Context: an optimization exercise on an open-source flow, tuned for small area, a short achievable clock period and few clock cycles. The choices shown serve that exercise and are no tape-out recipe.
Where RTL was checked, it was by simulation tests only, not by an equivalence proof against the original.
Not every run is shown, and edits may drop behaviour that the tests do not exercise.
Function not checked in run 5: the RTL went through the layout flow alone.

**design/flow/config.mk**
```make
export PLATFORM = sky130hd
export DESIGN_NAME = full_reciprocal
export DESIGN_NICKNAME = full_reciprocal
export VERILOG_FILES = /design/flow/design.v
export SDC_FILE = /design/flow/constraint.sdc
export NUM_CORES = 4
export LEC_CHECK = 0
export CAP_MARGIN = 20
export CORE_MARGIN = 2
export CORE_UTILIZATION = 40
export SLEW_MARGIN = 20
```
**design/flow/constraint.sdc**
```tcl
create_clock -name core_clock -period 8.0 [get_ports {clk}]
set_input_delay 1.6000 -clock core_clock [delete_from_list [all_inputs] [get_ports {clk}]]
set_output_delay 1.6000 -clock core_clock [all_outputs]
set_load 0.01 [all_outputs]
```
**design/flow/design.v**
```verilog
`timescale 1ns / 1ps
module mul12(
input logic[11:0] input0,
input logic[11:0] input1,
output logic[23:0] output0
);
always_comb begin
	output0 <= input0 * input1;
end
endmodule
`timescale 1ns / 1ps
module mul24_ins(
input  logic clk,
input  logic rst,  
input  logic start,
output logic ready,
input  logic[23:0] input0,
input  logic[23:0] input1,
output logic[47:0] output0
);
logic [11:0] mul1_input0, mul1_input1;
logic [23:0] mul1_output0;
mul12 mul12_1 ( 
	.input0(mul1_input0),
	.input1(mul1_input1),
	.output0(mul1_output0)
);
logic [11:0] a0, a1, b0, b1;  
assign a0 = input0[11:0];
assign a1 = input0[23:12];
assign b0 = input1[11:0];
assign b1 = input1[23:12];
logic [23:0] tmp;  
logic [47:0] result;
assign output0 = result;
enum {
	IDLE=0, 
	P0, 
	P1, 
	P2, 
	DONE
} state;
always_ff @(posedge clk) begin: fsm
	if (rst) begin
		state <= IDLE;
		ready <= 1'b0;
	end else
	case(state)
		IDLE: begin
			ready <= 1'b0;  
			if ( start == 1'b0) begin
				state <= IDLE;
			end else begin
				ready <= 1'b0;
				result <= 48'h0;
				tmp <= mul1_output0;  
				state <= P0;
			end
		end
		P0: begin
			result[23:0] <= tmp;
			tmp <= mul1_output0;  
			state <= P1;
		end
		P1: begin
			result[35:12] <= result[35:12] + tmp;
			tmp <= mul1_output0;  
			state <= P2;
		end
		P2: begin
			result[36:12] <= result[35:12] + tmp;
			tmp <= mul1_output0;  
			state <= DONE;
		end
		DONE: begin
			result[47:24] <= result[47:24] + tmp;
			ready <= 1'b1;
			state <= IDLE;
		end
	endcase
end: fsm
always_comb begin
	case(state)
		IDLE: begin
			mul1_input0 = a0; mul1_input1 = b0;  
		end
		P0: begin
			mul1_input0 = a1; mul1_input1 = b0;  
		end
		P1: begin
			mul1_input0 = a0; mul1_input1 = b1;  
		end
		P2: begin
			mul1_input0 = a1; mul1_input1 = b1;  
		end
		default: begin
			mul1_input0 = a0; mul1_input1 = b0;
		end
	endcase;
end
endmodule
`timescale 1ns / 1ps
module full_reciprocal(
input logic clk,
input logic rst,  
input logic start,
output logic ready,
input logic [15:0] input0,
output logic [23:0] output0  
);
localparam logic [23:0] A    = 24'h0F0F0D;  
localparam logic [23:0] B    = 24'h169696;  
localparam logic [23:0] HALF = 24'h040000;  
localparam logic [23:0] TWO  = 24'h100000;  
logic [4:0]   scaling;    
logic [47:0] mulResult;  
logic [23:0] scaledVal;
logic [23:0] approxVal;
logic [23:0] newVal;
logic mul_start;
logic mul_ready;
logic[23:0] mul_input0;
logic[23:0] mul_input1;
logic[47:0] mul_output0;
mul24_ins mul24_0( 
	.clk(clk),
	.rst(rst),
	.start(mul_start),
	.ready(mul_ready),
	.input0(mul_input0),
	.input1(mul_input1),
	.output0(mul_output0) 
);
enum {
	IDLE=0, 
	COMP_AND_SCALE, 
	MUL_A,
	SUB_B, 
	MUL_SCALED, 
	SUB_2, 
	MUL_NEW,
	CHECK_EQ, 
	ASSIGN_NEW, 
	MUL_SCALING, 
	DONE
} state;
always_ff @(posedge clk) begin: fsm
	if (rst) begin
		state <= IDLE;
		ready <= 1'b0;
	end else
	case(state)
		IDLE: begin
			ready <= 1'b0;
			if (start == 1'b0) begin
				state <= IDLE;
			end else begin
				scaledVal <= input0;
				scaling = 5'd19;
				state <= COMP_AND_SCALE;
			end
		end
		COMP_AND_SCALE: begin
			if( scaledVal < HALF ) begin
				scaledVal <= scaledVal << 1;
				scaling --;
				state <= COMP_AND_SCALE;
			end else begin
				state <= MUL_A;
			end
		end
		MUL_A: begin
			if ( mul_ready == 1'b1 ) begin
				mulResult <= mul_output0;
				state <= SUB_B;
			end else begin
				state <= MUL_A;  
			end
		end
		SUB_B: begin
			approxVal <= B - mulResult[42:19];
			state <= MUL_SCALED;
		end
		MUL_SCALED: begin
			if ( mul_ready == 1'b1 ) begin
				mulResult <= mul_output0;
				state <= SUB_2;
			end else begin
				state <= MUL_SCALED;  
			end
		end
		SUB_2: begin
			newVal <= TWO - mulResult[42:19];
			state <= MUL_NEW;
		end
		MUL_NEW: begin
			if ( mul_ready == 1'b1 ) begin
				mulResult <= mul_output0;
				state <= CHECK_EQ;
			end else begin
				state <= MUL_NEW;  
			end
		end
		CHECK_EQ: begin
			if ( approxVal == mulResult[42:19] ) begin
				state <= DONE;
			end else begin
				state <= ASSIGN_NEW;
				newVal <= mulResult[42:19];
			end
		end
		ASSIGN_NEW: begin
			approxVal <= newVal;
			state <= MUL_SCALED;
		end
		DONE: begin
			output0 <= (approxVal >> scaling);
			ready <= 1'b1;
			state <= IDLE;
		end
	endcase
end: fsm
always_comb begin
	case(state)
		MUL_A: begin
			mul_start <= ~mul_ready;
			mul_input0 <= A;
			mul_input1 <= scaledVal;
		end
		MUL_SCALING: begin
			mul_start <= ~mul_ready;
			mul_input0 <= scaling;
			mul_input1 <= approxVal;
		end
		MUL_SCALED: begin
			mul_start <= ~mul_ready;
			mul_input0 <= approxVal;
			mul_input1 <= scaledVal;
		end
		MUL_NEW: begin
			mul_start <= ~mul_ready;
			mul_input0 <= newVal;
			mul_input1 <= approxVal;
		end
		default: begin
			mul_start <= 1'b0;
			mul_input0 <= A;
			mul_input1 <= scaledVal;
		end
	endcase
end
endmodule
```
**design/flow/run.sh**
```bash
#!/bin/bash
# synth_recipe.tcl (not shown) runs the flow's synth.tcl, then flattens the netlist and writes it again
# the make line also repeats each setting of config.mk as NAME=value (left out here)
make -C /OpenROAD-flow-scripts/flow DESIGN_CONFIG=/design/flow/config.mk WORK_HOME=/design/flow/orfs CLKGATE_MAP_FILE= SYNTH_SCRIPT=/design/flow/synth_recipe.tcl finish
```
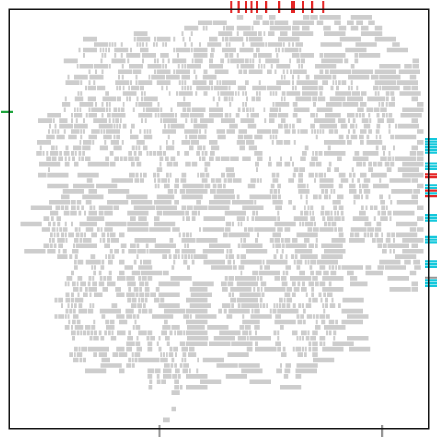
Figure 1: run 1, pin placement.
Drawn at 2 px/µm. Pins as bars across the die edge, other pins in grey.
green -> clk  # pins 1, direction input, edge left
red -> input0  # pins 16, direction input, edge 12 top, 4 right
cyan -> output0  # pins 24, direction output, edge right
all pins by edge = 29 right, 12 top, 2 bottom, 1 left

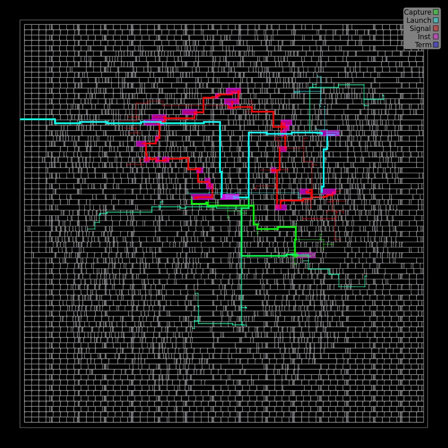
Figure 2: run 1, worst path highlighted.
Non-Filler Instances: 2277
Fin Setup TNS: 0 ns
clock period minus worst slack: 7.14 ns

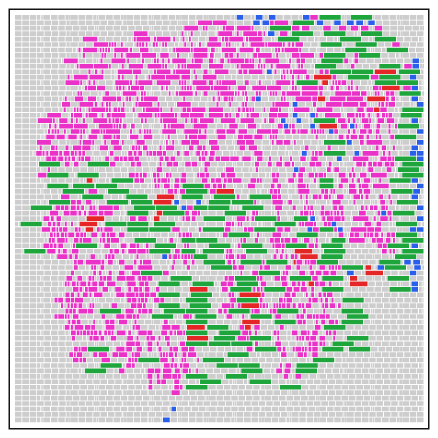
Figure 3: run 1, placement by cell class.
Drawn at 2 px/µm. Fill, decap, tap and diode cells in grey.
red -> clock drivers and dummy loads  # cells 32
blue -> remaining buffers and delay cells  # cells 69
magenta -> remaining logic cells  # cells 1448
green -> registers  # cells 189

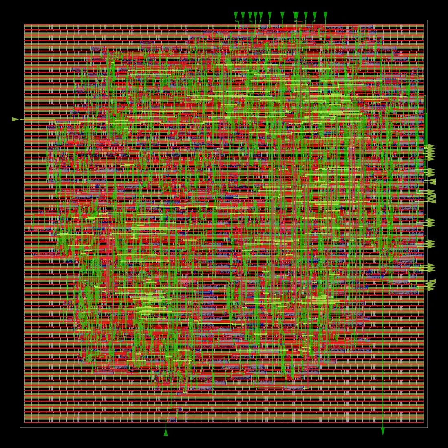
Figure 4: run 1, wires after detailed routing.
metal1 wirelength: 20200 µm
number of vias in the routed layout: 12845
routed wire length on met3: 2580 µm
top sig layer: met4

==> reports/qor.log, run 1 <==
qor: placed_design.dp.final_hpwl 36800 µm
qor: critical_path.critical_path.startpoint_type flip-flop
qor: critical_path.critical_path.endpoint_type flip-flop
qor: placed_design.postPlaceCellArea 17700 µm²
qor: critical_path.crit_path_top_delay_cell sky130_fd_sc_hd__dfxtp_1
qor: route.drt-pass1-iter-count 5
qor: cells_and_area.multi_input_area 10200 µm²
qor: placed_design.preCtsSetupSlack 0.933 ns
qor: cells_and_area.nClkBuffers 17
qor: logic_synthesis.post_synth_main_area_contributors sky130_fd_sc_hd__edfxtp_1 (32%), sky130_fd_sc_hd__fa_1 (12%), sky130_fd_sc_hd__ha_1 (8.0%), sky130_fd_sc_hd__nand2_1 (4.4%), sky130_fd_sc_hd__inv_1 (3.6%)
qor: logic_synthesis.fraction_of_the_yosys_area_taken_by_sequential_cells 33.2%
qor: cells_and_area.seq-cell-share 30.4%
qor: cells_and_area.post-route-cell-area 18400 µm²
qor: placed_design.routability_cong 0.926
qor: route.drt-vias-per-instance 5.64
qor: logic_synthesis.post_synth_most_frequent_cells sky130_fd_sc_hd__nand2_1 (195), sky130_fd_sc_hd__edfxtp_1 (180), sky130_fd_sc_hd__inv_1 (161), sky130_fd_sc_hd__nor2_1 (128), sky130_fd_sc_hd__a21oi_1 (108)
qor: critical_path.worstRegToRegCells 23
qor: critical_path.crit-reg2reg-launch state[0]$_SDFFE_PP0P_
qor: worst_hold_path.hold_path_class reg2reg
qor: floorplan.io-pin-count 44
qor: global_routing.number_of_antenna_violations_at_the_first_check_in_global_routing 0
qor: worst_hold_path.hold_path_cells 0
qor: logic_synthesis.synthDistinctLibCells 81
qor: critical_path.cp.depth 23
qor: timing.final_setup_violations 0
qor: timing.worst_pin_slew 1.12 ns
qor: logic_synthesis.synth_fa_ha_area_share 20.1%
qor: floorplan.fp-row-count 75
qor: global_routing.global_route_wire_length_before_repair 73200 µm
qor: cells_and_area.largest_register_ffs 31
qor: clocking.cts_repair_resize_count 0
qor: critical_path.worstPathMaxFanout 16
qor: run_status.outcome no timing/DRC/antenna violations
qor: clocking.clkSlewWorstSetupHoldPaths 0.08 ns
qor: critical_path.cp-startpoint state[0]$_SDFFE_PP0P_
qor: clocking.numCtsBuffers 17
qor: floorplan.tap_cell_count 539
qor: floorplan.die_w 209 µm
qor: critical_path.worstSetupEndpoint mul24_0.tmp[22]$_DFFE_PP_
qor: logic_synthesis.postSynthAreaPerCell 9.68 µm²
qor: timing.hold_slack 0.482 ns
qor: cells_and_area.finish.net_count 1953
qor: clocking.cts_hold_buf 0
qor: logic_synthesis.synth_top_family_by_area adder cells
qor: worst_hold_path.min_to mulResult[36]$_DFFE_PP_
qor: route.post_drt_wl_per_cell 20.5 µm
qor: logic_synthesis.synth_top_cell_area_share 32.2%
qor: clocking.tritoncts done
qor: global_routing.globalRouteMet3Util 2.86%
qor: logic_synthesis.post_synth_mux_area_share 5.44%
qor: placed_design.dp_cell_count 2245
qor: cells_and_area.non_clock_buffer_count 69
qor: logic_synthesis.synth_most_common_cell sky130_fd_sc_hd__nand2_1
qor: critical_path.worstPathBufferInverterCount 4
qor: route.drt-total-wl 46600 µm
qor: cells_and_area.nFillCells 4000
qor: cells_and_area.final-clk-cell-share 3.40%
qor: clocking.cts-root-buf sky130_fd_sc_hd__clkbuf_16
qor: global_routing.grt_util_met2 36.0%
qor: timing.postLayoutSetupSlackWorst 0.863 ns
qor: logic_synthesis.top_cell_type_by_total_area_after_synthesis sky130_fd_sc_hd__edfxtp_1
qor: logic_synthesis.yosys.area_share.xor_xnor 6.20%
qor: clocking.cts_sinks 189
qor: timing.finalCritPeriodShare 89.2%
Testbench counts for the RTL of run 1, summed over its fixed seeds: cycles 87,368.
## Run 2: what changed since run 1
==> design/flow/design.v (replaced) <==
`timescale 1ns / 1ps
module full_reciprocal(
input logic clk,
input logic rst,  
input logic start,
output logic ready,
input logic [15:0] input0,
output logic [23:0] output0  
);
logic        busy;
logic [15:0] x;      
logic [16:0] p;      
logic [19:0] q;      
logic [19:0] res;    
assign output0 = {4'b0, res};
logic [15:0] sm;     
always_comb begin
	sm[15] = input0[15];
	for (int i = 14; i >= 0; i--) sm[i] = sm[i+1] | input0[i];
end
logic [16:0] p0;
assign p0 = {sm, 1'b1} & ~{1'b0, sm};
logic [16:0] diff;
logic        qb;
logic [15:0] r;
assign diff = p - {1'b0, x};
assign qb   = ~diff[16] | p[16];
assign r    = qb ? diff[15:0] : p[15:0];
logic        pow2;
logic [15:0] xrev;
assign pow2 = (x & (x - 16'd1)) == 16'd0;
always_comb for (int i = 0; i < 16; i++) xrev[i] = x[15-i];
logic done;
assign done = busy & q[19];
always_ff @(posedge clk) begin
	if (!busy) begin
		x <= input0;
		p <= p0;
		q <= {3'b0, p0};
	end else begin
		p <= {r, 1'b0};
		q <= {q[18:0], qb};
	end
	if (done && !rst)
		res <= pow2 ? {xrev, 4'b0} : {q[18:0], qb};
	if (rst) begin
		busy  <= 1'b0;
		ready <= 1'b0;
	end else begin
		busy  <= busy ? ~q[19] : start;
		ready <= done;
	end
end
endmodule
--- a/design/flow/config.mk
+++ b/design/flow/config.mk
@@ -5,7 +5,9 @@
 export SDC_FILE = /design/flow/constraint.sdc
 export NUM_CORES = 4
 export LEC_CHECK = 0
+export ABC_CLOCK_PERIOD_IN_PS = 2500
 export CAP_MARGIN = 20
 export CORE_MARGIN = 2
 export CORE_UTILIZATION = 40
+export SETUP_SLACK_MARGIN = 5
 export SLEW_MARGIN = 20
==> run 2 against run 1 <==
  * Via count shrank 77%
  * Clock skew is 0.0031 ns lower
  * Register-to-register slack gained 4.2 ns
  * First-iteration DRC count is 83% lower
  * Sequential share of layout area rose by 8.2 points
  * Global-route usage is 4.4 points lower
==> reports/qor.log, run 2 <==
qor: critical_path.cp-startpoint x[0]$_DFFE_PN_
qor: critical_path.worstPathBufferInverterCount 2
qor: worst_hold_path.hold_path_cells 2
qor: cells_and_area.nClkBuffers 9
qor: route.highest-signal-layer met4
qor: logic_synthesis.synth_top_cell_area_share 28.1%
qor: route.wl_met3 342 µm
qor: logic_synthesis.synth_top_family_by_area compound AO/OA/AOI/OAI gates
qor: worst_hold_path.hold_path_class reg2reg
qor: timing.final_setup_violations 0
qor: route.detail_route.wirelength.met1 4200 µm
qor: logic_synthesis.top_cell_type_by_total_area_after_synthesis sky130_fd_sc_hd__edfxtp_1
qor: global_routing.global_route_wire_length_before_repair 13700 µm
qor: clocking.tritoncts done
qor: floorplan.io-pin-count 44
qor: cells_and_area.post-route-cell-area 4810 µm²
qor: logic_synthesis.post_synth_main_area_contributors sky130_fd_sc_hd__edfxtp_1 (28%), sky130_fd_sc_hd__dfxtp_1 (20%), sky130_fd_sc_hd__ha_1 (5.2%), sky130_fd_sc_hd__mux2_4 (3.9%), sky130_fd_sc_hd__o21ai_0 (3.4%)
qor: route.via_count 2950
qor: placed_design.routability_cong 0.875
qor: clocking.clkSlewWorstSetupHoldPaths 0.09 ns
qor: critical_path.worstRegToRegCells 9
qor: logic_synthesis.postSynthAreaPerCell 10.5 µm²
qor: clocking.maximum_buffer_depth_of_the_clock_tree 2
qor: worst_hold_path.min_to q[3]$_DFF_P_
qor: logic_synthesis.yosys.area_share.xor_xnor 2.05%
qor: logic_synthesis.synthDistinctLibCells 58
qor: logic_synthesis.synth_most_common_cell sky130_fd_sc_hd__dfxtp_1
qor: run_status.outcome no timing/DRC/antenna violations
qor: clocking.cts-root-buf sky130_fd_sc_hd__clkbuf_8
qor: floorplan.fp-row-count 35
qor: critical_path.crit_path_top_delay_cell sky130_fd_sc_hd__edfxtp_1
qor: placed_design.postPlaceCellArea 4360 µm²
qor: timing.hold_slack 0.450 ns
qor: critical_path.cp.depth 9
qor: route.post_drt_wl_per_cell 15.8 µm
qor: clocking.cts_sinks 75
qor: route.drt-pass1-iter-count 4
qor: cells_and_area.multi_input_area 1950 µm²
qor: critical_path.critical_path.startpoint_type flip-flop
qor: critical_path.worstSetupEndpoint res[16]$_DFFE_PP_
qor: cells_and_area.non_clock_buffer_count 58
qor: global_routing.grt_util_met2 28.2%
qor: timing.finalCritPeriodShare 36.4%
qor: clocking.cts_repair_resize_count 13
qor: critical_path.critical_path.endpoint_type flip-flop
qor: timing.worst_pin_slew 0.707 ns
qor: placed_design.dp_cell_count 527
qor: timing.final.setup.tns 0 ns
qor: global_routing.number_of_antenna_violations_at_the_first_check_in_global_routing 0
qor: cells_and_area.stdcell_count 561
qor: route.drt-total-wl 8850 µm
qor: cells_and_area.nFillCells 843
qor: critical_path.crit-reg2reg-launch x[0]$_DFFE_PN_
qor: placed_design.dp.final_hpwl 6240 µm
qor: timing.min_period 2.91 ns
qor: critical_path.worstPathMaxFanout 5
qor: cells_and_area.finish.net_count 463
qor: logic_synthesis.synth_fa_ha_area_share 6.25%
qor: cells_and_area.final-clk-cell-share 4.13%
qor: clocking.cts_hold_buf 0
qor: placed_design.preCtsSetupSlack 4.07 ns
qor: cells_and_area.seq-cell-share 38.7%
Testbench counts for the RTL of run 2, summed over its fixed seeds: cycles 7,283.
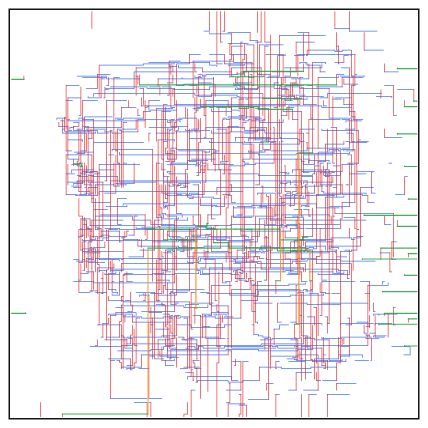
Figure 5: run 2, wiring by layer.
Drawn at 4 px/µm.
orange -> M4  # wire length 125 µm
red -> M2  # wire length 4180 µm
green -> M3  # wire length 342 µm
blue -> M1  # wire length 4200 µm

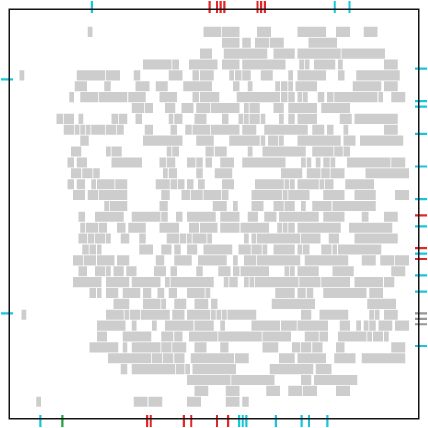
Figure 6: run 2, pin placement.
Drawn at 4 px/µm. Pins as bars across the die edge, other pins in grey.
number of input and output port buffers inserted: 39
die width: 102 µm
chip height: 102 µm

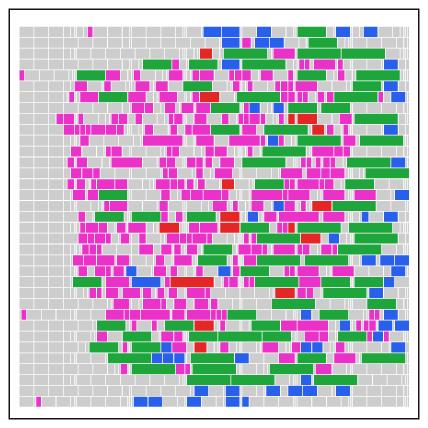
Figure 7: run 2, placement by cell class.
Drawn at 4 px/µm. Fill, decap, tap and diode cells in grey.
magenta -> remaining logic cells  # cells 283
green -> registers  # cells 75
blue -> remaining buffers and delay cells  # cells 58
red -> clock drivers and dummy loads  # cells 16

## Run 3: what changed since run 2
--- a/design/flow/config.mk
+++ b/design/flow/config.mk
@@ -9,5 +9,4 @@
 export CAP_MARGIN = 20
 export CORE_MARGIN = 2
 export CORE_UTILIZATION = 40
-export SETUP_SLACK_MARGIN = 5
 export SLEW_MARGIN = 20
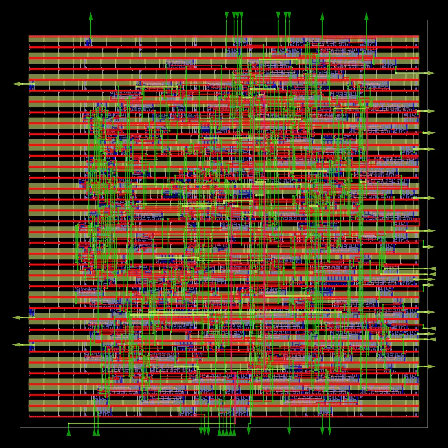
Figure 8: run 3, wires after detailed routing.
All-Layer GR Usage: 18.0%
number of vias in the routed layout: 2832
total wire length: 8650 µm

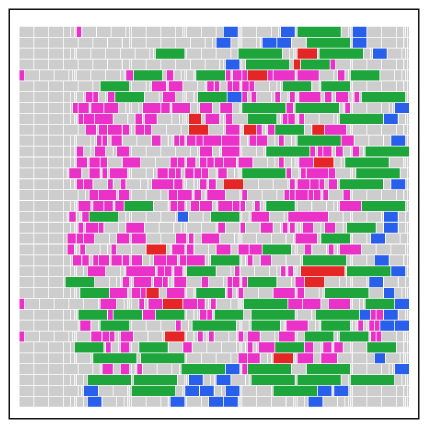
Figure 9: run 3, placement by cell class.
Drawn at 4 px/µm. Fill, decap, tap and diode cells in grey.
red -> clock drivers and dummy loads  # cells 16
blue -> remaining buffers and delay cells  # cells 43
magenta -> remaining logic cells  # cells 281
green -> registers  # cells 75
area of all placed cells without fillers: 4560 µm²
site row count: 35
Placeable Area: 9280 µm²
fraction of area in registers: 40.8%
Layout Utilization: 49.1%

==> run 3 against run 2 <==
  * Still clean
  * Final cell count fell by 3.0%
  * Cell area is 5.3% lower
  * Routed wire length shrank 2.3%
  * Via count decreased by 4.0%
  * Non-clock buffer count fell by 15
  * Clock-buffer cell count is 1 higher
  * Worst setup slack lost 0.91 ns
  * Critical endpoint is now q[0]$_DFF_P_
  * Largest cell class is now flip-flops and latches
  * Highest routed layer unchanged
==> reports/qor.log, run 3 <==
qor: clocking.cts_hold_buf 0
qor: logic_synthesis.yosys.area_share.xor_xnor 2.05%
qor: global_routing.grtUsageMet1 23.2%
qor: route.drt-vias-per-instance 5.21
qor: clocking.cts-root-buf sky130_fd_sc_hd__clkbuf_8
qor: worst_hold_path.hold_path_class reg2reg
qor: clocking.numCtsBuffers 9
qor: critical_path.critical_path.startpoint_type primary input
qor: floorplan.io-pin-count 44
qor: cells_and_area.finish.net_count 446
qor: critical_path.cp-startpoint input0[14]
qor: critical_path.path_delay_family simple AND/OR/NAND/NOR gates
qor: global_routing.global_route_wire_length_before_repair 14000 µm
qor: placed_design.preCtsSetupSlack 3.76 ns
qor: timing.finalCritPeriodShare 47.8%
qor: logic_synthesis.postSynthRegisterBits 75
qor: critical_path.worstSetupEndpoint q[0]$_DFF_P_
qor: logic_synthesis.fraction_of_the_yosys_area_taken_by_sequential_cells 48.4%
qor: clocking.cts_repair_resize_count 0
qor: clocking.maximum_buffer_depth_of_the_clock_tree 2
qor: logic_synthesis.synthDistinctLibCells 58
qor: critical_path.critical_path.endpoint_type flip-flop
qor: critical_path.worstPathBufferInverterCount 1
qor: floorplan.die_w 102 µm
qor: route.drt-initial-drc-count 98
qor: placed_design.port_buffers 39
qor: critical_path.worstPathMaxFanout 6
qor: critical_path.cp.depth 8
qor: cells_and_area.comb.multi_input.count 254
qor: clocking.worstSkewPairLatency 0.36 ns
qor: timing.worst_pin_slew 0.939 ns
qor: clocking.cts_sinks 75
qor: route.highest-signal-layer met4
qor: timing.grt_setup_unrepaired false
qor: logic_synthesis.synth_most_common_cell sky130_fd_sc_hd__dfxtp_1
qor: cells_and_area.nFillCells 862
qor: logic_synthesis.post_synth_main_area_contributors sky130_fd_sc_hd__edfxtp_1 (28%), sky130_fd_sc_hd__dfxtp_1 (20%), sky130_fd_sc_hd__ha_1 (5.2%), sky130_fd_sc_hd__mux2_4 (3.9%), sky130_fd_sc_hd__o21ai_0 (3.4%)
qor: clocking.tritoncts done
qor: logic_synthesis.synth_top_family_by_area compound AO/OA/AOI/OAI gates
qor: logic_synthesis.top_cell_type_by_total_area_after_synthesis sky130_fd_sc_hd__edfxtp_1
qor: timing.timing_hold_violations_final 0
qor: logic_synthesis.post_synth_and_or_nand_nor_area_fraction 14.7%
qor: logic_synthesis.synth_top_cell_area_share 28.1%
qor: cells_and_area.multi_input_area 1810 µm²
qor: placed_design.routability_cong 0.852
qor: cells_and_area.mostFrequentLayoutCells sky130_fd_sc_hd__dfxtp_1 (39), sky130_fd_sc_hd__clkdlybuf4s50_1 (39), sky130_fd_sc_hd__edfxtp_1 (36), sky130_fd_sc_hd__nand2_1 (33)
qor: cells_and_area.nClkBuffers 10
qor: timing.min_period 3.82 ns
qor: clocking.clkSlewWorstSetupHoldPaths 0.08 ns
qor: route.wl_met2 4010 µm
qor: logic_synthesis.compound_cell_area_share_of_the_yosys_netlist 15.1%
qor: placed_design.dp_cell_count 528
qor: timing.final.setup.tns 0 ns
qor: floorplan.fp.dieH 102 µm
qor: worst_hold_path.hold_path_cells 2
qor: critical_path.crit_path_top_delay_cell sky130_fd_sc_hd__clkdlybuf4s50_1
qor: worst_hold_path.min_to q[1]$_DFF_P_
qor: global_routing.grt_util_met2 29.2%
qor: cells_and_area.final-clk-cell-share 4.56%
qor: critical_path.crit-reg2reg-launch x[0]$_DFFE_PN_
qor: route.post_drt_wl_per_cell 15.9 µm
qor: timing.postLayoutSetupSlackWorst 4.18 ns
qor: route.drt-pass1-iter-count 4
qor: global_routing.globalRoute.busiestLayer met2
qor: logic_synthesis.postSynthAreaPerCell 10.5 µm²
qor: timing.final_setup_violations 0
qor: logic_synthesis.synth_fa_ha_area_share 6.25%
qor: placed_design.dp.final_hpwl 6470 µm
qor: route.wl_met3 416 µm
qor: route.detail_route.wirelength.met1 4050 µm
qor: placed_design.postPlaceCellArea 4350 µm²
qor: logic_synthesis.post_synth_most_frequent_cells sky130_fd_sc_hd__dfxtp_1 (39), sky130_fd_sc_hd__edfxtp_1 (36), sky130_fd_sc_hd__nand2_1 (33), sky130_fd_sc_hd__inv_1 (26), sky130_fd_sc_hd__o21ai_0 (26)
qor: run_status.outcome no timing/DRC/antenna violations
qor: timing.hold_slack 0.454 ns
qor: global_routing.globalRouteMet3Util 4.79%
qor: timing.slew_viol_final 0
qor: cells_and_area.stdcell_count 544
qor: global_routing.number_of_antenna_violations_at_the_first_check_in_global_routing 0
qor: critical_path.worstRegToRegCells 10
qor: job.timing.max_cap.violations 0
qor: logic_synthesis.synth.cell_area 3840 µm²
qor: logic_synthesis.post_synth_mux_area_share 8.50%
qor: floorplan.tap_cell_count 129
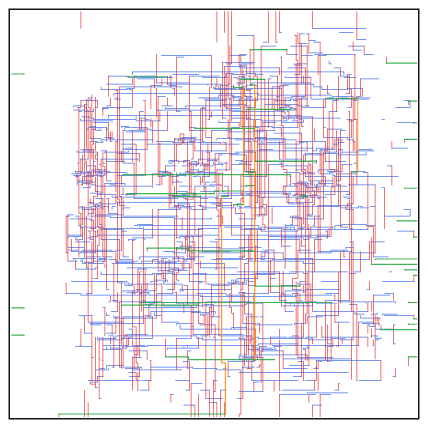
Figure 10: run 3, wiring by layer.
Drawn at 4 px/µm.
green -> M3  # wire length 416 µm
red -> M2  # wire length 4010 µm
orange -> M4  # wire length 172 µm
blue -> M1  # wire length 4050 µm

## Run 4: what changed since run 3
--- a/design/flow/config.mk
+++ b/design/flow/config.mk
@@ -5,7 +5,6 @@
 export SDC_FILE = /design/flow/constraint.sdc
 export NUM_CORES = 4
 export LEC_CHECK = 0
-export ABC_CLOCK_PERIOD_IN_PS = 2500
 export CAP_MARGIN = 20
 export CORE_MARGIN = 2
 export CORE_UTILIZATION = 40
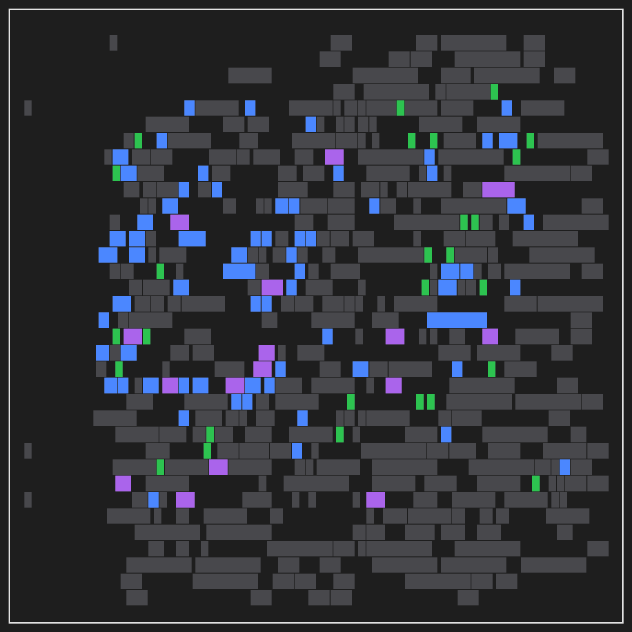
Figure 11: run 4, gate families picked out.
Drawn at 6 px/µm.
green -> inv cells  # cells 27, most used inv_1
blue -> aoi and oai cells  # cells 67, most used o21ai_0
purple -> non-inverting ao/oa cells  # cells 16, most used a22o_1

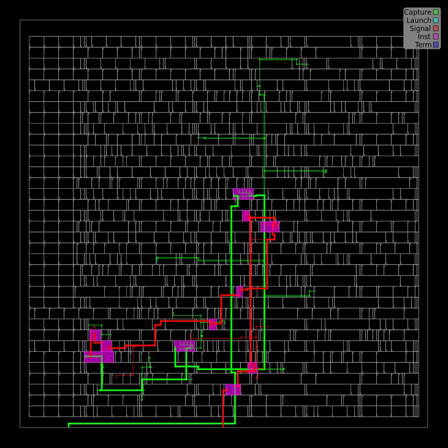
Figure 12: run 4, worst path highlighted.
clock period minus worst slack: 3.82 ns
Non-Filler Instances: 544
least setup slack across all paths after layout: 4.18 ns

==> run 4 against run 3 <==
  * Cell area stayed put
  * Critical path depth stayed put
  * First-iteration DRC count stayed put
  * Sequential share of layout area stayed put
  * Worst setup slack stayed put
  * Fmax stayed put
  * Flip-flop and latch count stayed put
  * Core utilization stayed put
  * Area after synthesis stayed put
  * Routed wire length stayed put
  * Worst hold slack stayed put
  * Largest cell class unchanged
  * Highest routed layer unchanged
==> reports/qor.log, run 4 <==
qor: critical_path.cp.depth 8
qor: logic_synthesis.synth_fa_ha_area_share 6.25%
qor: logic_synthesis.synth_most_common_cell sky130_fd_sc_hd__dfxtp_1
qor: logic_synthesis.synth_top_family_by_area compound AO/OA/AOI/OAI gates
qor: timing.finalCritPeriodShare 47.8%
qor: floorplan.tap_cell_count 129
qor: logic_synthesis.post_synth_and_or_nand_nor_area_fraction 14.7%
qor: cells_and_area.finish.net_count 446
qor: global_routing.globalRouteMet3Util 4.79%
qor: critical_path.critical_path.endpoint_type flip-flop
qor: job.timing.max_cap.violations 0
qor: critical_path.worstPathBufferInverterCount 1
qor: route.detail_route.wirelength.met1 4050 µm
qor: logic_synthesis.fraction_of_the_yosys_area_taken_by_sequential_cells 48.4%
qor: cells_and_area.comb.multi_input.count 254
qor: clocking.maximum_buffer_depth_of_the_clock_tree 2
qor: global_routing.globalRoute.busiestLayer met2
qor: placed_design.preCtsSetupSlack 3.76 ns
qor: timing.slew_viol_final 0
qor: cells_and_area.seq-cell-share 40.8%
qor: route.post_drt_wl_per_cell 15.9 µm
qor: critical_path.cp-startpoint input0[14]
qor: logic_synthesis.postSynthAreaPerCell 10.5 µm²
qor: logic_synthesis.synth_top_cell_area_share 28.1%
qor: global_routing.grt_util_met2 29.2%
qor: critical_path.crit_path_top_delay_cell sky130_fd_sc_hd__clkdlybuf4s50_1
qor: logic_synthesis.postSynthRegisterBits 75
qor: global_routing.grtUsageMet1 23.2%
qor: global_routing.global_route_wire_length_before_repair 14000 µm
qor: timing.hold_slack 0.454 ns
qor: clocking.tritoncts done
qor: critical_path.worstPathMaxFanout 6
qor: timing.worst_pin_slew 0.939 ns
qor: critical_path.worstRegToRegCells 10
qor: clocking.cts_repair_resize_count 0
qor: route.highest-signal-layer met4
qor: timing.grt_setup_unrepaired false
qor: clocking.cts-root-buf sky130_fd_sc_hd__clkbuf_8
qor: floorplan.fp-row-count 35
qor: timing.timing_hold_violations_final 0
qor: critical_path.path_delay_family simple AND/OR/NAND/NOR gates
qor: logic_synthesis.post_synth_main_area_contributors sky130_fd_sc_hd__edfxtp_1 (28%), sky130_fd_sc_hd__dfxtp_1 (20%), sky130_fd_sc_hd__ha_1 (5.2%), sky130_fd_sc_hd__mux2_4 (3.9%), sky130_fd_sc_hd__o21ai_0 (3.4%)
qor: route.drt-initial-drc-count 98
qor: placed_design.dp_cell_count 528
qor: cells_and_area.final-clk-cell-share 4.56%
qor: route.drt-total-wl 8650 µm
qor: logic_synthesis.post_synth_mux_area_share 8.50%
qor: logic_synthesis.post_synth_most_frequent_cells sky130_fd_sc_hd__dfxtp_1 (39), sky130_fd_sc_hd__edfxtp_1 (36), sky130_fd_sc_hd__nand2_1 (33), sky130_fd_sc_hd__inv_1 (26), sky130_fd_sc_hd__o21ai_0 (26)
qor: clocking.cts_hold_buf 0
qor: cells_and_area.non_clock_buffer_count 43
qor: floorplan.die_w 102 µm
qor: timing.final.setup.tns 0 ns
qor: critical_path.crit-reg2reg-launch x[0]$_DFFE_PN_
qor: clocking.clkSlewWorstSetupHoldPaths 0.08 ns
qor: cells_and_area.multi_input_area 1810 µm²
qor: placed_design.postPlaceCellArea 4350 µm²
qor: run_status.outcome no timing/DRC/antenna violations
qor: logic_synthesis.top_cell_type_by_total_area_after_synthesis sky130_fd_sc_hd__edfxtp_1
qor: logic_synthesis.synth.cell_area 3840 µm²
qor: placed_design.port_buffers 39
qor: worst_hold_path.hold_path_cells 2
qor: floorplan.core_area 9280 µm²
qor: worst_hold_path.min_to q[1]$_DFF_P_
qor: clocking.numCtsBuffers 9
qor: logic_synthesis.yosys.area_share.xor_xnor 2.05%
qor: clocking.worstSkewPairLatency 0.36 ns
qor: route.via_count 2832
qor: placed_design.dp.final_hpwl 6470 µm
qor: cells_and_area.mostFrequentLayoutCells sky130_fd_sc_hd__dfxtp_1 (39), sky130_fd_sc_hd__clkdlybuf4s50_1 (39), sky130_fd_sc_hd__edfxtp_1 (36), sky130_fd_sc_hd__nand2_1 (33)
qor: route.wl_met2 4010 µm
qor: critical_path.critical_path.startpoint_type primary input
qor: cells_and_area.layout_utilization 49.1%
qor: floorplan.fp.dieH 102 µm
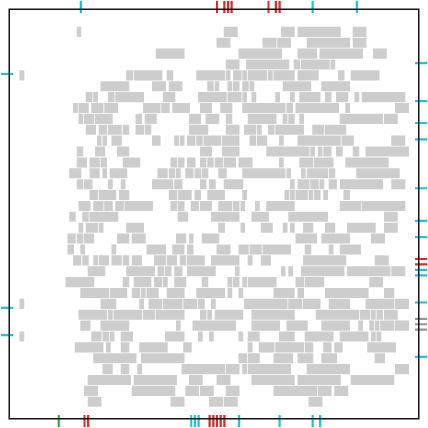
Figure 13: run 4, pin placement.
Drawn at 4 px/µm. Pins as bars across the die edge, other pins in grey.

## Run 5: what changed since run 4
==> design/flow/design.v (replaced) <==
`timescale 1ns / 1ps
module full_reciprocal(
input logic clk,
input logic rst,  
input logic start,
output logic ready,
input logic [15:0] input0,
output logic [23:0] output0  
);
localparam int FL = 15;           
localparam int XW = FL - 1;       
localparam int KMAX = 1 << (20 - FL);
logic          busy;
logic [XW-1:0] x;      
logic [XW:0]   p;      
logic [19:0]   q;      
logic [19:0]   res;    
assign output0 = {4'b0, res};
logic fast;
assign fast = |input0[15:FL-1];
logic [KMAX+1:8] t;    
always_comb begin
	for (int k = 8; k <= KMAX; k++) t[k] = ({4'b0, input0} <= 20'(524288 / k));
	t[KMAX+1] = 1'b0;
end
logic [19:0] fq;
always_comb begin
	fq = '0;
	for (int k = 8; k <= KMAX; k++)
		if (t[k] & ~t[k+1]) fq = fq | 20'(k);
end
logic [XW:0] p0;
always_comb begin
	logic any;
	any = 1'b0;
	for (int i = XW; i >= 1; i--) begin
		p0[i] = input0[i-1] & ~any;
		any = any | input0[i-1];
	end
	p0[0] = ~any;
end
logic [XW+1:0] diff;
logic          qb;
logic [XW-1:0] r;
assign diff = {1'b0, p} - {2'b0, x};
assign qb   = ~diff[XW+1];
assign r    = qb ? diff[XW-1:0] : p[XW-1:0];
logic        pow2;
logic [19:0] xrev;
always_ff @(posedge clk) pow2 <= (x & (x - 1'b1)) == '0;
always_comb begin
	xrev = '0;
	for (int i = 0; i < XW; i++) xrev[19-i] = x[i];
end
logic done;
assign done = busy & q[19];
always_ff @(posedge clk) begin
	if (!busy) begin
		x <= input0[XW-1:0];
		p <= p0;
		q <= {{(19-XW){1'b0}}, p0};
	end else begin
		p <= {r, 1'b0};
		q <= {q[18:0], qb};
	end
	if (!rst) begin
		if (done)
			res <= pow2 ? xrev : {q[18:0], qb};
		else if (!busy && start && fast)
			res <= fq;
	end
	if (rst) begin
		busy  <= 1'b0;
		ready <= 1'b0;
	end else begin
		busy  <= busy ? ~q[19] : start & ~fast;
		ready <= done | (~busy & start & fast);
	end
end
endmodule
--- a/design/flow/config.mk
+++ b/design/flow/config.mk
@@ -8,4 +8,5 @@
 export CAP_MARGIN = 20
 export CORE_MARGIN = 2
 export CORE_UTILIZATION = 40
+export SETUP_SLACK_MARGIN = 5
 export SLEW_MARGIN = 20
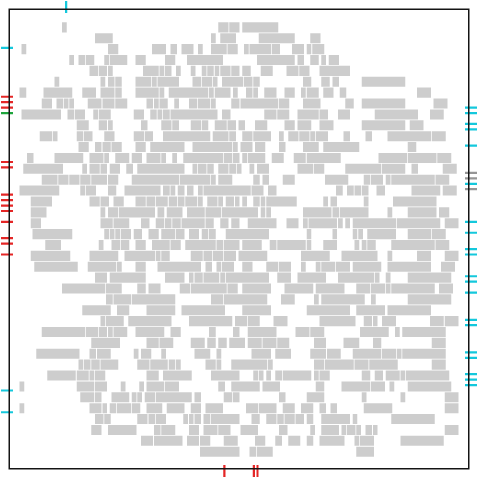
Figure 14: run 5, pin placement.
Drawn at 4 px/µm. Pins as bars across the die edge, other pins in grey.
green -> clk  # pins 1, direction input, edge left
cyan -> output0  # pins 24, direction output, edge 20 right, 3 left, 1 top
red -> input0  # pins 16, direction input, edge 13 left, 3 bottom

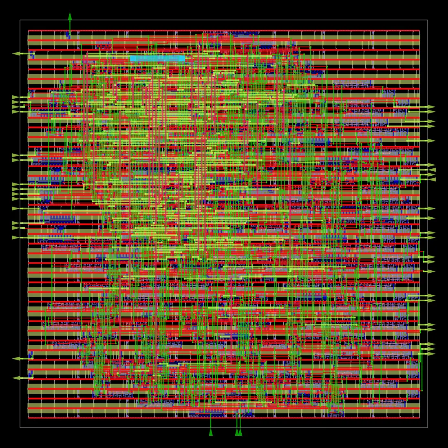
Figure 15: run 5, wires after detailed routing.
All-Layer GR Usage: 27.5%
wire length per cell after detailed routing: 23.4 µm

==> run 5 against run 4 <==
  * Worst hold slack got worse by 0.0060 ns
  * Flip-flop and latch count fell by 3
  * Register-to-register slack improved by 0.54 ns
  * Non-clock buffer count rose by 47
  * Highest routed layer is now met5
  * Still clean
==> reports/qor.log, run 5 <==
qor: run_status.outcome no timing/DRC/antenna violations
qor: logic_synthesis.top_cell_type_by_total_area_after_synthesis sky130_fd_sc_hd__edfxtp_1
qor: cells_and_area.mostFrequentLayoutCells sky130_fd_sc_hd__nor2_1 (53), sky130_fd_sc_hd__nand2_1 (41), sky130_fd_sc_hd__dfxtp_1 (38), sky130_fd_sc_hd__buf_4 (37), sky130_fd_sc_hd__edfxtp_1 (34)
qor: logic_synthesis.post_synth_most_frequent_cells sky130_fd_sc_hd__nor2_1 (59), sky130_fd_sc_hd__nand2_1 (45), sky130_fd_sc_hd__clkbuf_1 (38), sky130_fd_sc_hd__dfxtp_1 (38)
qor: job.timing.max_cap.violations 0
qor: logic_synthesis.post_synth_mux_area_share 5.17%
qor: cells_and_area.non_clock_buffer_count 90
qor: placed_design.dp_cell_count 720
qor: critical_path.cp-startpoint input0[15]
qor: clocking.cts_post_setup_buffers_inserted 25
qor: critical_path.worstPathBufferInverterCount 2
qor: cells_and_area.seq-cell-share 26.2%
qor: timing.worst_pin_slew 0.972 ns
qor: critical_path.cp.depth 8
qor: route.drt-pass1-iter-count 8
qor: route.drt-initial-drc-count 630
qor: worst_hold_path.hold_path_class reg2reg
qor: worst_hold_path.hold_path_cells 2
qor: timing.timing_hold_violations_final 0
qor: logic_synthesis.synth_top_family_by_area simple AND/OR/NAND/NOR gates
qor: route.via_count 5097
qor: worst_hold_path.min_to q[3]$_DFF_P_
qor: route.drt-total-wl 18300 µm
qor: logic_synthesis.compound_cell_area_share_of_the_yosys_netlist 21.0%
qor: timing.grt_setup_unrepaired true
qor: clocking.numCtsBuffers 9
qor: critical_path.worstRegToRegCells 9
qor: timing.min_period 3.34 ns
qor: route.wl_met3 2310 µm
qor: logic_synthesis.synth_fa_ha_area_share 4.64%
qor: floorplan.die_w 115 µm
qor: logic_synthesis.post_synth_and_or_nand_nor_area_fraction 25.2%
qor: clocking.cts_repair_resize_count 171
qor: floorplan.dieArea 13100 µm²
qor: clocking.cts_hold_buf 0
qor: cells_and_area.nFillCells 1093
qor: cells_and_area.nClkBuffers 11
qor: critical_path.path_delay_family simple AND/OR/NAND/NOR gates
qor: logic_synthesis.synthDistinctLibCells 76
qor: global_routing.globalRouteMet3Util 10.1%
qor: critical_path.crit_path_top_delay_cell sky130_fd_sc_hd__nor3_1
qor: placed_design.postPlaceCellArea 5390 µm²
qor: placed_design.port_buffers 39
qor: timing.postLayoutSetupSlackWorst 4.66 ns
qor: placed_design.routability_cong 0.970
qor: global_routing.globalRoute.busiestLayer met2
qor: clocking.maximum_buffer_depth_of_the_clock_tree 2
qor: global_routing.global_route_wire_length_before_repair 27300 µm
qor: route.detail_route.wirelength.met1 7380 µm
qor: cells_and_area.post-route-cell-area 6800 µm²
qor: critical_path.critical_path.startpoint_type primary input
qor: timing.slew_viol_final 0
qor: floorplan.io-pin-count 44
qor: floorplan.core_area 12000 µm²
qor: timing.final_setup_violations 0
qor: critical_path.crit-reg2reg-launch x[3]$_DFFE_PN_
qor: cells_and_area.finish.net_count 666
qor: logic_synthesis.postSynthAreaPerCell 8.52 µm²
qor: global_routing.grt_util_met2 40.6%
qor: floorplan.tap_cell_count 147
qor: global_routing.number_of_antenna_violations_at_the_first_check_in_global_routing 1
qor: floorplan.fp.dieH 115 µm
qor: global_routing.grt_start_max_net_pins 33
qor: critical_path.worstSetupEndpoint res[1]$_DFFE_PP_
qor: placed_design.dp.final_hpwl 11500 µm
qor: route.drt-vias-per-instance 6.50
qor: route.wl_met2 7830 µm
qor: logic_synthesis.synth.cell_area 4880 µm²
qor: cells_and_area.layout_utilization 56.8%
qor: clocking.cts_sinks 72
qor: clocking.clkSlewWorstSetupHoldPaths 0.06 ns
qor: clocking.worstSkewPairLatency 0.34 ns
qor: logic_synthesis.fraction_of_the_yosys_area_taken_by_sequential_cells 36.5%
qor: critical_path.worstPathMaxFanout 22
qor: logic_synthesis.synth_top_cell_area_share 20.9%
qor: timing.achievable-frequency 0.300 GHz
qor: placed_design.preCtsSetupSlack 3.18 ns
qor: cells_and_area.stdcell_count 784
qor: clocking.cts-root-buf sky130_fd_sc_hd__clkbuf_16
qor: logic_synthesis.postSynthRegisterBits 72
qor: logic_synthesis.post_synth_main_area_contributors sky130_fd_sc_hd__edfxtp_1 (21%), sky130_fd_sc_hd__dfxtp_1 (16%), sky130_fd_sc_hd__mux2i_1 (4.7%), sky130_fd_sc_hd__nor2_1 (4.5%), sky130_fd_sc_hd__ha_1 (3.6%)
qor: logic_synthesis.synth_most_common_cell sky130_fd_sc_hd__nor2_1
qor: timing.hold_slack 0.448 ns
qor: critical_path.required 8.08 ns
qor: cells_and_area.comb.multi_input.count 435
qor: timing.final.setup.tns 0 ns
qor: global_routing.grtUsageMet1 36.2%
qor: route.highest-signal-layer met5
qor: timing.finalCritPeriodShare 41.7%
qor: critical_path.critical_path.endpoint_type flip-flop
qor: cells_and_area.multi_input_area 3330 µm²
qor: clocking.tritoncts done
qor: cells_and_area.final-clk-cell-share 4.64%
qor: floorplan.fp-row-count 40
qor: logic_synthesis.yosys.area_share.xor_xnor 1.79%
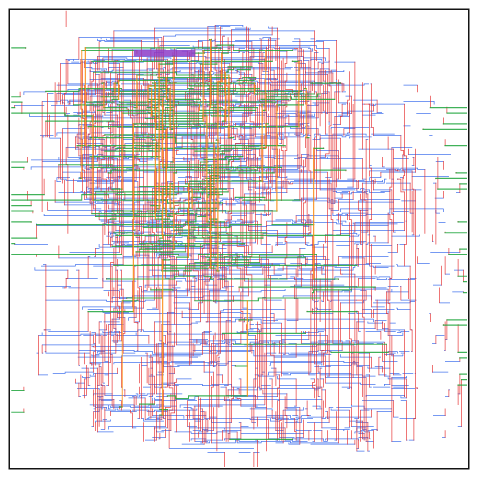
Figure 16: run 5, wiring by layer.
Drawn at 4 px/µm.
orange -> M4  # wire length 796 µm
purple -> M5  # wire length 13.8 µm
red -> M2  # wire length 7830 µm
blue -> M1  # wire length 7380 µm
green -> M3  # wire length 2310 µm

Figure 17. Worst path highlighted (run 5).
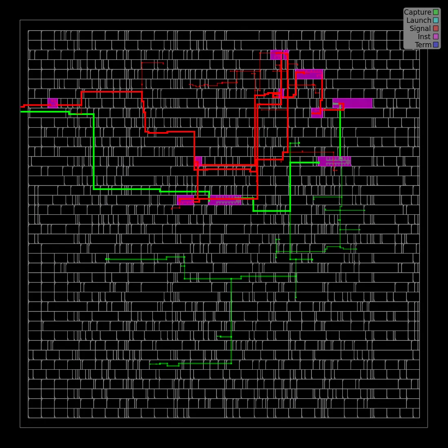

## Run 6: what changed since run 5
--- a/design/flow/design.v
+++ b/design/flow/design.v
@@ -7,7 +7,7 @@
 input logic [15:0] input0,
 output logic [23:0] output0  
 );
-localparam int FL = 15;           
+localparam int FL = 16;           
 localparam int XW = FL - 1;       
 localparam int KMAX = 1 << (20 - FL);
 logic          busy;
--- a/design/flow/config.mk
+++ b/design/flow/config.mk
@@ -5,6 +5,7 @@
 export SDC_FILE = /design/flow/constraint.sdc
 export NUM_CORES = 4
 export LEC_CHECK = 0
+export ABC_AREA = 1
 export CAP_MARGIN = 20
 export CORE_MARGIN = 2
 export CORE_UTILIZATION = 40
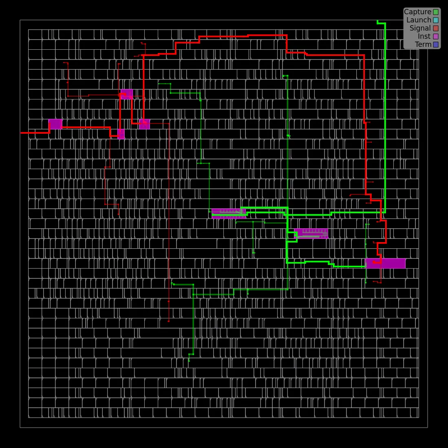
Figure 18: run 6, worst path highlighted.
clock period minus worst slack: 2.91 ns
least setup slack across all paths after layout: 5.09 ns
Layout Utilization: 47.2%
Non-Filler Instances: 833

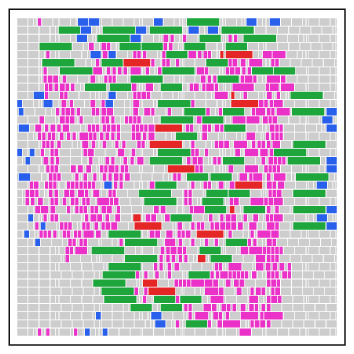
Figure 19: run 6, placement by cell class.
Drawn at 3 px/µm. Fill, decap, tap and diode cells in grey.
green -> registers  # cells 74
magenta -> remaining logic cells  # cells 557
red -> clock drivers and dummy loads  # cells 16
blue -> remaining buffers and delay cells  # cells 43

==> run 6 against run 5 <==
  * Still clean on timing, DRC and antenna
  * Die area is 5.3% lower
  * Flip-flop and latch count grew 2
  * Non-clock buffer count down 47
  * Core utilization down 9.6 points
  * Clock skew decreased by 0.0016 ns
  * Clock-buffer cell count unchanged
  * First-iteration DRC count shrank 60%
==> reports/qor.log, run 6 <==
qor: global_routing.global_route_wire_length_before_repair 20400 µm
qor: clocking.clkSlewWorstSetupHoldPaths 0.06 ns
qor: route.detail_route.wirelength.met1 5440 µm
qor: timing.worst_pin_slew 0.943 ns
qor: global_routing.grtUsageMet1 26.4%
qor: logic_synthesis.post_synth_most_frequent_cells sky130_fd_sc_hd__nand2_1 (203), sky130_fd_sc_hd__nor2_1 (86), sky130_fd_sc_hd__inv_1 (79), sky130_fd_sc_hd__nand3_1 (43), sky130_fd_sc_hd__dfxtp_1 (39)
qor: clocking.maximum_buffer_depth_of_the_clock_tree 2
qor: route.wl_met3 635 µm
qor: logic_synthesis.synth_fa_ha_area_share 4.93%
qor: route.drt-vias-per-instance 5.18
qor: clocking.tritoncts done
qor: timing.final_setup_violations 0
qor: timing.final.setup.tns 0 ns
qor: route.wl_met2 5960 µm
qor: global_routing.number_of_antenna_violations_at_the_first_check_in_global_routing 0
qor: critical_path.worstSetupEndpoint res[11]$_SDFFCE_PN0P_
qor: critical_path.cp.depth 4
qor: run_status.outcome no timing/DRC/antenna violations
qor: floorplan.dieArea 12400 µm²
qor: logic_synthesis.postSynthAreaPerCell 7.11 µm²
qor: logic_synthesis.post_synth_main_area_contributors sky130_fd_sc_hd__edfxtp_1 (23%), sky130_fd_sc_hd__dfxtp_1 (17%), sky130_fd_sc_hd__nand2_1 (17%), sky130_fd_sc_hd__nor2_1 (7.0%), sky130_fd_sc_hd__inv_1 (6.4%)
qor: critical_path.crit-reg2reg-launch x[0]$_DFFE_PN_
qor: timing.timing_hold_violations_final 0
qor: critical_path.required 8.02 ns
qor: cells_and_area.nClkBuffers 11
qor: route.highest-signal-layer met4
qor: timing.achievable-frequency 0.344 GHz
qor: critical_path.criticalPathCategory in2reg
qor: global_routing.globalRoute.busiestLayer met2
qor: placed_design.routability_cong 0.961
qor: cells_and_area.mostFrequentLayoutCells sky130_fd_sc_hd__nand2_1 (201), sky130_fd_sc_hd__nor2_1 (80), sky130_fd_sc_hd__inv_1 (75), sky130_fd_sc_hd__nand3_1 (43), sky130_fd_sc_hd__dfxtp_1 (39)
qor: logic_synthesis.post_synth_mux_area_share 0%
qor: logic_synthesis.post_synth_and_or_nand_nor_area_fraction 33.8%
qor: clocking.cts_sinks 74
qor: logic_synthesis.synthDistinctLibCells 39
qor: route.drt-pass1-iter-count 4
qor: logic_synthesis.synth.cell_area 4620 µm²
qor: critical_path.critical_path.startpoint_type primary input
qor: floorplan.io-pin-count 44
qor: timing.finalCritPeriodShare 36.3%
qor: cells_and_area.final-clk-cell-share 5.54%
qor: job.timing.max_cap.violations 0
qor: cells_and_area.multi_input_area 2390 µm²
qor: placed_design.dp_cell_count 815
qor: clocking.cts-root-buf sky130_fd_sc_hd__clkbuf_16
qor: logic_synthesis.compound_cell_area_share_of_the_yosys_netlist 10.8%
qor: clocking.numCtsBuffers 9
qor: cells_and_area.finish.net_count 720
qor: logic_synthesis.postSynthRegisterBits 74
qor: timing.grt_setup_unrepaired false
qor: worst_hold_path.hold_path_class reg2reg
qor: floorplan.tap_cell_count 143
qor: timing.hold_slack 0.432 ns
qor: critical_path.crit_path_top_delay_cell sky130_fd_sc_hd__clkdlybuf4s50_1
qor: placed_design.postPlaceCellArea 5080 µm²
qor: logic_synthesis.synth_top_cell_area_share 22.8%
qor: clocking.cts_repair_resize_count 28
qor: floorplan.die_w 111 µm
qor: worst_hold_path.min_to q[16]$_SDFF_PN0_
qor: critical_path.cp-startpoint start
qor: logic_synthesis.synth_top_family_by_area simple AND/OR/NAND/NOR gates
qor: critical_path.worstRegToRegCells 11
qor: critical_path.crit_path_cell_trace clkdlybuf4s50_1, nand3_1, a21oi_2, buf_4
qor: logic_synthesis.fraction_of_the_yosys_area_taken_by_sequential_cells 39.7%
qor: cells_and_area.seq-cell-share 34.2%
qor: clocking.cts_htree_levels 3
qor: global_routing.grt_util_met2 34.6%
qor: critical_path.path_delay_family buffers and inverters
qor: placed_design.port_buffers 39
qor: critical_path.critical_path.endpoint_type flip-flop
qor: cells_and_area.non_clock_buffer_count 43
qor: placed_design.dp.final_hpwl 9810 µm
qor: route.drt-initial-drc-count 251
qor: floorplan.core_area 11300 µm²
qor: floorplan.fp.dieH 111 µm
qor: logic_synthesis.synth_most_common_cell sky130_fd_sc_hd__nand2_1
qor: logic_synthesis.yosys.area_share.xor_xnor 1.33%
qor: clocking.cts_hold_buf 0
qor: critical_path.worstPathMaxFanout 18
qor: worst_hold_path.hold_path_cells 2
qor: clocking.cts_post_setup_buffers_inserted 2
qor: timing.slew_viol_final 0
qor: global_routing.globalRouteMet3Util 3.76%
qor: logic_synthesis.ys_async_rst_share 0%
qor: logic_synthesis.top_cell_type_by_total_area_after_synthesis sky130_fd_sc_hd__edfxtp_1
qor: cells_and_area.nFillCells 1157
Testbench counts for the RTL of run 6, summed over its fixed seeds: cycles 4,975.
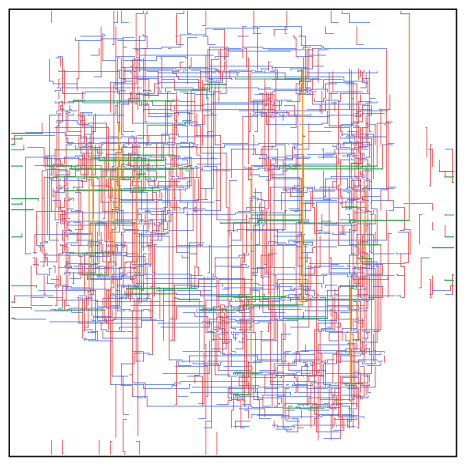
Figure 20: run 6, wiring by layer.
Drawn at 4 px/µm.
orange -> M4  # wire length 416 µm
green -> M3  # wire length 635 µm
red -> M2  # wire length 5960 µm
blue -> M1  # wire length 5440 µm
All-Layer GR Usage: 20.7%
wire length per cell after detailed routing: 15.0 µm
total wire length: 12500 µm
number of vias in the routed layout: 4314

## Run 7: what changed since run 6
--- a/design/flow/config.mk
+++ b/design/flow/config.mk
@@ -5,7 +5,6 @@
 export SDC_FILE = /design/flow/constraint.sdc
 export NUM_CORES = 4
 export LEC_CHECK = 0
-export ABC_AREA = 1
 export CAP_MARGIN = 20
 export CORE_MARGIN = 2
 export CORE_UTILIZATION = 40
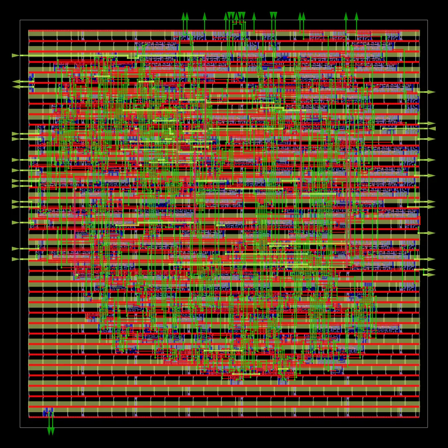
Figure 21: run 7, wires after detailed routing.
total wire length: 10900 µm
met2 wire length: 5320 µm
metal1 wirelength: 4980 µm
wire length per cell after detailed routing: 17.6 µm
routed wire length on met3: 470 µm

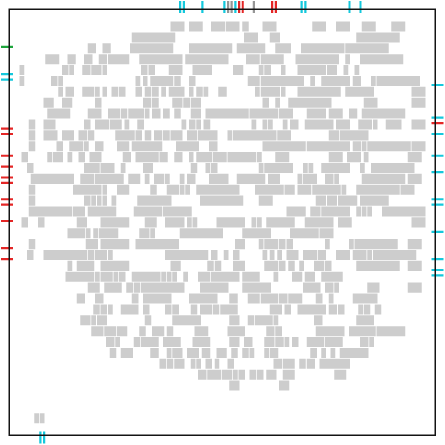
Figure 22: run 7, pin placement.
Drawn at 4 px/µm. Pins as bars across the die edge, other pins in grey.
cyan -> output0  # pins 24, direction output, edge 11 right, 9 top, 2 bottom, 2 left
green -> clk  # pins 1, direction input, edge left
red -> input0  # pins 16, direction input, edge 11 left, 4 top, 1 right
all pins by edge = 16 top, 14 left, 12 right, 2 bottom
chip height: 106 µm
die width: 106 µm

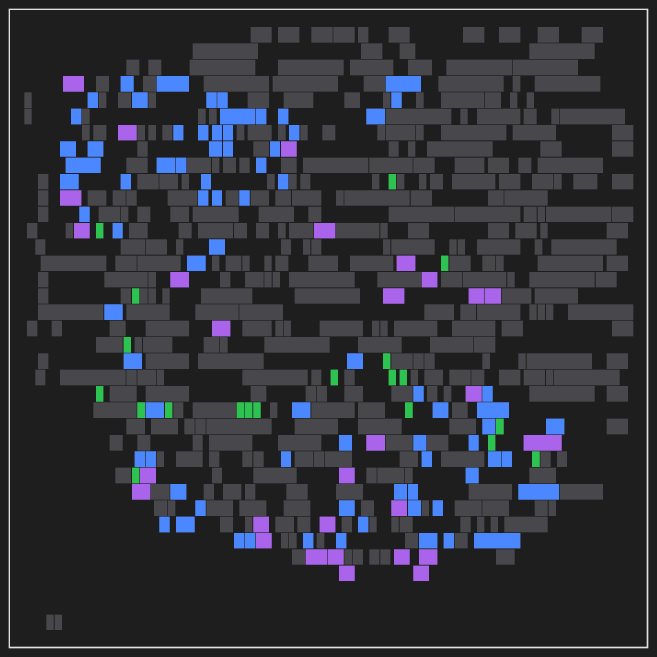
Figure 23: run 7, gate families picked out.
Drawn at 6 px/µm.
fraction of standard cell area in multi-input logic: 45.8%
commonest non-fill, non-tap cell in the layout: sky130_fd_sc_hd__nand2_1

==> run 7 against run 6 <==
  * Critical path depth is 4 higher
  * Highest routed layer unchanged
  * Area after synthesis is 9.6% lower
  * First-iteration DRC count is 10% lower
  * Clock skew is 0.0054 ns higher
  * Cell area is 8.3% lower
  * Non-clock buffer count is 2 higher
  * Global-route usage is 0.59 points lower
  * Still clean
==> reports/qor.log, run 7 <==
qor: logic_synthesis.postSynthAreaPerCell 9.23 µm²
qor: critical_path.crit_path_cell_trace clkbuf_4, nor2b_4, nand2b_1, o311a_1, a311oi_2, nor2_1, nor2_1, a21oi_1
qor: placed_design.postPlaceCellArea 4640 µm²
qor: timing.hold_slack 0.455 ns
qor: critical_path.worstPathMaxFanout 11
qor: timing.postLayoutSetupSlackWorst 5.07 ns
qor: cells_and_area.mostFrequentLayoutCells sky130_fd_sc_hd__nand2_1 (43), sky130_fd_sc_hd__nor2_1 (40), sky130_fd_sc_hd__dfxtp_1 (39), sky130_fd_sc_hd__edfxtp_1 (35), sky130_fd_sc_hd__nand3_1 (28)
qor: worst_hold_path.hold_path_class reg2reg
qor: cells_and_area.seq-cell-share 37.3%
qor: logic_synthesis.yosys.area_share.xor_xnor 1.68%
qor: worst_hold_path.hold_path_cells 2
qor: floorplan.io-pin-count 44
qor: critical_path.worstRegToRegCells 8
qor: floorplan.core_area 10200 µm²
qor: critical_path.cp.depth 8
qor: clocking.maximum_buffer_depth_of_the_clock_tree 2
qor: global_routing.grt_start_max_net_pins 45
qor: timing.final_setup_violations 0
qor: route.highest-signal-layer met4
qor: cells_and_area.layout_utilization 47.9%
qor: logic_synthesis.top_cell_type_by_total_area_after_synthesis sky130_fd_sc_hd__edfxtp_1
qor: global_routing.track_usage 20.1%
qor: logic_synthesis.synth.cell_area 4170 µm²
qor: critical_path.worstPathBufferInverterCount 1
qor: critical_path.critical_path.startpoint_type primary input
qor: cells_and_area.nClkBuffers 9
qor: global_routing.grtUsageMet1 28.1%
qor: timing.grt_setup_unrepaired true
qor: timing.final.setup.tns 0 ns
qor: timing.slew_viol_final 0
qor: floorplan.fp-row-count 37
qor: logic_synthesis.post_synth_mux_area_share 3.84%
qor: timing.worst_pin_slew 0.871 ns
qor: clocking.worstSkewPairLatency 0.36 ns
qor: run_status.outcome no timing/DRC/antenna violations
qor: critical_path.critical_path.endpoint_type flip-flop
qor: timing.timing_hold_violations_final 0
qor: floorplan.dieArea 11300 µm²
qor: clocking.clkSlewWorstSetupHoldPaths 0.09 ns
qor: cells_and_area.comb.multi_input.count 330
qor: critical_path.criticalPathCategory in2reg
## Run 8: what changed since run 7
--- a/design/flow/config.mk
+++ b/design/flow/config.mk
@@ -8,5 +8,6 @@
 export CAP_MARGIN = 20
 export CORE_MARGIN = 2
 export CORE_UTILIZATION = 40
+export CTS_BUF_LIST = sky130_fd_sc_hd__clkbuf_8
 export SETUP_SLACK_MARGIN = 5
 export SLEW_MARGIN = 20
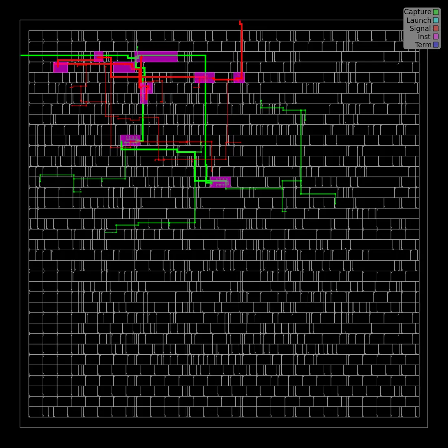
Figure 24: run 8, worst path highlighted.
Non-Filler Instances: 621
clock period minus worst slack: 2.93 ns
least setup slack across all paths after layout: 5.07 ns
Layout Utilization: 47.9%

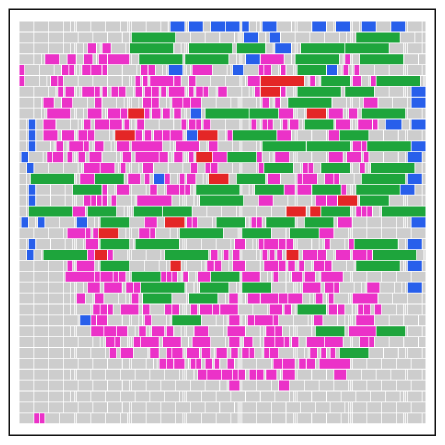
Figure 25: run 8, placement by cell class.
Drawn at 4 px/µm. Fill, decap, tap and diode cells in grey.
red -> clock drivers and dummy loads  # cells 16
blue -> remaining buffers and delay cells  # cells 45
magenta -> remaining logic cells  # cells 350
green -> registers  # cells 74
Placeable Area: 10200 µm²
site row count: 37
fraction of area in registers: 37.3%
area of all placed cells without fillers: 4900 µm²

==> run 8 against run 7 <==
  * Via count unchanged
  * Sequential share of layout area is the same
  * Worst setup slack unchanged
  * Critical endpoint unchanged
  * Core utilization did not move
  * Final cell count unchanged
  * Still clean on timing, DRC and antenna
  * Largest cell class unchanged
  * Area after synthesis unchanged
  * Register-to-register slack hardly changed
==> reports/qor.log, run 8 <==
qor: run_status.outcome no timing/DRC/antenna violations
qor: logic_synthesis.synth_top_family_by_area simple AND/OR/NAND/NOR gates
qor: logic_synthesis.post_synth_most_frequent_cells sky130_fd_sc_hd__nand2_1 (43), sky130_fd_sc_hd__nor2_1 (41), sky130_fd_sc_hd__dfxtp_1 (39), sky130_fd_sc_hd__edfxtp_1 (35), sky130_fd_sc_hd__nand3_1 (28)
qor: route.post_drt_wl_per_cell 17.6 µm
qor: cells_and_area.finish.net_count 515
qor: logic_synthesis.postSynthRegisterBits 74
qor: floorplan.tap_cell_count 136
qor: critical_path.crit-reg2reg-launch x[1]$_DFFE_PN_
qor: timing.grt_setup_unrepaired true
qor: clocking.cts_repair_resize_count 64
qor: clocking.worstSkewPairLatency 0.36 ns
qor: route.drt-vias-per-instance 5.68
qor: cells_and_area.nFillCells 1002
qor: clocking.cts_post_setup_buffers_inserted 2
qor: logic_synthesis.synth_fa_ha_area_share 5.94%
qor: global_routing.grt_start_max_net_pins 45
qor: placed_design.port_buffers 39
qor: clocking.tritoncts done
qor: logic_synthesis.post_synth_and_or_nand_nor_area_fraction 21.9%
qor: route.drt-initial-drc-count 225
qor: critical_path.cp.depth 8
qor: critical_path.critical_path.endpoint_type flip-flop
qor: clocking.cts_sinks 74
qor: cells_and_area.layout.cells.most_common sky130_fd_sc_hd__nand2_1
qor: route.drt-pass1-iter-count 4
qor: critical_path.cp-startpoint input0[9]
qor: logic_synthesis.post_synth_main_area_contributors sky130_fd_sc_hd__edfxtp_1 (25%), sky130_fd_sc_hd__dfxtp_1 (19%), sky130_fd_sc_hd__ha_1 (4.5%), sky130_fd_sc_hd__nand2_1 (3.9%), sky130_fd_sc_hd__mux2i_1 (3.8%)
qor: logic_synthesis.post_synth_mux_area_share 3.84%
qor: logic_synthesis.synthDistinctLibCells 68
qor: timing.worst_pin_slew 0.871 ns
qor: critical_path.crit_path_top_delay_cell sky130_fd_sc_hd__o311a_1
qor: route.wl_met3 470 µm
qor: placed_design.postPlaceCellArea 4640 µm²
qor: placed_design.dp.final_hpwl 7950 µm
qor: global_routing.globalRouteMet3Util 4.05%
qor: critical_path.worstSetupEndpoint res[2]$_DFFE_PP_
qor: route.highest-signal-layer met4
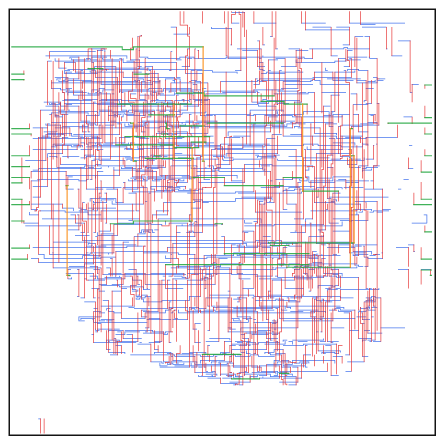
Figure 26: run 8, wiring by layer.
Drawn at 4 px/µm.
orange -> M4  # wire length 171 µm
red -> M2  # wire length 5320 µm
green -> M3  # wire length 470 µm
blue -> M1  # wire length 4980 µm
All-Layer GR Usage: 20.1%
number of vias in the routed layout: 3525

## Run 9: what changed since run 8
--- a/design/flow/config.mk
+++ b/design/flow/config.mk
@@ -8,6 +8,6 @@
 export CAP_MARGIN = 20
 export CORE_MARGIN = 2
 export CORE_UTILIZATION = 40
-export CTS_BUF_LIST = sky130_fd_sc_hd__clkbuf_8
+export CTS_BUF_LIST = sky130_fd_sc_hd__clkbuf_4 sky130_fd_sc_hd__clkbuf_8
 export SETUP_SLACK_MARGIN = 5
 export SLEW_MARGIN = 20
==> run 9 against run 8 <==
  * First-iteration DRC count did not move
  * Core utilization did not move
  * Final cell count did not move
  * Cell area did not move
  * Sequential share of layout area did not move
  * Clock skew did not move
  * Area after synthesis did not move
  * Synthesized cell count did not move
  * Critical path depth did not move
  * Register-to-register slack barely moved
==> reports/qor.log, run 9 <==
qor: cells_and_area.mostFrequentLayoutCells sky130_fd_sc_hd__nand2_1 (43), sky130_fd_sc_hd__nor2_1 (40), sky130_fd_sc_hd__dfxtp_1 (39), sky130_fd_sc_hd__edfxtp_1 (35), sky130_fd_sc_hd__nand3_1 (28)
qor: critical_path.cp.depth 8
qor: critical_path.worstPathMaxFanout 11
qor: logic_synthesis.post_synth_most_frequent_cells sky130_fd_sc_hd__nand2_1 (43), sky130_fd_sc_hd__nor2_1 (41), sky130_fd_sc_hd__dfxtp_1 (39), sky130_fd_sc_hd__edfxtp_1 (35), sky130_fd_sc_hd__nand3_1 (28)
qor: floorplan.die_w 106 µm
qor: floorplan.fp.dieH 106 µm
qor: clocking.worstSkewPairLatency 0.36 ns
qor: clocking.cts_hold_buf 0
qor: cells_and_area.nFillCells 1002
qor: clocking.cts-root-buf sky130_fd_sc_hd__clkbuf_8
qor: clocking.cts_post_setup_buffers_inserted 2
qor: critical_path.crit_path_top_delay_cell sky130_fd_sc_hd__o311a_1
qor: cells_and_area.stdcell_count 621
qor: clocking.cts_sinks 74
qor: logic_synthesis.post_synth_main_area_contributors sky130_fd_sc_hd__edfxtp_1 (25%), sky130_fd_sc_hd__dfxtp_1 (19%), sky130_fd_sc_hd__ha_1 (4.5%), sky130_fd_sc_hd__nand2_1 (3.9%), sky130_fd_sc_hd__mux2i_1 (3.8%)
qor: clocking.tritoncts done
qor: clocking.maximum_buffer_depth_of_the_clock_tree 2
qor: logic_synthesis.synth_most_common_cell sky130_fd_sc_hd__nand2_1
qor: logic_synthesis.postSynthRegisterBits 74
qor: timing.finalCritPeriodShare 36.6%
qor: cells_and_area.multi_input_area_share 45.8%
qor: cells_and_area.nClkBuffers 9
qor: logic_synthesis.synth.cell_area 4170 µm²
qor: timing.grt_setup_unrepaired true
qor: timing.hold_slack 0.455 ns
qor: cells_and_area.final-clk-cell-share 4.26%
qor: timing.final.setup.tns 0 ns
qor: critical_path.criticalPathCategory in2reg
qor: cells_and_area.finish.net_count 515
qor: run_status.outcome no timing/DRC/antenna violations
qor: cells_and_area.multi_input_area 2250 µm²
qor: logic_synthesis.synth_fa_ha_area_share 5.94%
qor: timing.achievable-frequency 0.341 GHz
qor: critical_path.critical_path.startpoint_type primary input
qor: floorplan.fp-row-count 37
qor: cells_and_area.non_clock_buffer_count 45
qor: worst_hold_path.hold_path_cells 2
## Run 10: what changed since run 9
--- a/design/flow/config.mk
+++ b/design/flow/config.mk
@@ -7,7 +7,7 @@
 export LEC_CHECK = 0
 export CAP_MARGIN = 20
 export CORE_MARGIN = 2
-export CORE_UTILIZATION = 40
-export CTS_BUF_LIST = sky130_fd_sc_hd__clkbuf_4 sky130_fd_sc_hd__clkbuf_8
+export CORE_UTILIZATION = 60
+export PLACE_DENSITY = 0.7
 export SETUP_SLACK_MARGIN = 5
 export SLEW_MARGIN = 20
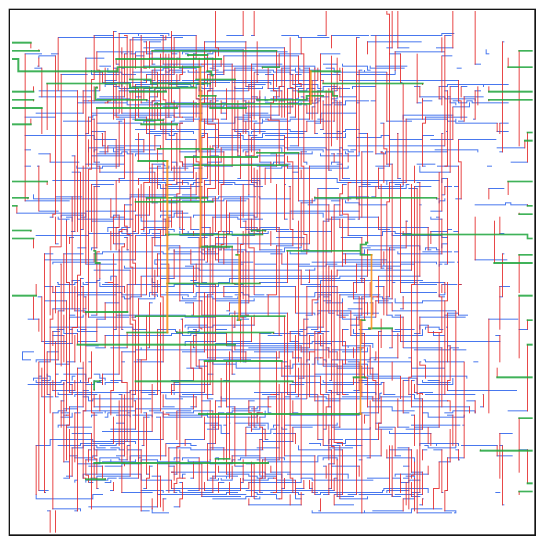
Figure 27: run 10, wiring by layer.
Drawn at 6 px/µm.
All-Layer GR Usage: 28.1%
total wire length: 10400 µm
wire length per cell after detailed routing: 18.2 µm
number of vias in the routed layout: 3546

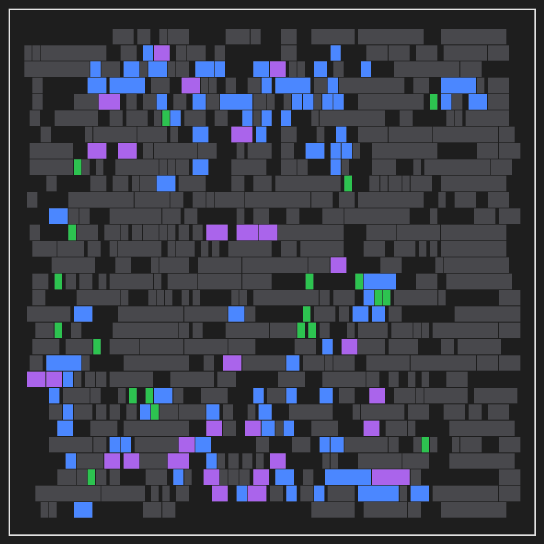
Figure 28: run 10, gate families picked out.
Drawn at 6 px/µm.
blue -> aoi and oai cells  # cells 77, most used a21oi_1
purple -> non-inverting ao/oa cells  # cells 29, most used a21o_1
green -> inv cells  # cells 20, most used inv_1

==> run 10 against run 9 <==
  * Area after synthesis stayed put
  * Via count is 0.60% higher
  * Highest routed layer unchanged
  * Non-clock buffer count is 7 higher
==> reports/qor.log, run 10 <==
qor: cells_and_area.seq-cell-share 37.3%
qor: global_routing.global_route_wire_length_before_repair 16400 µm
qor: placed_design.routability_cong 0.905
qor: clocking.cts_htree_levels 3
qor: logic_synthesis.ys_async_rst_share 0%
qor: route.drt-vias-per-instance 6.20
qor: run_status.outcome no timing/DRC/antenna violations
qor: timing.min_period 2.97 ns
qor: placed_design.postPlaceCellArea 4570 µm²
qor: logic_synthesis.synthDistinctLibCells 68
qor: cells_and_area.nFillCells 526
qor: route.drt-initial-drc-count 212
qor: timing.achievable-frequency 0.337 GHz
qor: critical_path.path_delay_family simple AND/OR/NAND/NOR gates
qor: worst_hold_path.hold_path_cells 2
qor: logic_synthesis.post_synth_main_area_contributors sky130_fd_sc_hd__edfxtp_1 (25%), sky130_fd_sc_hd__dfxtp_1 (19%), sky130_fd_sc_hd__ha_1 (4.5%), sky130_fd_sc_hd__nand2_1 (3.9%), sky130_fd_sc_hd__mux2i_1 (3.8%)
qor: route.wl_met2 5110 µm
qor: logic_synthesis.compound_cell_area_share_of_the_yosys_netlist 17.3%
qor: cells_and_area.nClkBuffers 10
qor: critical_path.critical_path.endpoint_type flip-flop
qor: floorplan.die_w 87.4 µm
qor: critical_path.criticalPathCategory in2reg
qor: critical_path.worstRegToRegCells 9
qor: clocking.clkSlewWorstSetupHoldPaths 0.08 ns
qor: critical_path.crit_path_cell_trace buf_12, or3_4, nor3_4, nand2_2, or2_4, nor4b_4, buf_4, nand2_2, o311ai_2
qor: critical_path.crit_path_top_delay_cell sky130_fd_sc_hd__or3_4
qor: floorplan.tap_cell_count 80
qor: critical_path.critical_path.startpoint_type primary input
qor: logic_synthesis.synth_fa_ha_area_share 5.94%
qor: timing.worst_pin_slew 0.859 ns
qor: cells_and_area.finish.net_count 522
qor: route.wl_met3 705 µm
qor: global_routing.grt_start_max_net_pins 45
qor: logic_synthesis.synth.cell_area 4170 µm²
qor: cells_and_area.stdcell_count 572
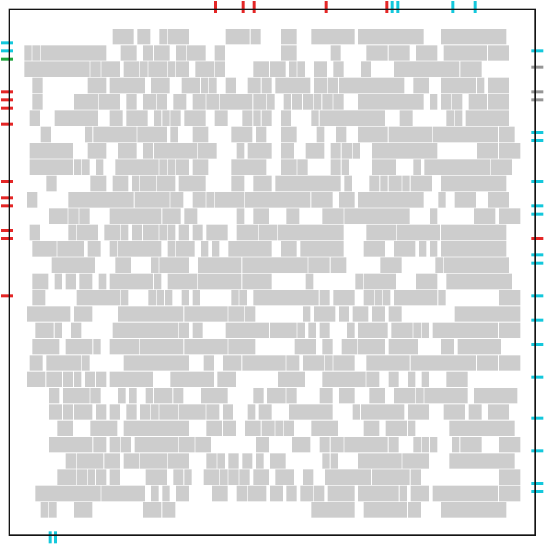
Figure 29: run 10, pin placement.
Drawn at 6 px/µm. Pins as bars across the die edge, other pins in grey.
green -> clk  # pins 1, direction input, edge left
cyan -> output0  # pins 24, direction output, edge 16 right, 4 top, 2 bottom, 2 left
red -> input0  # pins 16, direction input, edge 10 left, 5 top, 1 right

## Run 11: what changed since run 10
==> design/flow/config.mk (replaced) <==
export PLATFORM = sky130hd
export DESIGN_NAME = full_reciprocal
export DESIGN_NICKNAME = full_reciprocal
export VERILOG_FILES = /design/flow/design.v
export SDC_FILE = /design/flow/constraint.sdc
export NUM_CORES = 4
export LEC_CHECK = 0
export CAP_MARGIN = 0
export CORE_MARGIN = 2
export CORE_UTILIZATION = 40
export SETUP_SLACK_MARGIN = 5
export SLEW_MARGIN = 0
==> run 11 against run 10 <==
  * Still clean on timing, DRC and antenna
  * First-iteration DRC count up 6.1%
  * Clock skew grew 0.0033 ns
==> reports/qor.log, run 11 <==
qor: run_status.outcome no timing/DRC/antenna violations
qor: logic_synthesis.fraction_of_the_yosys_area_taken_by_sequential_cells 43.9%
qor: route.detail_route.wirelength.met1 4980 µm
qor: cells_and_area.mostFrequentLayoutCells sky130_fd_sc_hd__nand2_1 (43), sky130_fd_sc_hd__nor2_1 (40), sky130_fd_sc_hd__dfxtp_1 (39), sky130_fd_sc_hd__edfxtp_1 (35), sky130_fd_sc_hd__nand3_1 (28)
qor: critical_path.critical_path.startpoint_type primary input
qor: logic_synthesis.compound_cell_area_share_of_the_yosys_netlist 17.3%
qor: cells_and_area.multi_input_area_share 45.8%
qor: cells_and_area.final-clk-cell-share 4.26%
qor: route.drt-pass1-iter-count 4
qor: clocking.worstSkewPairLatency 0.36 ns
qor: cells_and_area.layout.cells.most_common sky130_fd_sc_hd__nand2_1
qor: critical_path.path_delay_family compound AO/OA/AOI/OAI gates
qor: floorplan.fp-row-count 37
qor: global_routing.track_usage 20.1%
qor: floorplan.die_w 106 µm
qor: cells_and_area.nFillCells 1002
qor: clocking.cts_post_setup_buffers_inserted 2
qor: worst_hold_path.hold_path_class reg2reg
qor: placed_design.routability_cong 0.938
qor: logic_synthesis.synth_top_cell_area_share 25.2%
qor: critical_path.worstSetupEndpoint res[2]$_DFFE_PP_
qor: placed_design.preCtsSetupSlack 3.92 ns
qor: placed_design.port_buffers 39
qor: timing.min_period 2.93 ns
qor: route.via_count 3525
qor: logic_synthesis.synthDistinctLibCells 68
qor: cells_and_area.post-route-cell-area 4900 µm²
qor: logic_synthesis.post_synth_and_or_nand_nor_area_fraction 21.9%
qor: logic_synthesis.ys_async_rst_share 0%
qor: clocking.cts_repair_resize_count 64
qor: logic_synthesis.synth_top_family_by_area simple AND/OR/NAND/NOR gates
qor: critical_path.worstPathMaxFanout 11
qor: timing.finalCritPeriodShare 36.6%
qor: timing.hold_slack 0.455 ns
qor: floorplan.tap_cell_count 136
qor: timing.timing_hold_violations_final 0
qor: logic_synthesis.synth_most_common_cell sky130_fd_sc_hd__nand2_1
qor: global_routing.grt_start_max_net_pins 45
qor: placed_design.dp_cell_count 601
qor: cells_and_area.layout_utilization 47.9%
qor: worst_hold_path.hold_path_cells 2
qor: clocking.clkSlewWorstSetupHoldPaths 0.09 ns
qor: route.drt-vias-per-instance 5.68
qor: global_routing.global_route_wire_length_before_repair 17600 µm
qor: clocking.cts_hold_buf 0
qor: timing.postLayoutSetupSlackWorst 5.07 ns
qor: worst_hold_path.min_to q[10]$_DFF_P_
qor: job.timing.max_cap.violations 0
qor: cells_and_area.non_clock_buffer_count 45
qor: clocking.cts-root-buf sky130_fd_sc_hd__clkbuf_8
qor: cells_and_area.multi_input_area 2250 µm²
qor: timing.slew_viol_final 0
qor: logic_synthesis.yosys.area_share.xor_xnor 1.68%
## Run 12: what changed since run 11
==> design/flow/flow/run.sh (new file) <==
#!/bin/bash
set -euo pipefail
MARGIN=$(cat flow/margin.txt)
bash standard.sh SETUP_SLACK_MARGIN=$MARGIN finish > standard_flow.log 2>&1
==> design/flow/flow/margin.txt (new file) <==
5.5
==> design/flow/standard.sh (new file) <==
#!/bin/bash
# synth_recipe.tcl (not shown) runs the flow's synth.tcl, then flattens the netlist and writes it again
# the make line also repeats each setting of config.mk as NAME=value (left out here)
make -C /OpenROAD-flow-scripts/flow DESIGN_CONFIG=/design/flow/config.mk WORK_HOME=/design/flow/orfs CLKGATE_MAP_FILE= SYNTH_SCRIPT=/design/flow/synth_recipe.tcl "${@:-finish}"
==> design/flow/config.mk (replaced) <==
export PLATFORM = sky130hd
export DESIGN_NAME = full_reciprocal
export DESIGN_NICKNAME = full_reciprocal
export VERILOG_FILES = /design/flow/design.v
export SDC_FILE = /design/flow/constraint.sdc
export NUM_CORES = 4
export LEC_CHECK = 0
export CAP_MARGIN = 20
export CORE_MARGIN = 2
export CORE_UTILIZATION = 40
export SLEW_MARGIN = 20
removed: design/flow/run.sh
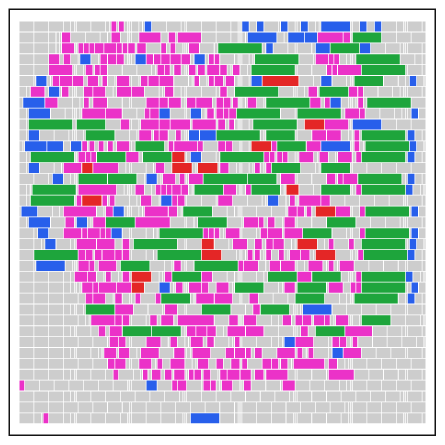
Figure 30: run 12, placement by cell class.
Drawn at 4 px/µm. Fill, decap, tap and diode cells in grey.
red -> clock drivers and dummy loads  # cells 16
blue -> remaining buffers and delay cells  # cells 68
magenta -> remaining logic cells  # cells 351
green -> registers  # cells 74

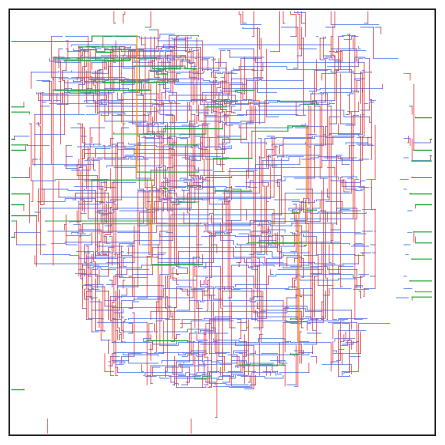
Figure 31: run 12, wiring by layer.
Drawn at 4 px/µm.
blue -> M1  # wire length 5060 µm
orange -> M4  # wire length 120 µm
green -> M3  # wire length 581 µm
red -> M2  # wire length 5330 µm

==> run 12 against run 11 <==
  * Via count grew 2.2%
  * Flip-flop and latch count is the same
  * Worst setup slack lost 0.033 ns
  * Critical path type unchanged
  * Largest cell class unchanged
==> reports/qor.log, run 12 <==
qor: timing.postLayoutSetupSlackWorst 5.04 ns
qor: route.detail_route.wirelength.met1 5060 µm
qor: clocking.worstSkewPairLatency 0.35 ns
qor: cells_and_area.finish.net_count 539
qor: placed_design.dp.final_hpwl 7810 µm
qor: cells_and_area.seq-cell-share 34.9%
qor: cells_and_area.layout.cells.most_common sky130_fd_sc_hd__nand2_1
qor: placed_design.routability_cong 0.833
qor: cells_and_area.multi_input_area 2370 µm²
qor: run_status.outcome no timing/DRC/antenna violations
qor: critical_path.criticalPathCategory in2reg
qor: cells_and_area.mostFrequentLayoutCells sky130_fd_sc_hd__nand2_1 (41), sky130_fd_sc_hd__dfxtp_1 (39), sky130_fd_sc_hd__nor2_1 (38), sky130_fd_sc_hd__edfxtp_1 (35), sky130_fd_sc_hd__buf_4 (28)
qor: worst_hold_path.hold_path_class reg2reg
qor: logic_synthesis.synth.cell_area 4170 µm²
qor: placed_design.dp_cell_count 601
qor: timing.final_setup_violations 0
qor: critical_path.critical_path.startpoint_type primary input
qor: cells_and_area.stdcell_count 645
qor: worst_hold_path.min_to q[7]$_DFF_P_
qor: floorplan.die_w 106 µm
qor: critical_path.worstPathBufferInverterCount 2
qor: logic_synthesis.fraction_of_the_yosys_area_taken_by_sequential_cells 43.9%
qor: timing.worst_pin_slew 0.918 ns
qor: floorplan.core_area 10200 µm²
qor: clocking.cts_post_setup_buffers_inserted 17
qor: route.drt-initial-drc-count 230
qor: critical_path.crit_path_top_delay_cell sky130_fd_sc_hd__or3_4
qor: placed_design.preCtsSetupSlack 3.99 ns
qor: route.post_drt_wl_per_cell 17.2 µm
qor: logic_synthesis.synth_top_family_by_area simple AND/OR/NAND/NOR gates
qor: global_routing.track_usage 20.8%
qor: global_routing.globalRouteMet3Util 3.56%
qor: critical_path.worstSetupEndpoint p[2]$_DFF_P_
qor: job.timing.max_cap.violations 0
qor: clocking.cts_hold_buf 0
qor: clocking.clkSlewWorstSetupHoldPaths 0.08 ns
qor: floorplan.dieArea 11300 µm²
qor: logic_synthesis.post_synth_and_or_nand_nor_area_fraction 21.9%
qor: logic_synthesis.synth_top_cell_area_share 25.2%
qor: critical_path.critical_path.endpoint_type flip-flop
qor: global_routing.grtUsageMet1 28.8%
qor: cells_and_area.comb.multi_input.count 331
qor: global_routing.grt_start_max_net_pins 45
qor: logic_synthesis.yosys.area_share.xor_xnor 1.68%
qor: timing.grt_setup_unrepaired true
qor: timing.hold_slack 0.463 ns
qor: cells_and_area.layout_utilization 51.3%
qor: timing.min_period 2.96 ns
qor: clocking.cts-root-buf sky130_fd_sc_hd__clkbuf_8
qor: cells_and_area.nFillCells 948
qor: route.via_count 3601
qor: critical_path.cp-startpoint input0[12]
qor: critical_path.crit-reg2reg-launch x[11]$_DFFE_PN_
qor: route.wl_met2 5330 µm
qor: logic_synthesis.synth_most_common_cell sky130_fd_sc_hd__nand2_1
qor: placed_design.port_buffers 39
qor: cells_and_area.multi_input_area_share 45.2%
qor: clocking.maximum_buffer_depth_of_the_clock_tree 2
qor: global_routing.grt_util_met2 33.7%
qor: critical_path.required 8.24 ns
qor: floorplan.tap_cell_count 136
qor: clocking.tritoncts done
qor: clocking.numCtsBuffers 9
qor: floorplan.fp-row-count 37
qor: logic_synthesis.synthDistinctLibCells 68
qor: route.drt-total-wl 11100 µm
qor: logic_synthesis.post_synth_main_area_contributors sky130_fd_sc_hd__edfxtp_1 (25%), sky130_fd_sc_hd__dfxtp_1 (19%), sky130_fd_sc_hd__ha_1 (4.5%), sky130_fd_sc_hd__nand2_1 (3.9%), sky130_fd_sc_hd__mux2i_1 (3.8%)
qor: logic_synthesis.postSynthRegisterBits 74
qor: route.drt-vias-per-instance 5.58
qor: critical_path.worstPathMaxFanout 6
qor: critical_path.worstRegToRegCells 8
qor: route.highest-signal-layer met4
qor: global_routing.number_of_antenna_violations_at_the_first_check_in_global_routing 0
qor: timing.slew_viol_final 0
qor: logic_synthesis.postSynthAreaPerCell 9.23 µm²
qor: cells_and_area.non_clock_buffer_count 68
qor: route.wl_met3 581 µm
qor: critical_path.crit_path_cell_trace buf_12, or3_4, nor3_4, nand2_2, or2_4, nor4b_4, buf_4, nand2_1, o311ai_1
qor: route.drt-pass1-iter-count 7
qor: logic_synthesis.post_synth_mux_area_share 3.84%
qor: cells_and_area.nClkBuffers 11
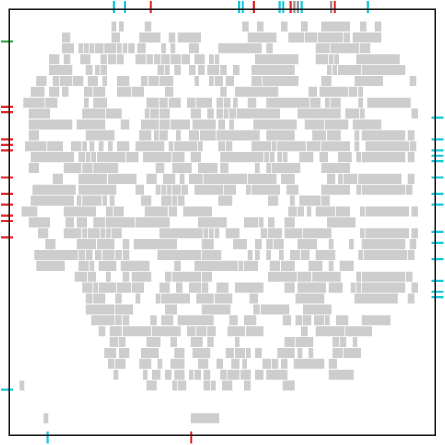
Figure 32: run 12, pin placement.
Drawn at 4 px/µm. Pins as bars across the die edge, other pins in grey.

## Run 13: what changed since run 12
==> design/flow/flow/margin.txt (replaced) <==
5.2
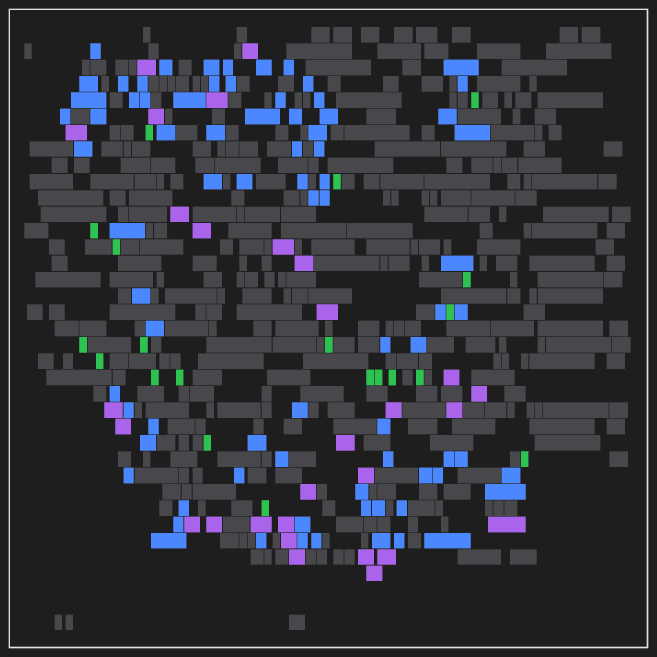
Figure 33: run 13, gate families picked out.
Drawn at 6 px/µm.
Non-Filler Instances: 626
fraction of standard cell area in multi-input logic: 45.6%

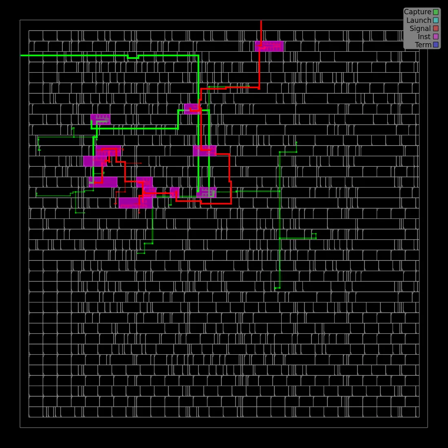
Figure 34: run 13, worst path highlighted.
least setup slack across all paths after layout: 5.16 ns
Layout Utilization: 49.4%
clock period minus worst slack: 2.84 ns

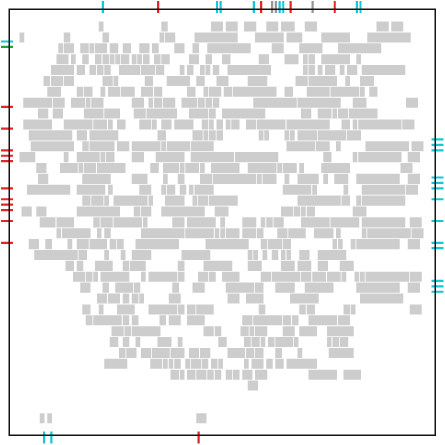
Figure 35: run 13, pin placement.
Drawn at 4 px/µm. Pins as bars across the die edge, other pins in grey.
green -> clk  # pins 1, direction input, edge left
red -> input0  # pins 16, direction input, edge 11 left, 4 top, 1 bottom
cyan -> output0  # pins 24, direction output, edge 13 right, 8 top, 2 bottom, 1 left
all pins by edge = 15 top, 13 left, 13 right, 3 bottom

==> run 13 against run 12 <==
  * Still clean on timing, DRC and antenna
  * Synthesized cell count stayed put
  * Worst hold slack got worse by 0.0044 ns
  * Global-route usage is 0.82 points lower
  * Die area unchanged
  * Routed wire length is 0.53% lower
  * Fmax increased by 4.2%
  * Via count decreased by 0.67%
  * Cell area down 3.8%
  * Critical path type unchanged
  * Critical endpoint is now p[1]$_DFF_P_
==> reports/qor.log, run 13 <==
qor: critical_path.cp-startpoint input0[12]
qor: floorplan.die_w 106 µm
qor: cells_and_area.finish.net_count 520
qor: timing.timing_hold_violations_final 0
qor: critical_path.worstSetupEndpoint p[1]$_DFF_P_
qor: global_routing.grt_util_met2 31.3%
qor: clocking.tritoncts done
qor: critical_path.crit-reg2reg-launch x[7]$_DFFE_PN_
qor: critical_path.worstPathMaxFanout 6
qor: clocking.cts_repair_resize_count 131
qor: clocking.cts-root-buf sky130_fd_sc_hd__clkbuf_8
qor: floorplan.fp.dieH 106 µm
qor: route.drt-pass1-iter-count 5
qor: placed_design.preCtsSetupSlack 3.94 ns
qor: logic_synthesis.ys_async_rst_share 0%
qor: cells_and_area.multi_input_area 2300 µm²
qor: route.highest-signal-layer met4
qor: cells_and_area.post-route-cell-area 5050 µm²
qor: timing.hold_slack 0.458 ns
qor: timing.final.setup.tns 0 ns
qor: logic_synthesis.yosys.area_share.xor_xnor 1.68%
qor: logic_synthesis.synth_most_common_cell sky130_fd_sc_hd__nand2_1
qor: critical_path.crit_path_top_delay_cell sky130_fd_sc_hd__or3_4
qor: cells_and_area.nFillCells 954
qor: run_status.outcome no timing/DRC/antenna violations
qor: floorplan.dieArea 11300 µm²
qor: logic_synthesis.synth.cell_area 4170 µm²
qor: placed_design.routability_cong 0.827
qor: route.drt-initial-drc-count 298
qor: route.drt-vias-per-instance 5.71
qor: logic_synthesis.synth_fa_ha_area_share 5.94%
qor: timing.finalCritPeriodShare 35.5%
qor: timing.slew_viol_final 0
qor: logic_synthesis.top_cell_type_by_total_area_after_synthesis sky130_fd_sc_hd__edfxtp_1
qor: route.post_drt_wl_per_cell 17.6 µm
qor: clocking.worstSkewPairLatency 0.36 ns
qor: clocking.cts_post_setup_buffers_inserted 7
qor: global_routing.globalRouteMet3Util 5.15%
qor: logic_synthesis.synth_top_family_by_area simple AND/OR/NAND/NOR gates
qor: critical_path.critical_path.endpoint_type flip-flop
qor: cells_and_area.seq-cell-share 36.3%
qor: worst_hold_path.hold_path_class reg2reg
qor: critical_path.crit_path_cell_trace buf_12, or3_4, nor3_4, nand2_2, or2_4, nor4b_4, buf_6, nand3_4, o311ai_2
qor: logic_synthesis.fraction_of_the_yosys_area_taken_by_sequential_cells 43.9%
qor: global_routing.global_route_wire_length_before_repair 17400 µm
## Run 14: what changed since run 13
==> design/flow/flow/margin.txt (replaced) <==
5.1
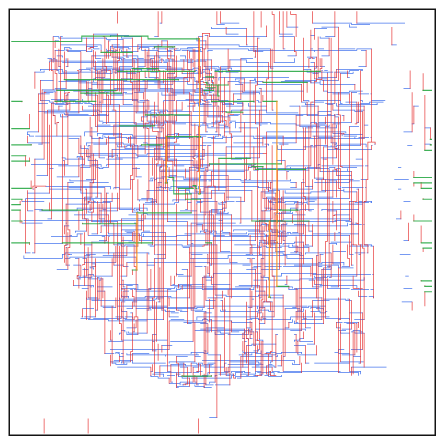
Figure 36: run 14, wiring by layer.
Drawn at 4 px/µm.
green -> M3  # wire length 477 µm
orange -> M4  # wire length 130 µm
red -> M2  # wire length 5120 µm
blue -> M1  # wire length 5110 µm

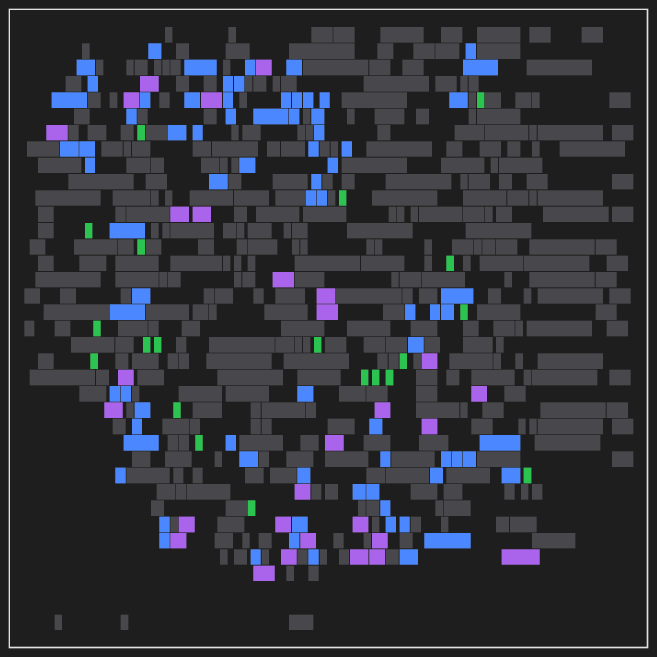
Figure 37: run 14, gate families picked out.
Drawn at 6 px/µm.
fraction of standard cell area in multi-input logic: 45.3%
Non-Filler Instances: 624

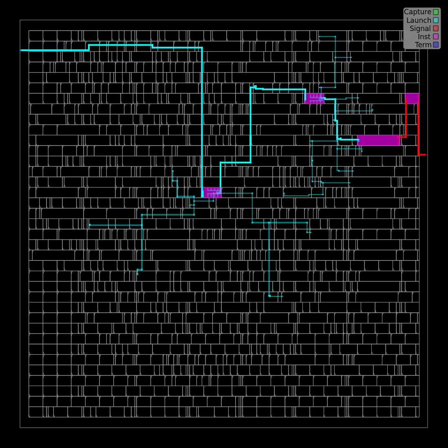
Figure 38: run 14, worst path highlighted.
least setup slack across all paths after layout: 5.17 ns
clock period minus worst slack: 2.83 ns
Layout Utilization: 49.2%

==> run 14 against run 13 <==
  * Worst setup slack better by 0.0070 ns
  * Fmax increased by 0.25%
  * Area after synthesis is the same
  * Critical endpoint is now output0[18]
==> reports/qor.log, run 14 <==
qor: clocking.cts_post_setup_buffers_inserted 5
qor: floorplan.fp-row-count 37
qor: logic_synthesis.postSynthRegisterBits 74
qor: route.drt-initial-drc-count 253
qor: route.wl_met3 477 µm
qor: cells_and_area.final-clk-cell-share 4.10%
qor: critical_path.crit_path_cell_trace clkdlybuf4s50_1
qor: logic_synthesis.post_synth_mux_area_share 3.84%
qor: global_routing.grt_util_met2 32.6%
qor: logic_synthesis.post_synth_most_frequent_cells sky130_fd_sc_hd__nand2_1 (43), sky130_fd_sc_hd__nor2_1 (41), sky130_fd_sc_hd__dfxtp_1 (39), sky130_fd_sc_hd__edfxtp_1 (35), sky130_fd_sc_hd__nand3_1 (28)
qor: global_routing.globalRoute.busiestLayer met2
qor: logic_synthesis.synth.cell_area 4170 µm²
qor: clocking.clkSlewWorstSetupHoldPaths 0.09 ns
qor: critical_path.criticalPathCategory reg2out
qor: critical_path.critical_path.endpoint_type output pin
qor: cells_and_area.multi_input_area 2280 µm²
qor: route.drt-pass1-iter-count 5
qor: logic_synthesis.post_synth_main_area_contributors sky130_fd_sc_hd__edfxtp_1 (25%), sky130_fd_sc_hd__dfxtp_1 (19%), sky130_fd_sc_hd__ha_1 (4.5%), sky130_fd_sc_hd__nand2_1 (3.9%), sky130_fd_sc_hd__mux2i_1 (3.8%)
qor: logic_synthesis.synth_top_family_by_area simple AND/OR/NAND/NOR gates
qor: clocking.cts_sinks 74
qor: logic_synthesis.postSynthAreaPerCell 9.23 µm²
qor: placed_design.dp.final_hpwl 7800 µm
qor: clocking.worstSkewPairLatency 0.36 ns
qor: floorplan.core_area 10200 µm²
qor: run_status.outcome no timing/DRC/antenna violations
qor: global_routing.track_usage 20.1%
qor: global_routing.globalRouteMet3Util 3.19%
qor: logic_synthesis.post_synth_and_or_nand_nor_area_fraction 21.9%
qor: critical_path.worstPathBufferInverterCount 1
qor: route.wl_met2 5120 µm
qor: placed_design.dp_cell_count 601
qor: logic_synthesis.ys_async_rst_share 0%
qor: worst_hold_path.hold_path_cells 2
qor: logic_synthesis.synth_top_cell_area_share 25.2%
qor: cells_and_area.finish.net_count 518
qor: critical_path.critical_path.startpoint_type flip-flop
qor: cells_and_area.mostFrequentLayoutCells sky130_fd_sc_hd__nand2_1 (42), sky130_fd_sc_hd__nor2_1 (40), sky130_fd_sc_hd__dfxtp_1 (39), sky130_fd_sc_hd__edfxtp_1 (35), sky130_fd_sc_hd__nand3_1 (28)
qor: floorplan.die_w 106 µm
qor: clocking.cts_repair_resize_count 99
qor: critical_path.worstSetupEndpoint output0[18]
qor: timing.grt_setup_unrepaired true
qor: clocking.cts_hold_buf 0
qor: placed_design.preCtsSetupSlack 3.93 ns
qor: logic_synthesis.yosys.area_share.xor_xnor 1.68%
qor: cells_and_area.layout.cells.most_common sky130_fd_sc_hd__nand2_1
qor: placed_design.postPlaceCellArea 4650 µm²
qor: critical_path.crit_path_top_delay_cell sky130_fd_sc_hd__clkdlybuf4s50_1
qor: floorplan.dieArea 11300 µm²
qor: timing.worst_pin_slew 0.980 ns
qor: global_routing.grtUsageMet1 27.7%
qor: global_routing.number_of_antenna_violations_at_the_first_check_in_global_routing 0
qor: global_routing.global_route_wire_length_before_repair 17400 µm
qor: timing.finalCritPeriodShare 35.4%
qor: logic_synthesis.compound_cell_area_share_of_the_yosys_netlist 17.3%
qor: route.drt-total-wl 10800 µm
qor: critical_path.path_delay_family buffers and inverters
qor: timing.final_setup_violations 0
qor: route.highest-signal-layer met4
qor: floorplan.tap_cell_count 136
qor: route.drt-vias-per-instance 5.64
qor: cells_and_area.comb.multi_input.count 330
qor: clocking.tritoncts done
qor: cells_and_area.nClkBuffers 9
qor: clocking.numCtsBuffers 9
qor: cells_and_area.non_clock_buffer_count 48
qor: logic_synthesis.top_cell_type_by_total_area_after_synthesis sky130_fd_sc_hd__edfxtp_1
qor: global_routing.grt_start_max_net_pins 45
qor: placed_design.routability_cong 0.825
qor: route.via_count 3522
qor: cells_and_area.nFillCells 971
qor: critical_path.worstPathMaxFanout 1
qor: critical_path.worstRegToRegCells 9
qor: clocking.cts-root-buf sky130_fd_sc_hd__clkbuf_8
qor: critical_path.required 6.40 ns
qor: logic_synthesis.synth_fa_ha_area_share 5.94%
qor: clocking.cts_htree_levels 3
qor: cells_and_area.post-route-cell-area 5030 µm²
qor: logic_synthesis.synth_most_common_cell sky130_fd_sc_hd__nand2_1
qor: floorplan.fp.dieH 106 µm
qor: timing.achievable-frequency 0.353 GHz
qor: timing.hold_slack 0.455 ns
qor: job.timing.max_cap.violations 0
qor: logic_synthesis.fraction_of_the_yosys_area_taken_by_sequential_cells 43.9%
qor: logic_synthesis.synthDistinctLibCells 68
qor: critical_path.cp-startpoint res[18]$_SDFFCE_PN0P_
## Run 15: what changed since run 14
--- a/design/flow/design.v
+++ b/design/flow/design.v
@@ -29,6 +29,17 @@
 	for (int k = 8; k <= KMAX; k++)
 		if (t[k] & ~t[k+1]) fq = fq | 20'(k);
 end
+logic [33:16] t2;      
+always_comb begin
+	for (int k = 16; k <= 32; k++) t2[k] = ({5'b0, x} <= 20'(524288 / k));
+	t2[33] = 1'b0;
+end
+logic [19:0] fq2;
+always_comb begin
+	fq2 = '0;
+	for (int k = 16; k <= 32; k++)
+		if (t2[k] & ~t2[k+1]) fq2 = fq2 | 20'(k);
+end
 logic [XW:0] p0;
 always_comb begin
 	logic any;
@@ -52,8 +63,9 @@
 	xrev = '0;
 	for (int i = 0; i < XW; i++) xrev[19-i] = x[i];
 end
-logic done;
-assign done = busy & q[19];
+logic done, done2;
+assign done  = busy & q[19];
+assign done2 = busy & x[XW-1];
 always_ff @(posedge clk) begin
 	if (!busy) begin
 		x <= input0[XW-1:0];
@@ -64,7 +76,9 @@
 		q <= {q[18:0], qb};
 	end
 	if (!rst) begin
-		if (done)
+		if (done2)
+			res <= fq2;
+		else if (done)
 			res <= pow2 ? xrev : {q[18:0], qb};
 		else if (!busy && start && fast)
 			res <= fq;
@@ -73,8 +87,8 @@
 		busy  <= 1'b0;
 		ready <= 1'b0;
 	end else begin
-		busy  <= busy ? ~q[19] : start & ~fast;
-		ready <= done | (~busy & start & fast);
+		busy  <= busy ? ~(done | done2) : start & ~fast;
+		ready <= done | done2 | (~busy & start & fast);
 	end
 end
 endmodule
==> design/flow/run.sh (new file) <==
#!/bin/bash
# synth_recipe.tcl (not shown) runs the flow's synth.tcl, then flattens the netlist and writes it again
# the make line also repeats each setting of config.mk as NAME=value (left out here)
make -C /OpenROAD-flow-scripts/flow DESIGN_CONFIG=/design/flow/config.mk WORK_HOME=/design/flow/orfs CLKGATE_MAP_FILE= SYNTH_SCRIPT=/design/flow/synth_recipe.tcl finish
--- a/design/flow/config.mk
+++ b/design/flow/config.mk
@@ -8,4 +8,5 @@
 export CAP_MARGIN = 20
 export CORE_MARGIN = 2
 export CORE_UTILIZATION = 40
+export SETUP_SLACK_MARGIN = 5
 export SLEW_MARGIN = 20
removed: design/flow/flow/run.sh
removed: design/flow/flow/margin.txt
removed: design/flow/standard.sh
==> run 15 against run 14 <==
  * Still clean on timing, DRC and antenna
  * Non-clock buffer count is 10 higher
  * First-iteration DRC count is 100% higher
  * Fmax is 6.3% lower
  * Sequential share of layout area is 4.6 points lower
  * Flip-flop and latch count stayed put
  * Worst hold slack worse by 0.0058 ns
  * Worst setup slack worse by 0.19 ns
  * Synthesized cell count is 29% higher
  * Critical path type is now reg2reg
  * Critical endpoint is now res[0]$_DFFE_PP_
  * Highest routed layer unchanged
==> reports/qor.log, run 15 <==
qor: run_status.outcome no timing/DRC/antenna violations
qor: timing.hold_slack 0.450 ns
qor: clocking.maximum_buffer_depth_of_the_clock_tree 2
qor: timing.achievable-frequency 0.331 GHz
qor: placed_design.dp_cell_count 727
qor: clocking.worstSkewPairLatency 0.34 ns
qor: critical_path.critical_path.endpoint_type flip-flop
qor: cells_and_area.layout.cells.most_common sky130_fd_sc_hd__nand2_1
qor: route.wl_met2 7430 µm
qor: global_routing.globalRoute.busiestLayer met2
qor: timing.final.setup.tns 0 ns
qor: placed_design.postPlaceCellArea 5340 µm²
qor: logic_synthesis.synth_top_family_by_area compound AO/OA/AOI/OAI gates
qor: cells_and_area.finish.net_count 643
qor: route.drt-initial-drc-count 505
qor: logic_synthesis.synth.cell_area 4920 µm²
qor: clocking.clkSlewWorstSetupHoldPaths 0.07 ns
qor: logic_synthesis.synth_top_cell_area_share 21.4%
qor: logic_synthesis.synth_most_common_cell sky130_fd_sc_hd__nand2_1
qor: critical_path.critical_path.startpoint_type flip-flop
qor: worst_hold_path.min_to q[15]$_DFF_P_
qor: floorplan.core_area 12000 µm²
qor: critical_path.required 8.08 ns
qor: clocking.cts_repair_resize_count 85
qor: timing.final_setup_violations 0
qor: cells_and_area.multi_input_area 2880 µm²
qor: logic_synthesis.synthDistinctLibCells 77
qor: clocking.cts_hold_buf 0
qor: global_routing.grtUsageMet1 34.3%
qor: clocking.cts-root-buf sky130_fd_sc_hd__clkbuf_16
qor: route.drt-pass1-iter-count 7
qor: placed_design.port_buffers 39
qor: route.via_count 4798
qor: logic_synthesis.post_synth_mux_area_share 4.48%
qor: critical_path.cp.depth 10
qor: clocking.cts_htree_levels 3
qor: clocking.cts_sinks 74
qor: timing.slew_viol_final 0
qor: placed_design.preCtsSetupSlack 4.01 ns
qor: logic_synthesis.ys_async_rst_share 0%
qor: cells_and_area.seq-cell-share 31.8%
qor: critical_path.cp-startpoint x[2]$_DFFE_PN_
qor: critical_path.crit-reg2reg-launch x[2]$_DFFE_PN_
qor: critical_path.worstPathBufferInverterCount 1
qor: route.wl_met3 1380 µm
qor: critical_path.crit_path_cell_trace inv_2, ha_1, nor2b_4, o31a_1, o211ai_2, o21ai_2, a31o_4, a211o_2, a21oi_1, a211oi_1
qor: global_routing.grt_util_met2 40.4%
qor: cells_and_area.final-clk-cell-share 5.04%
qor: cells_and_area.mostFrequentLayoutCells sky130_fd_sc_hd__nand2_1 (62), sky130_fd_sc_hd__nor2_1 (57), sky130_fd_sc_hd__dfxtp_1 (39), sky130_fd_sc_hd__a21oi_1 (35), sky130_fd_sc_hd__edfxtp_1 (35)
qor: logic_synthesis.post_synth_most_frequent_cells sky130_fd_sc_hd__nand2_1 (63), sky130_fd_sc_hd__nor2_1 (60), sky130_fd_sc_hd__dfxtp_1 (39), sky130_fd_sc_hd__a21oi_1 (36), sky130_fd_sc_hd__edfxtp_1 (35)
qor: timing.worst_pin_slew 0.893 ns
qor: logic_synthesis.post_synth_main_area_contributors sky130_fd_sc_hd__edfxtp_1 (21%), sky130_fd_sc_hd__dfxtp_1 (16%), sky130_fd_sc_hd__nand2_1 (4.8%), sky130_fd_sc_hd__nor2_1 (4.6%), sky130_fd_sc_hd__mux2i_1 (4.5%)
qor: floorplan.dieArea 13200 µm²
qor: logic_synthesis.post_synth_and_or_nand_nor_area_fraction 22.2%
qor: floorplan.tap_cell_count 147
qor: timing.finalCritPeriodShare 37.8%
qor: cells_and_area.non_clock_buffer_count 58
qor: global_routing.number_of_antenna_violations_at_the_first_check_in_global_routing 0
qor: timing.timing_hold_violations_final 0
Testbench counts for the RTL of run 15, summed over its fixed seeds: cycles 3,763.
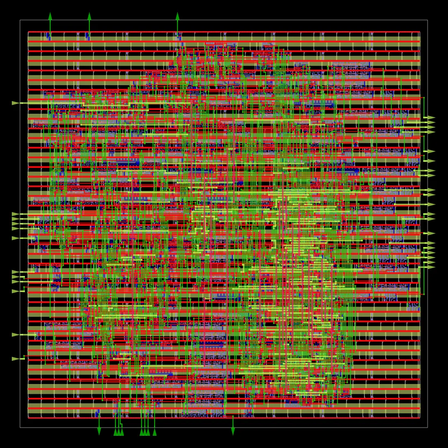
Figure 39: run 15, wires after detailed routing.
metal1 wirelength: 6830 µm
wire length per cell after detailed routing: 21.4 µm

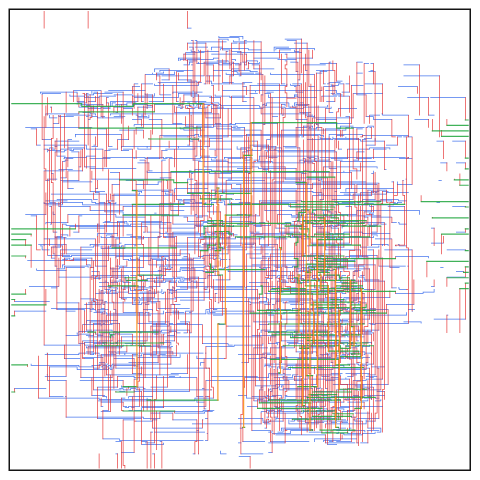
Figure 40: run 15, wiring by layer.
Drawn at 4 px/µm.
orange -> M4  # wire length 585 µm
green -> M3  # wire length 1380 µm
blue -> M1  # wire length 6830 µm
red -> M2  # wire length 7430 µm

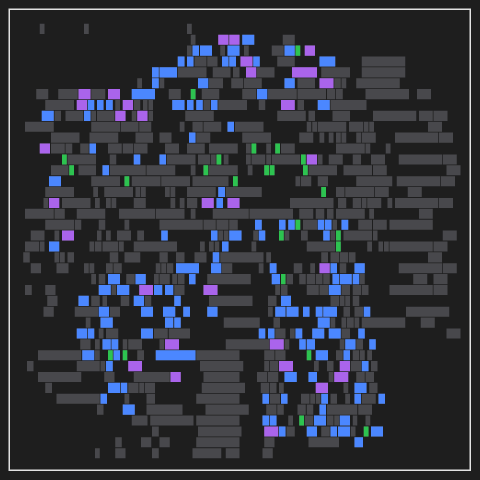
Figure 41: run 15, gate families picked out.
Drawn at 4 px/µm.
purple -> non-inverting ao/oa cells  # cells 32
green -> inv cells  # cells 25, most used inv_1
blue -> aoi and oai cells  # cells 132, most used a21oi_1
Non-Filler Instances: 760
fraction of standard cell area in multi-input logic: 50.1%

## Run 16: what changed since run 15
--- a/design/flow/config.mk
+++ b/design/flow/config.mk
@@ -8,5 +8,6 @@
 export CAP_MARGIN = 20
 export CORE_MARGIN = 2
 export CORE_UTILIZATION = 40
+export CTS_BUF_LIST = sky130_fd_sc_hd__clkbuf_8
 export SETUP_SLACK_MARGIN = 5
 export SLEW_MARGIN = 20
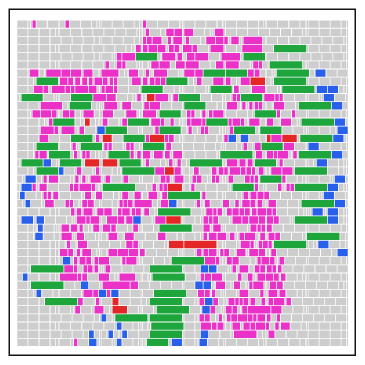
Figure 42: run 16, placement by cell class.
Drawn at 3 px/µm. Fill, decap, tap and diode cells in grey.
magenta -> remaining logic cells  # cells 465
green -> registers  # cells 74
blue -> remaining buffers and delay cells  # cells 57
red -> clock drivers and dummy loads  # cells 16

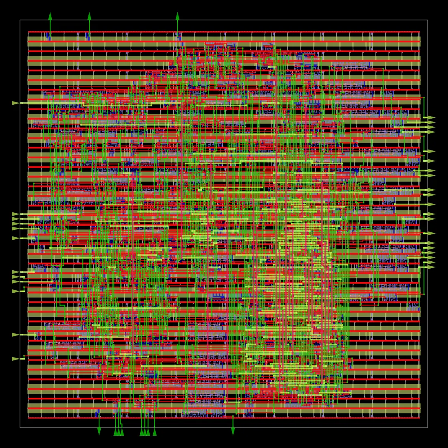
Figure 43: run 16, wires after detailed routing.
total wire length: 16200 µm
metal1 wirelength: 6640 µm
wire length per cell after detailed routing: 21.3 µm
met2 wire length: 7220 µm

==> run 16 against run 15 <==
  * Still clean
  * Register-to-register slack improved by 0.03 ns
  * Cell area fell by 2.2%
  * Sequential share of layout area rose by 0.73 points
  * Critical path depth did not move
  * Area after synthesis did not move
  * Fmax rose by 1.0%
  * First-iteration DRC count rose by 1.2%
  * Via count rose by 0.54%
  * Flip-flop and latch count did not move
  * Critical endpoint unchanged
  * Largest cell class unchanged
==> reports/qor.log, run 16 <==
qor: critical_path.crit_path_cell_trace inv_1, ha_1, a21o_1, a21o_1, a21oi_2, o21ai_2, a31o_4, a211o_4, a21oi_1, a211oi_1
qor: logic_synthesis.compound_cell_area_share_of_the_yosys_netlist 23.1%
qor: timing.slew_viol_final 0
qor: floorplan.fp.dieH 115 µm
qor: logic_synthesis.postSynthRegisterBits 74
qor: route.wl_met3 1580 µm
qor: clocking.maximum_buffer_depth_of_the_clock_tree 2
qor: logic_synthesis.synth_top_cell_area_share 21.4%
qor: placed_design.dp_cell_count 727
qor: timing.final_setup_violations 0
qor: floorplan.core_area 12000 µm²
qor: logic_synthesis.ys_async_rst_share 0%
qor: clocking.tritoncts done
qor: timing.worst_pin_slew 0.885 ns
qor: cells_and_area.final-clk-cell-share 3.44%
qor: critical_path.cp-startpoint x[9]$_DFFE_PN_
qor: cells_and_area.seq-cell-share 32.5%
qor: critical_path.worstRegToRegCells 10
qor: cells_and_area.layout_utilization 46.9%
qor: cells_and_area.layout.cells.most_common sky130_fd_sc_hd__nand2_1
qor: timing.final.setup.tns 0 ns
qor: cells_and_area.finish.net_count 642
qor: global_routing.global_route_wire_length_before_repair 25700 µm
qor: critical_path.crit_path_top_delay_cell sky130_fd_sc_hd__edfxtp_1
qor: placed_design.postPlaceCellArea 5340 µm²
qor: logic_synthesis.synth_most_common_cell sky130_fd_sc_hd__nand2_1
qor: timing.grt_setup_unrepaired true
qor: logic_synthesis.synth_flop_cell sky130_fd_sc_hd__dfxtp_1
qor: timing.timing_hold_violations_final 0
qor: placed_design.routability_cong 0.982
qor: clocking.cts_sinks 74
qor: clocking.cts-root-buf sky130_fd_sc_hd__clkbuf_8
qor: logic_synthesis.synth.cell_area 4920 µm²
qor: critical_path.required 8.11 ns
qor: clocking.clkSlewWorstSetupHoldPaths 0.09 ns
qor: logic_synthesis.synth_fa_ha_area_share 4.63%
qor: clocking.cts_htree_levels 3
qor: cells_and_area.nClkBuffers 9
qor: global_routing.track_usage 25.4%
qor: route.drt-initial-drc-count 511
qor: clocking.cts_repair_resize_count 81
qor: global_routing.globalRoute.busiestLayer met2
qor: clocking.numCtsBuffers 9
qor: logic_synthesis.post_synth_mux_area_share 4.48%
qor: timing.min_period 2.99 ns
qor: cells_and_area.non_clock_buffer_count 57
qor: timing.finalCritPeriodShare 37.4%
qor: worst_hold_path.min_from q[14]$_DFF_P_
qor: logic_synthesis.synthDistinctLibCells 77
qor: worst_hold_path.hold_path_class reg2reg
qor: logic_synthesis.fraction_of_the_yosys_area_taken_by_sequential_cells 37.3%
qor: job.timing.max_cap.violations 0
qor: critical_path.worstPathBufferInverterCount 1
qor: critical_path.cp.depth 10
qor: floorplan.io-pin-count 44
qor: logic_synthesis.post_synth_most_frequent_cells sky130_fd_sc_hd__nand2_1 (63), sky130_fd_sc_hd__nor2_1 (60), sky130_fd_sc_hd__dfxtp_1 (39), sky130_fd_sc_hd__a21oi_1 (36), sky130_fd_sc_hd__edfxtp_1 (35)
qor: cells_and_area.nFillCells 1191
qor: run_status.outcome no timing/DRC/antenna violations
qor: cells_and_area.post-route-cell-area 5630 µm²
qor: floorplan.tap_cell_count 147
qor: global_routing.grt_start_max_net_pins 43
qor: critical_path.worstSetupEndpoint res[0]$_DFFE_PP_
qor: clocking.cts_hold_buf 0
qor: placed_design.port_buffers 39
qor: global_routing.grtUsageMet1 34.4%
qor: logic_synthesis.top_cell_type_by_total_area_after_synthesis sky130_fd_sc_hd__edfxtp_1
qor: route.drt-vias-per-instance 6.36
qor: worst_hold_path.hold_path_cells 2
qor: clocking.worstSkewPairLatency 0.36 ns
qor: cells_and_area.comb.multi_input.count 440
qor: floorplan.die_w 115 µm
qor: logic_synthesis.post_synth_main_area_contributors sky130_fd_sc_hd__edfxtp_1 (21%), sky130_fd_sc_hd__dfxtp_1 (16%), sky130_fd_sc_hd__nand2_1 (4.8%), sky130_fd_sc_hd__nor2_1 (4.6%), sky130_fd_sc_hd__mux2i_1 (4.5%)
qor: floorplan.dieArea 13200 µm²
qor: route.highest-signal-layer met4
qor: cells_and_area.multi_input_area 2870 µm²
qor: global_routing.number_of_antenna_violations_at_the_first_check_in_global_routing 0
qor: global_routing.globalRouteMet3Util 4.96%
qor: route.drt-pass1-iter-count 5
qor: global_routing.grt_util_met2 40.0%
qor: critical_path.worstPathMaxFanout 9
qor: route.via_count 4824
qor: critical_path.critical_path.startpoint_type flip-flop
qor: placed_design.dp.final_hpwl 11300 µm
qor: critical_path.criticalPathCategory reg2reg
qor: timing.achievable-frequency 0.334 GHz
qor: logic_synthesis.yosys.area_share.xor_xnor 1.60%
qor: logic_synthesis.synth_top_family_by_area compound AO/OA/AOI/OAI gates
qor: worst_hold_path.min_to q[15]$_DFF_P_
qor: critical_path.crit-reg2reg-launch x[9]$_DFFE_PN_
qor: logic_synthesis.postSynthAreaPerCell 8.45 µm²
qor: clocking.cts_post_setup_buffers_inserted 16
qor: placed_design.preCtsSetupSlack 4.01 ns
qor: floorplan.fp-row-count 40
qor: timing.hold_slack 0.452 ns
qor: timing.postLayoutSetupSlackWorst 5.01 ns
qor: cells_and_area.mostFrequentLayoutCells sky130_fd_sc_hd__nand2_1 (62), sky130_fd_sc_hd__nor2_1 (57), sky130_fd_sc_hd__dfxtp_1 (39), sky130_fd_sc_hd__a21oi_1 (35), sky130_fd_sc_hd__edfxtp_1 (35)
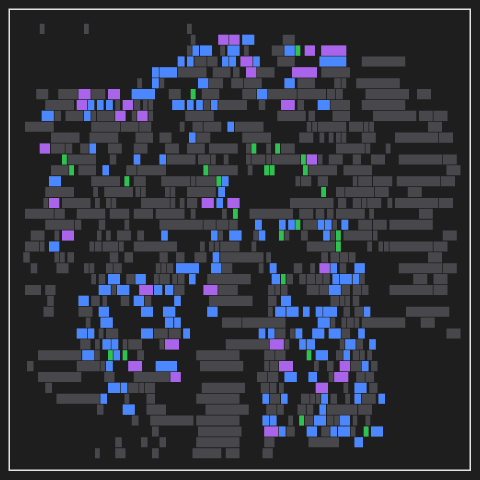
Figure 44: run 16, gate families picked out.
Drawn at 4 px/µm.
blue -> aoi and oai cells  # cells 132, most used a21oi_1
green -> inv cells  # cells 25, most used inv_1
purple -> non-inverting ao/oa cells  # cells 32
Non-Filler Instances: 759
fraction of standard cell area in multi-input logic: 50.9%


==> screenshots <==
Pin placement.
Drawn at 4 px/µm. Pins as bars across the die edge, other pins in grey.
shot_01.png
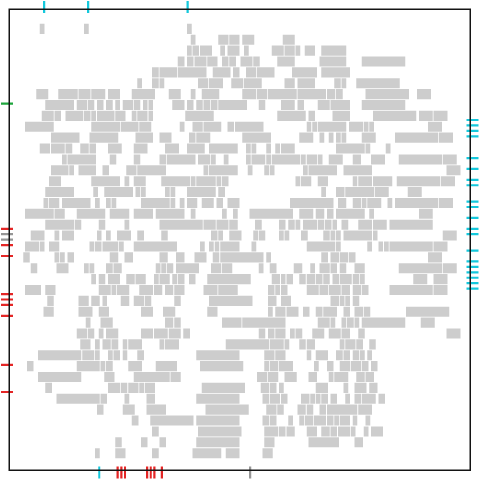
shot_02.png
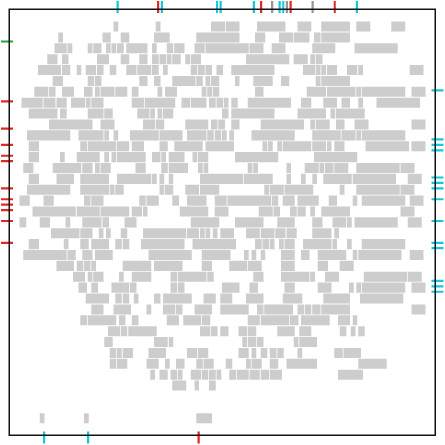
shot_03.png
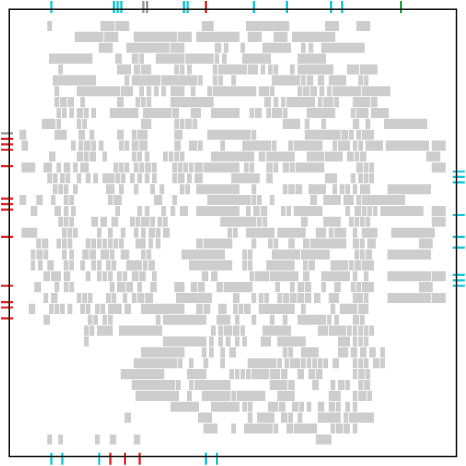
shot_01.png: run 16
shot_03.png: run 6
shot_02.png: run 14

Key to shot_03.png:
red -> input0  # pins 16, direction input, edge 12 left, 3 bottom, 1 top
cyan -> output0  # pins 24, direction output, edge 10 top, 9 right, 5 bottom
green -> clk  # pins 1, direction input, edge top
all pins by edge = 14 top, 13 left, 9 right, 8 bottom


==> screenshots <==
Wires after detailed routing.
(a)
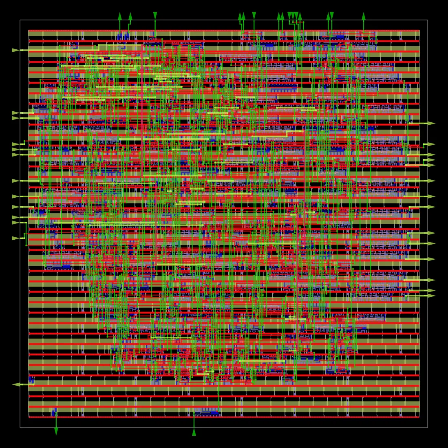
(b)
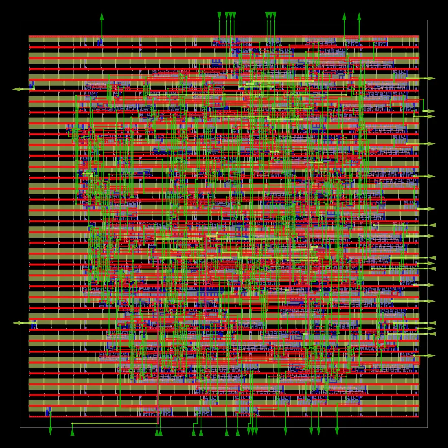
(c)
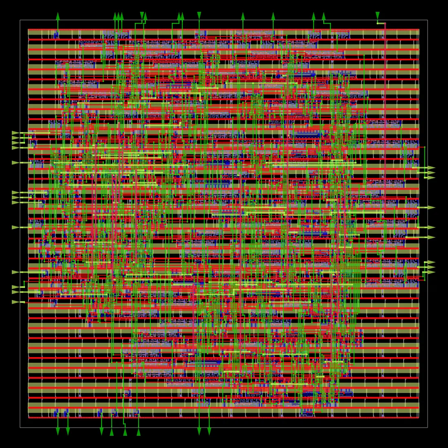
(d)
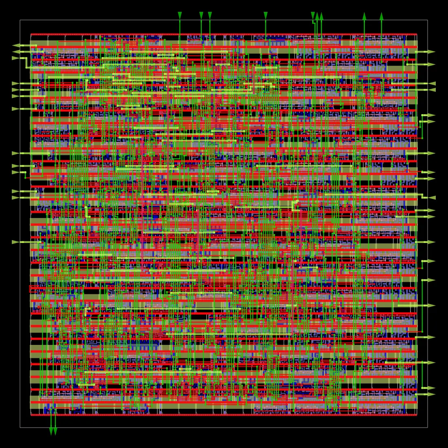
(c) -> run 6
(d) -> run 10
(b) -> run 2
(a) -> run 12

[separate check: timing with driven ports]
In the flow no input, the clock included, has a driving cell. The finished layouts below were timed again as built, in two steps. Step 1 sets driving cells, clkbuf_16 on the clock port and buf_2 on the other inputs (assumed; they add their load-dependent delay and slew). Step 2 times the ports against the registers' clock, not the clock port: input delays grow and output delays shrink by t, the midpoint of the rising clock arrivals with the driver on. Slacks: ideal ports / drivers / drivers and shift; pairs: ideal ports / drivers.
| run | shift t [ns] | slack for setup (ns) | latest minus earliest clock arrival (ns) |
|---|---|---|---|
| run 1 | 0.497 | 0.863 / 0.863 / 0.863 | 0.015 / 0.015 |
| run 2 | 0.376 | 5.087 / 5.087 / 4.734 | 0.012 / 0.011 |
| run 3 | 0.392 | 4.177 / 4.185 / 3.793 | 0.008 / 0.008 |
| run 4 | 0.392 | 4.177 / 4.185 / 3.793 | 0.008 / 0.008 |
| run 5 | 0.373 | 4.662 / 4.601 / 4.227 | 0.007 / 0.007 |
| run 6 | 0.370 | 5.094 / 5.107 / 4.736 | 0.005 / 0.005 |
| run 7 | 0.383 | 5.071 / 5.071 / 4.689 | 0.012 / 0.011 |
| run 8 | 0.383 | 5.071 / 5.071 / 4.689 | 0.012 / 0.011 |
| run 9 | 0.383 | 5.071 / 5.071 / 4.689 | 0.012 / 0.011 |
| run 10 | 0.364 | 5.031 / 5.008 / 4.644 | 0.008 / 0.008 |
| run 11 | 0.383 | 5.071 / 5.071 / 4.689 | 0.012 / 0.011 |
| run 12 | 0.378 | 5.038 / 5.024 / 4.647 | 0.008 / 0.007 |
| run 13 | 0.392 | 5.158 / 5.146 / 4.754 | 0.011 / 0.010 |
| run 14 | 0.388 | 5.165 / 5.131 / 4.782 | 0.016 / 0.015 |
| run 15 | 0.373 | 4.976 / 4.976 / 4.665 | 0.012 / 0.012 |
| run 16 | 0.391 | 5.006 / 5.006 / 4.669 | 0.016 / 0.016 |
After both steps setup and hold are still met in every run listed. The setup slack of run 5, which loses most, moves by -0.061 ns with the drivers and by -0.435 ns with both steps.
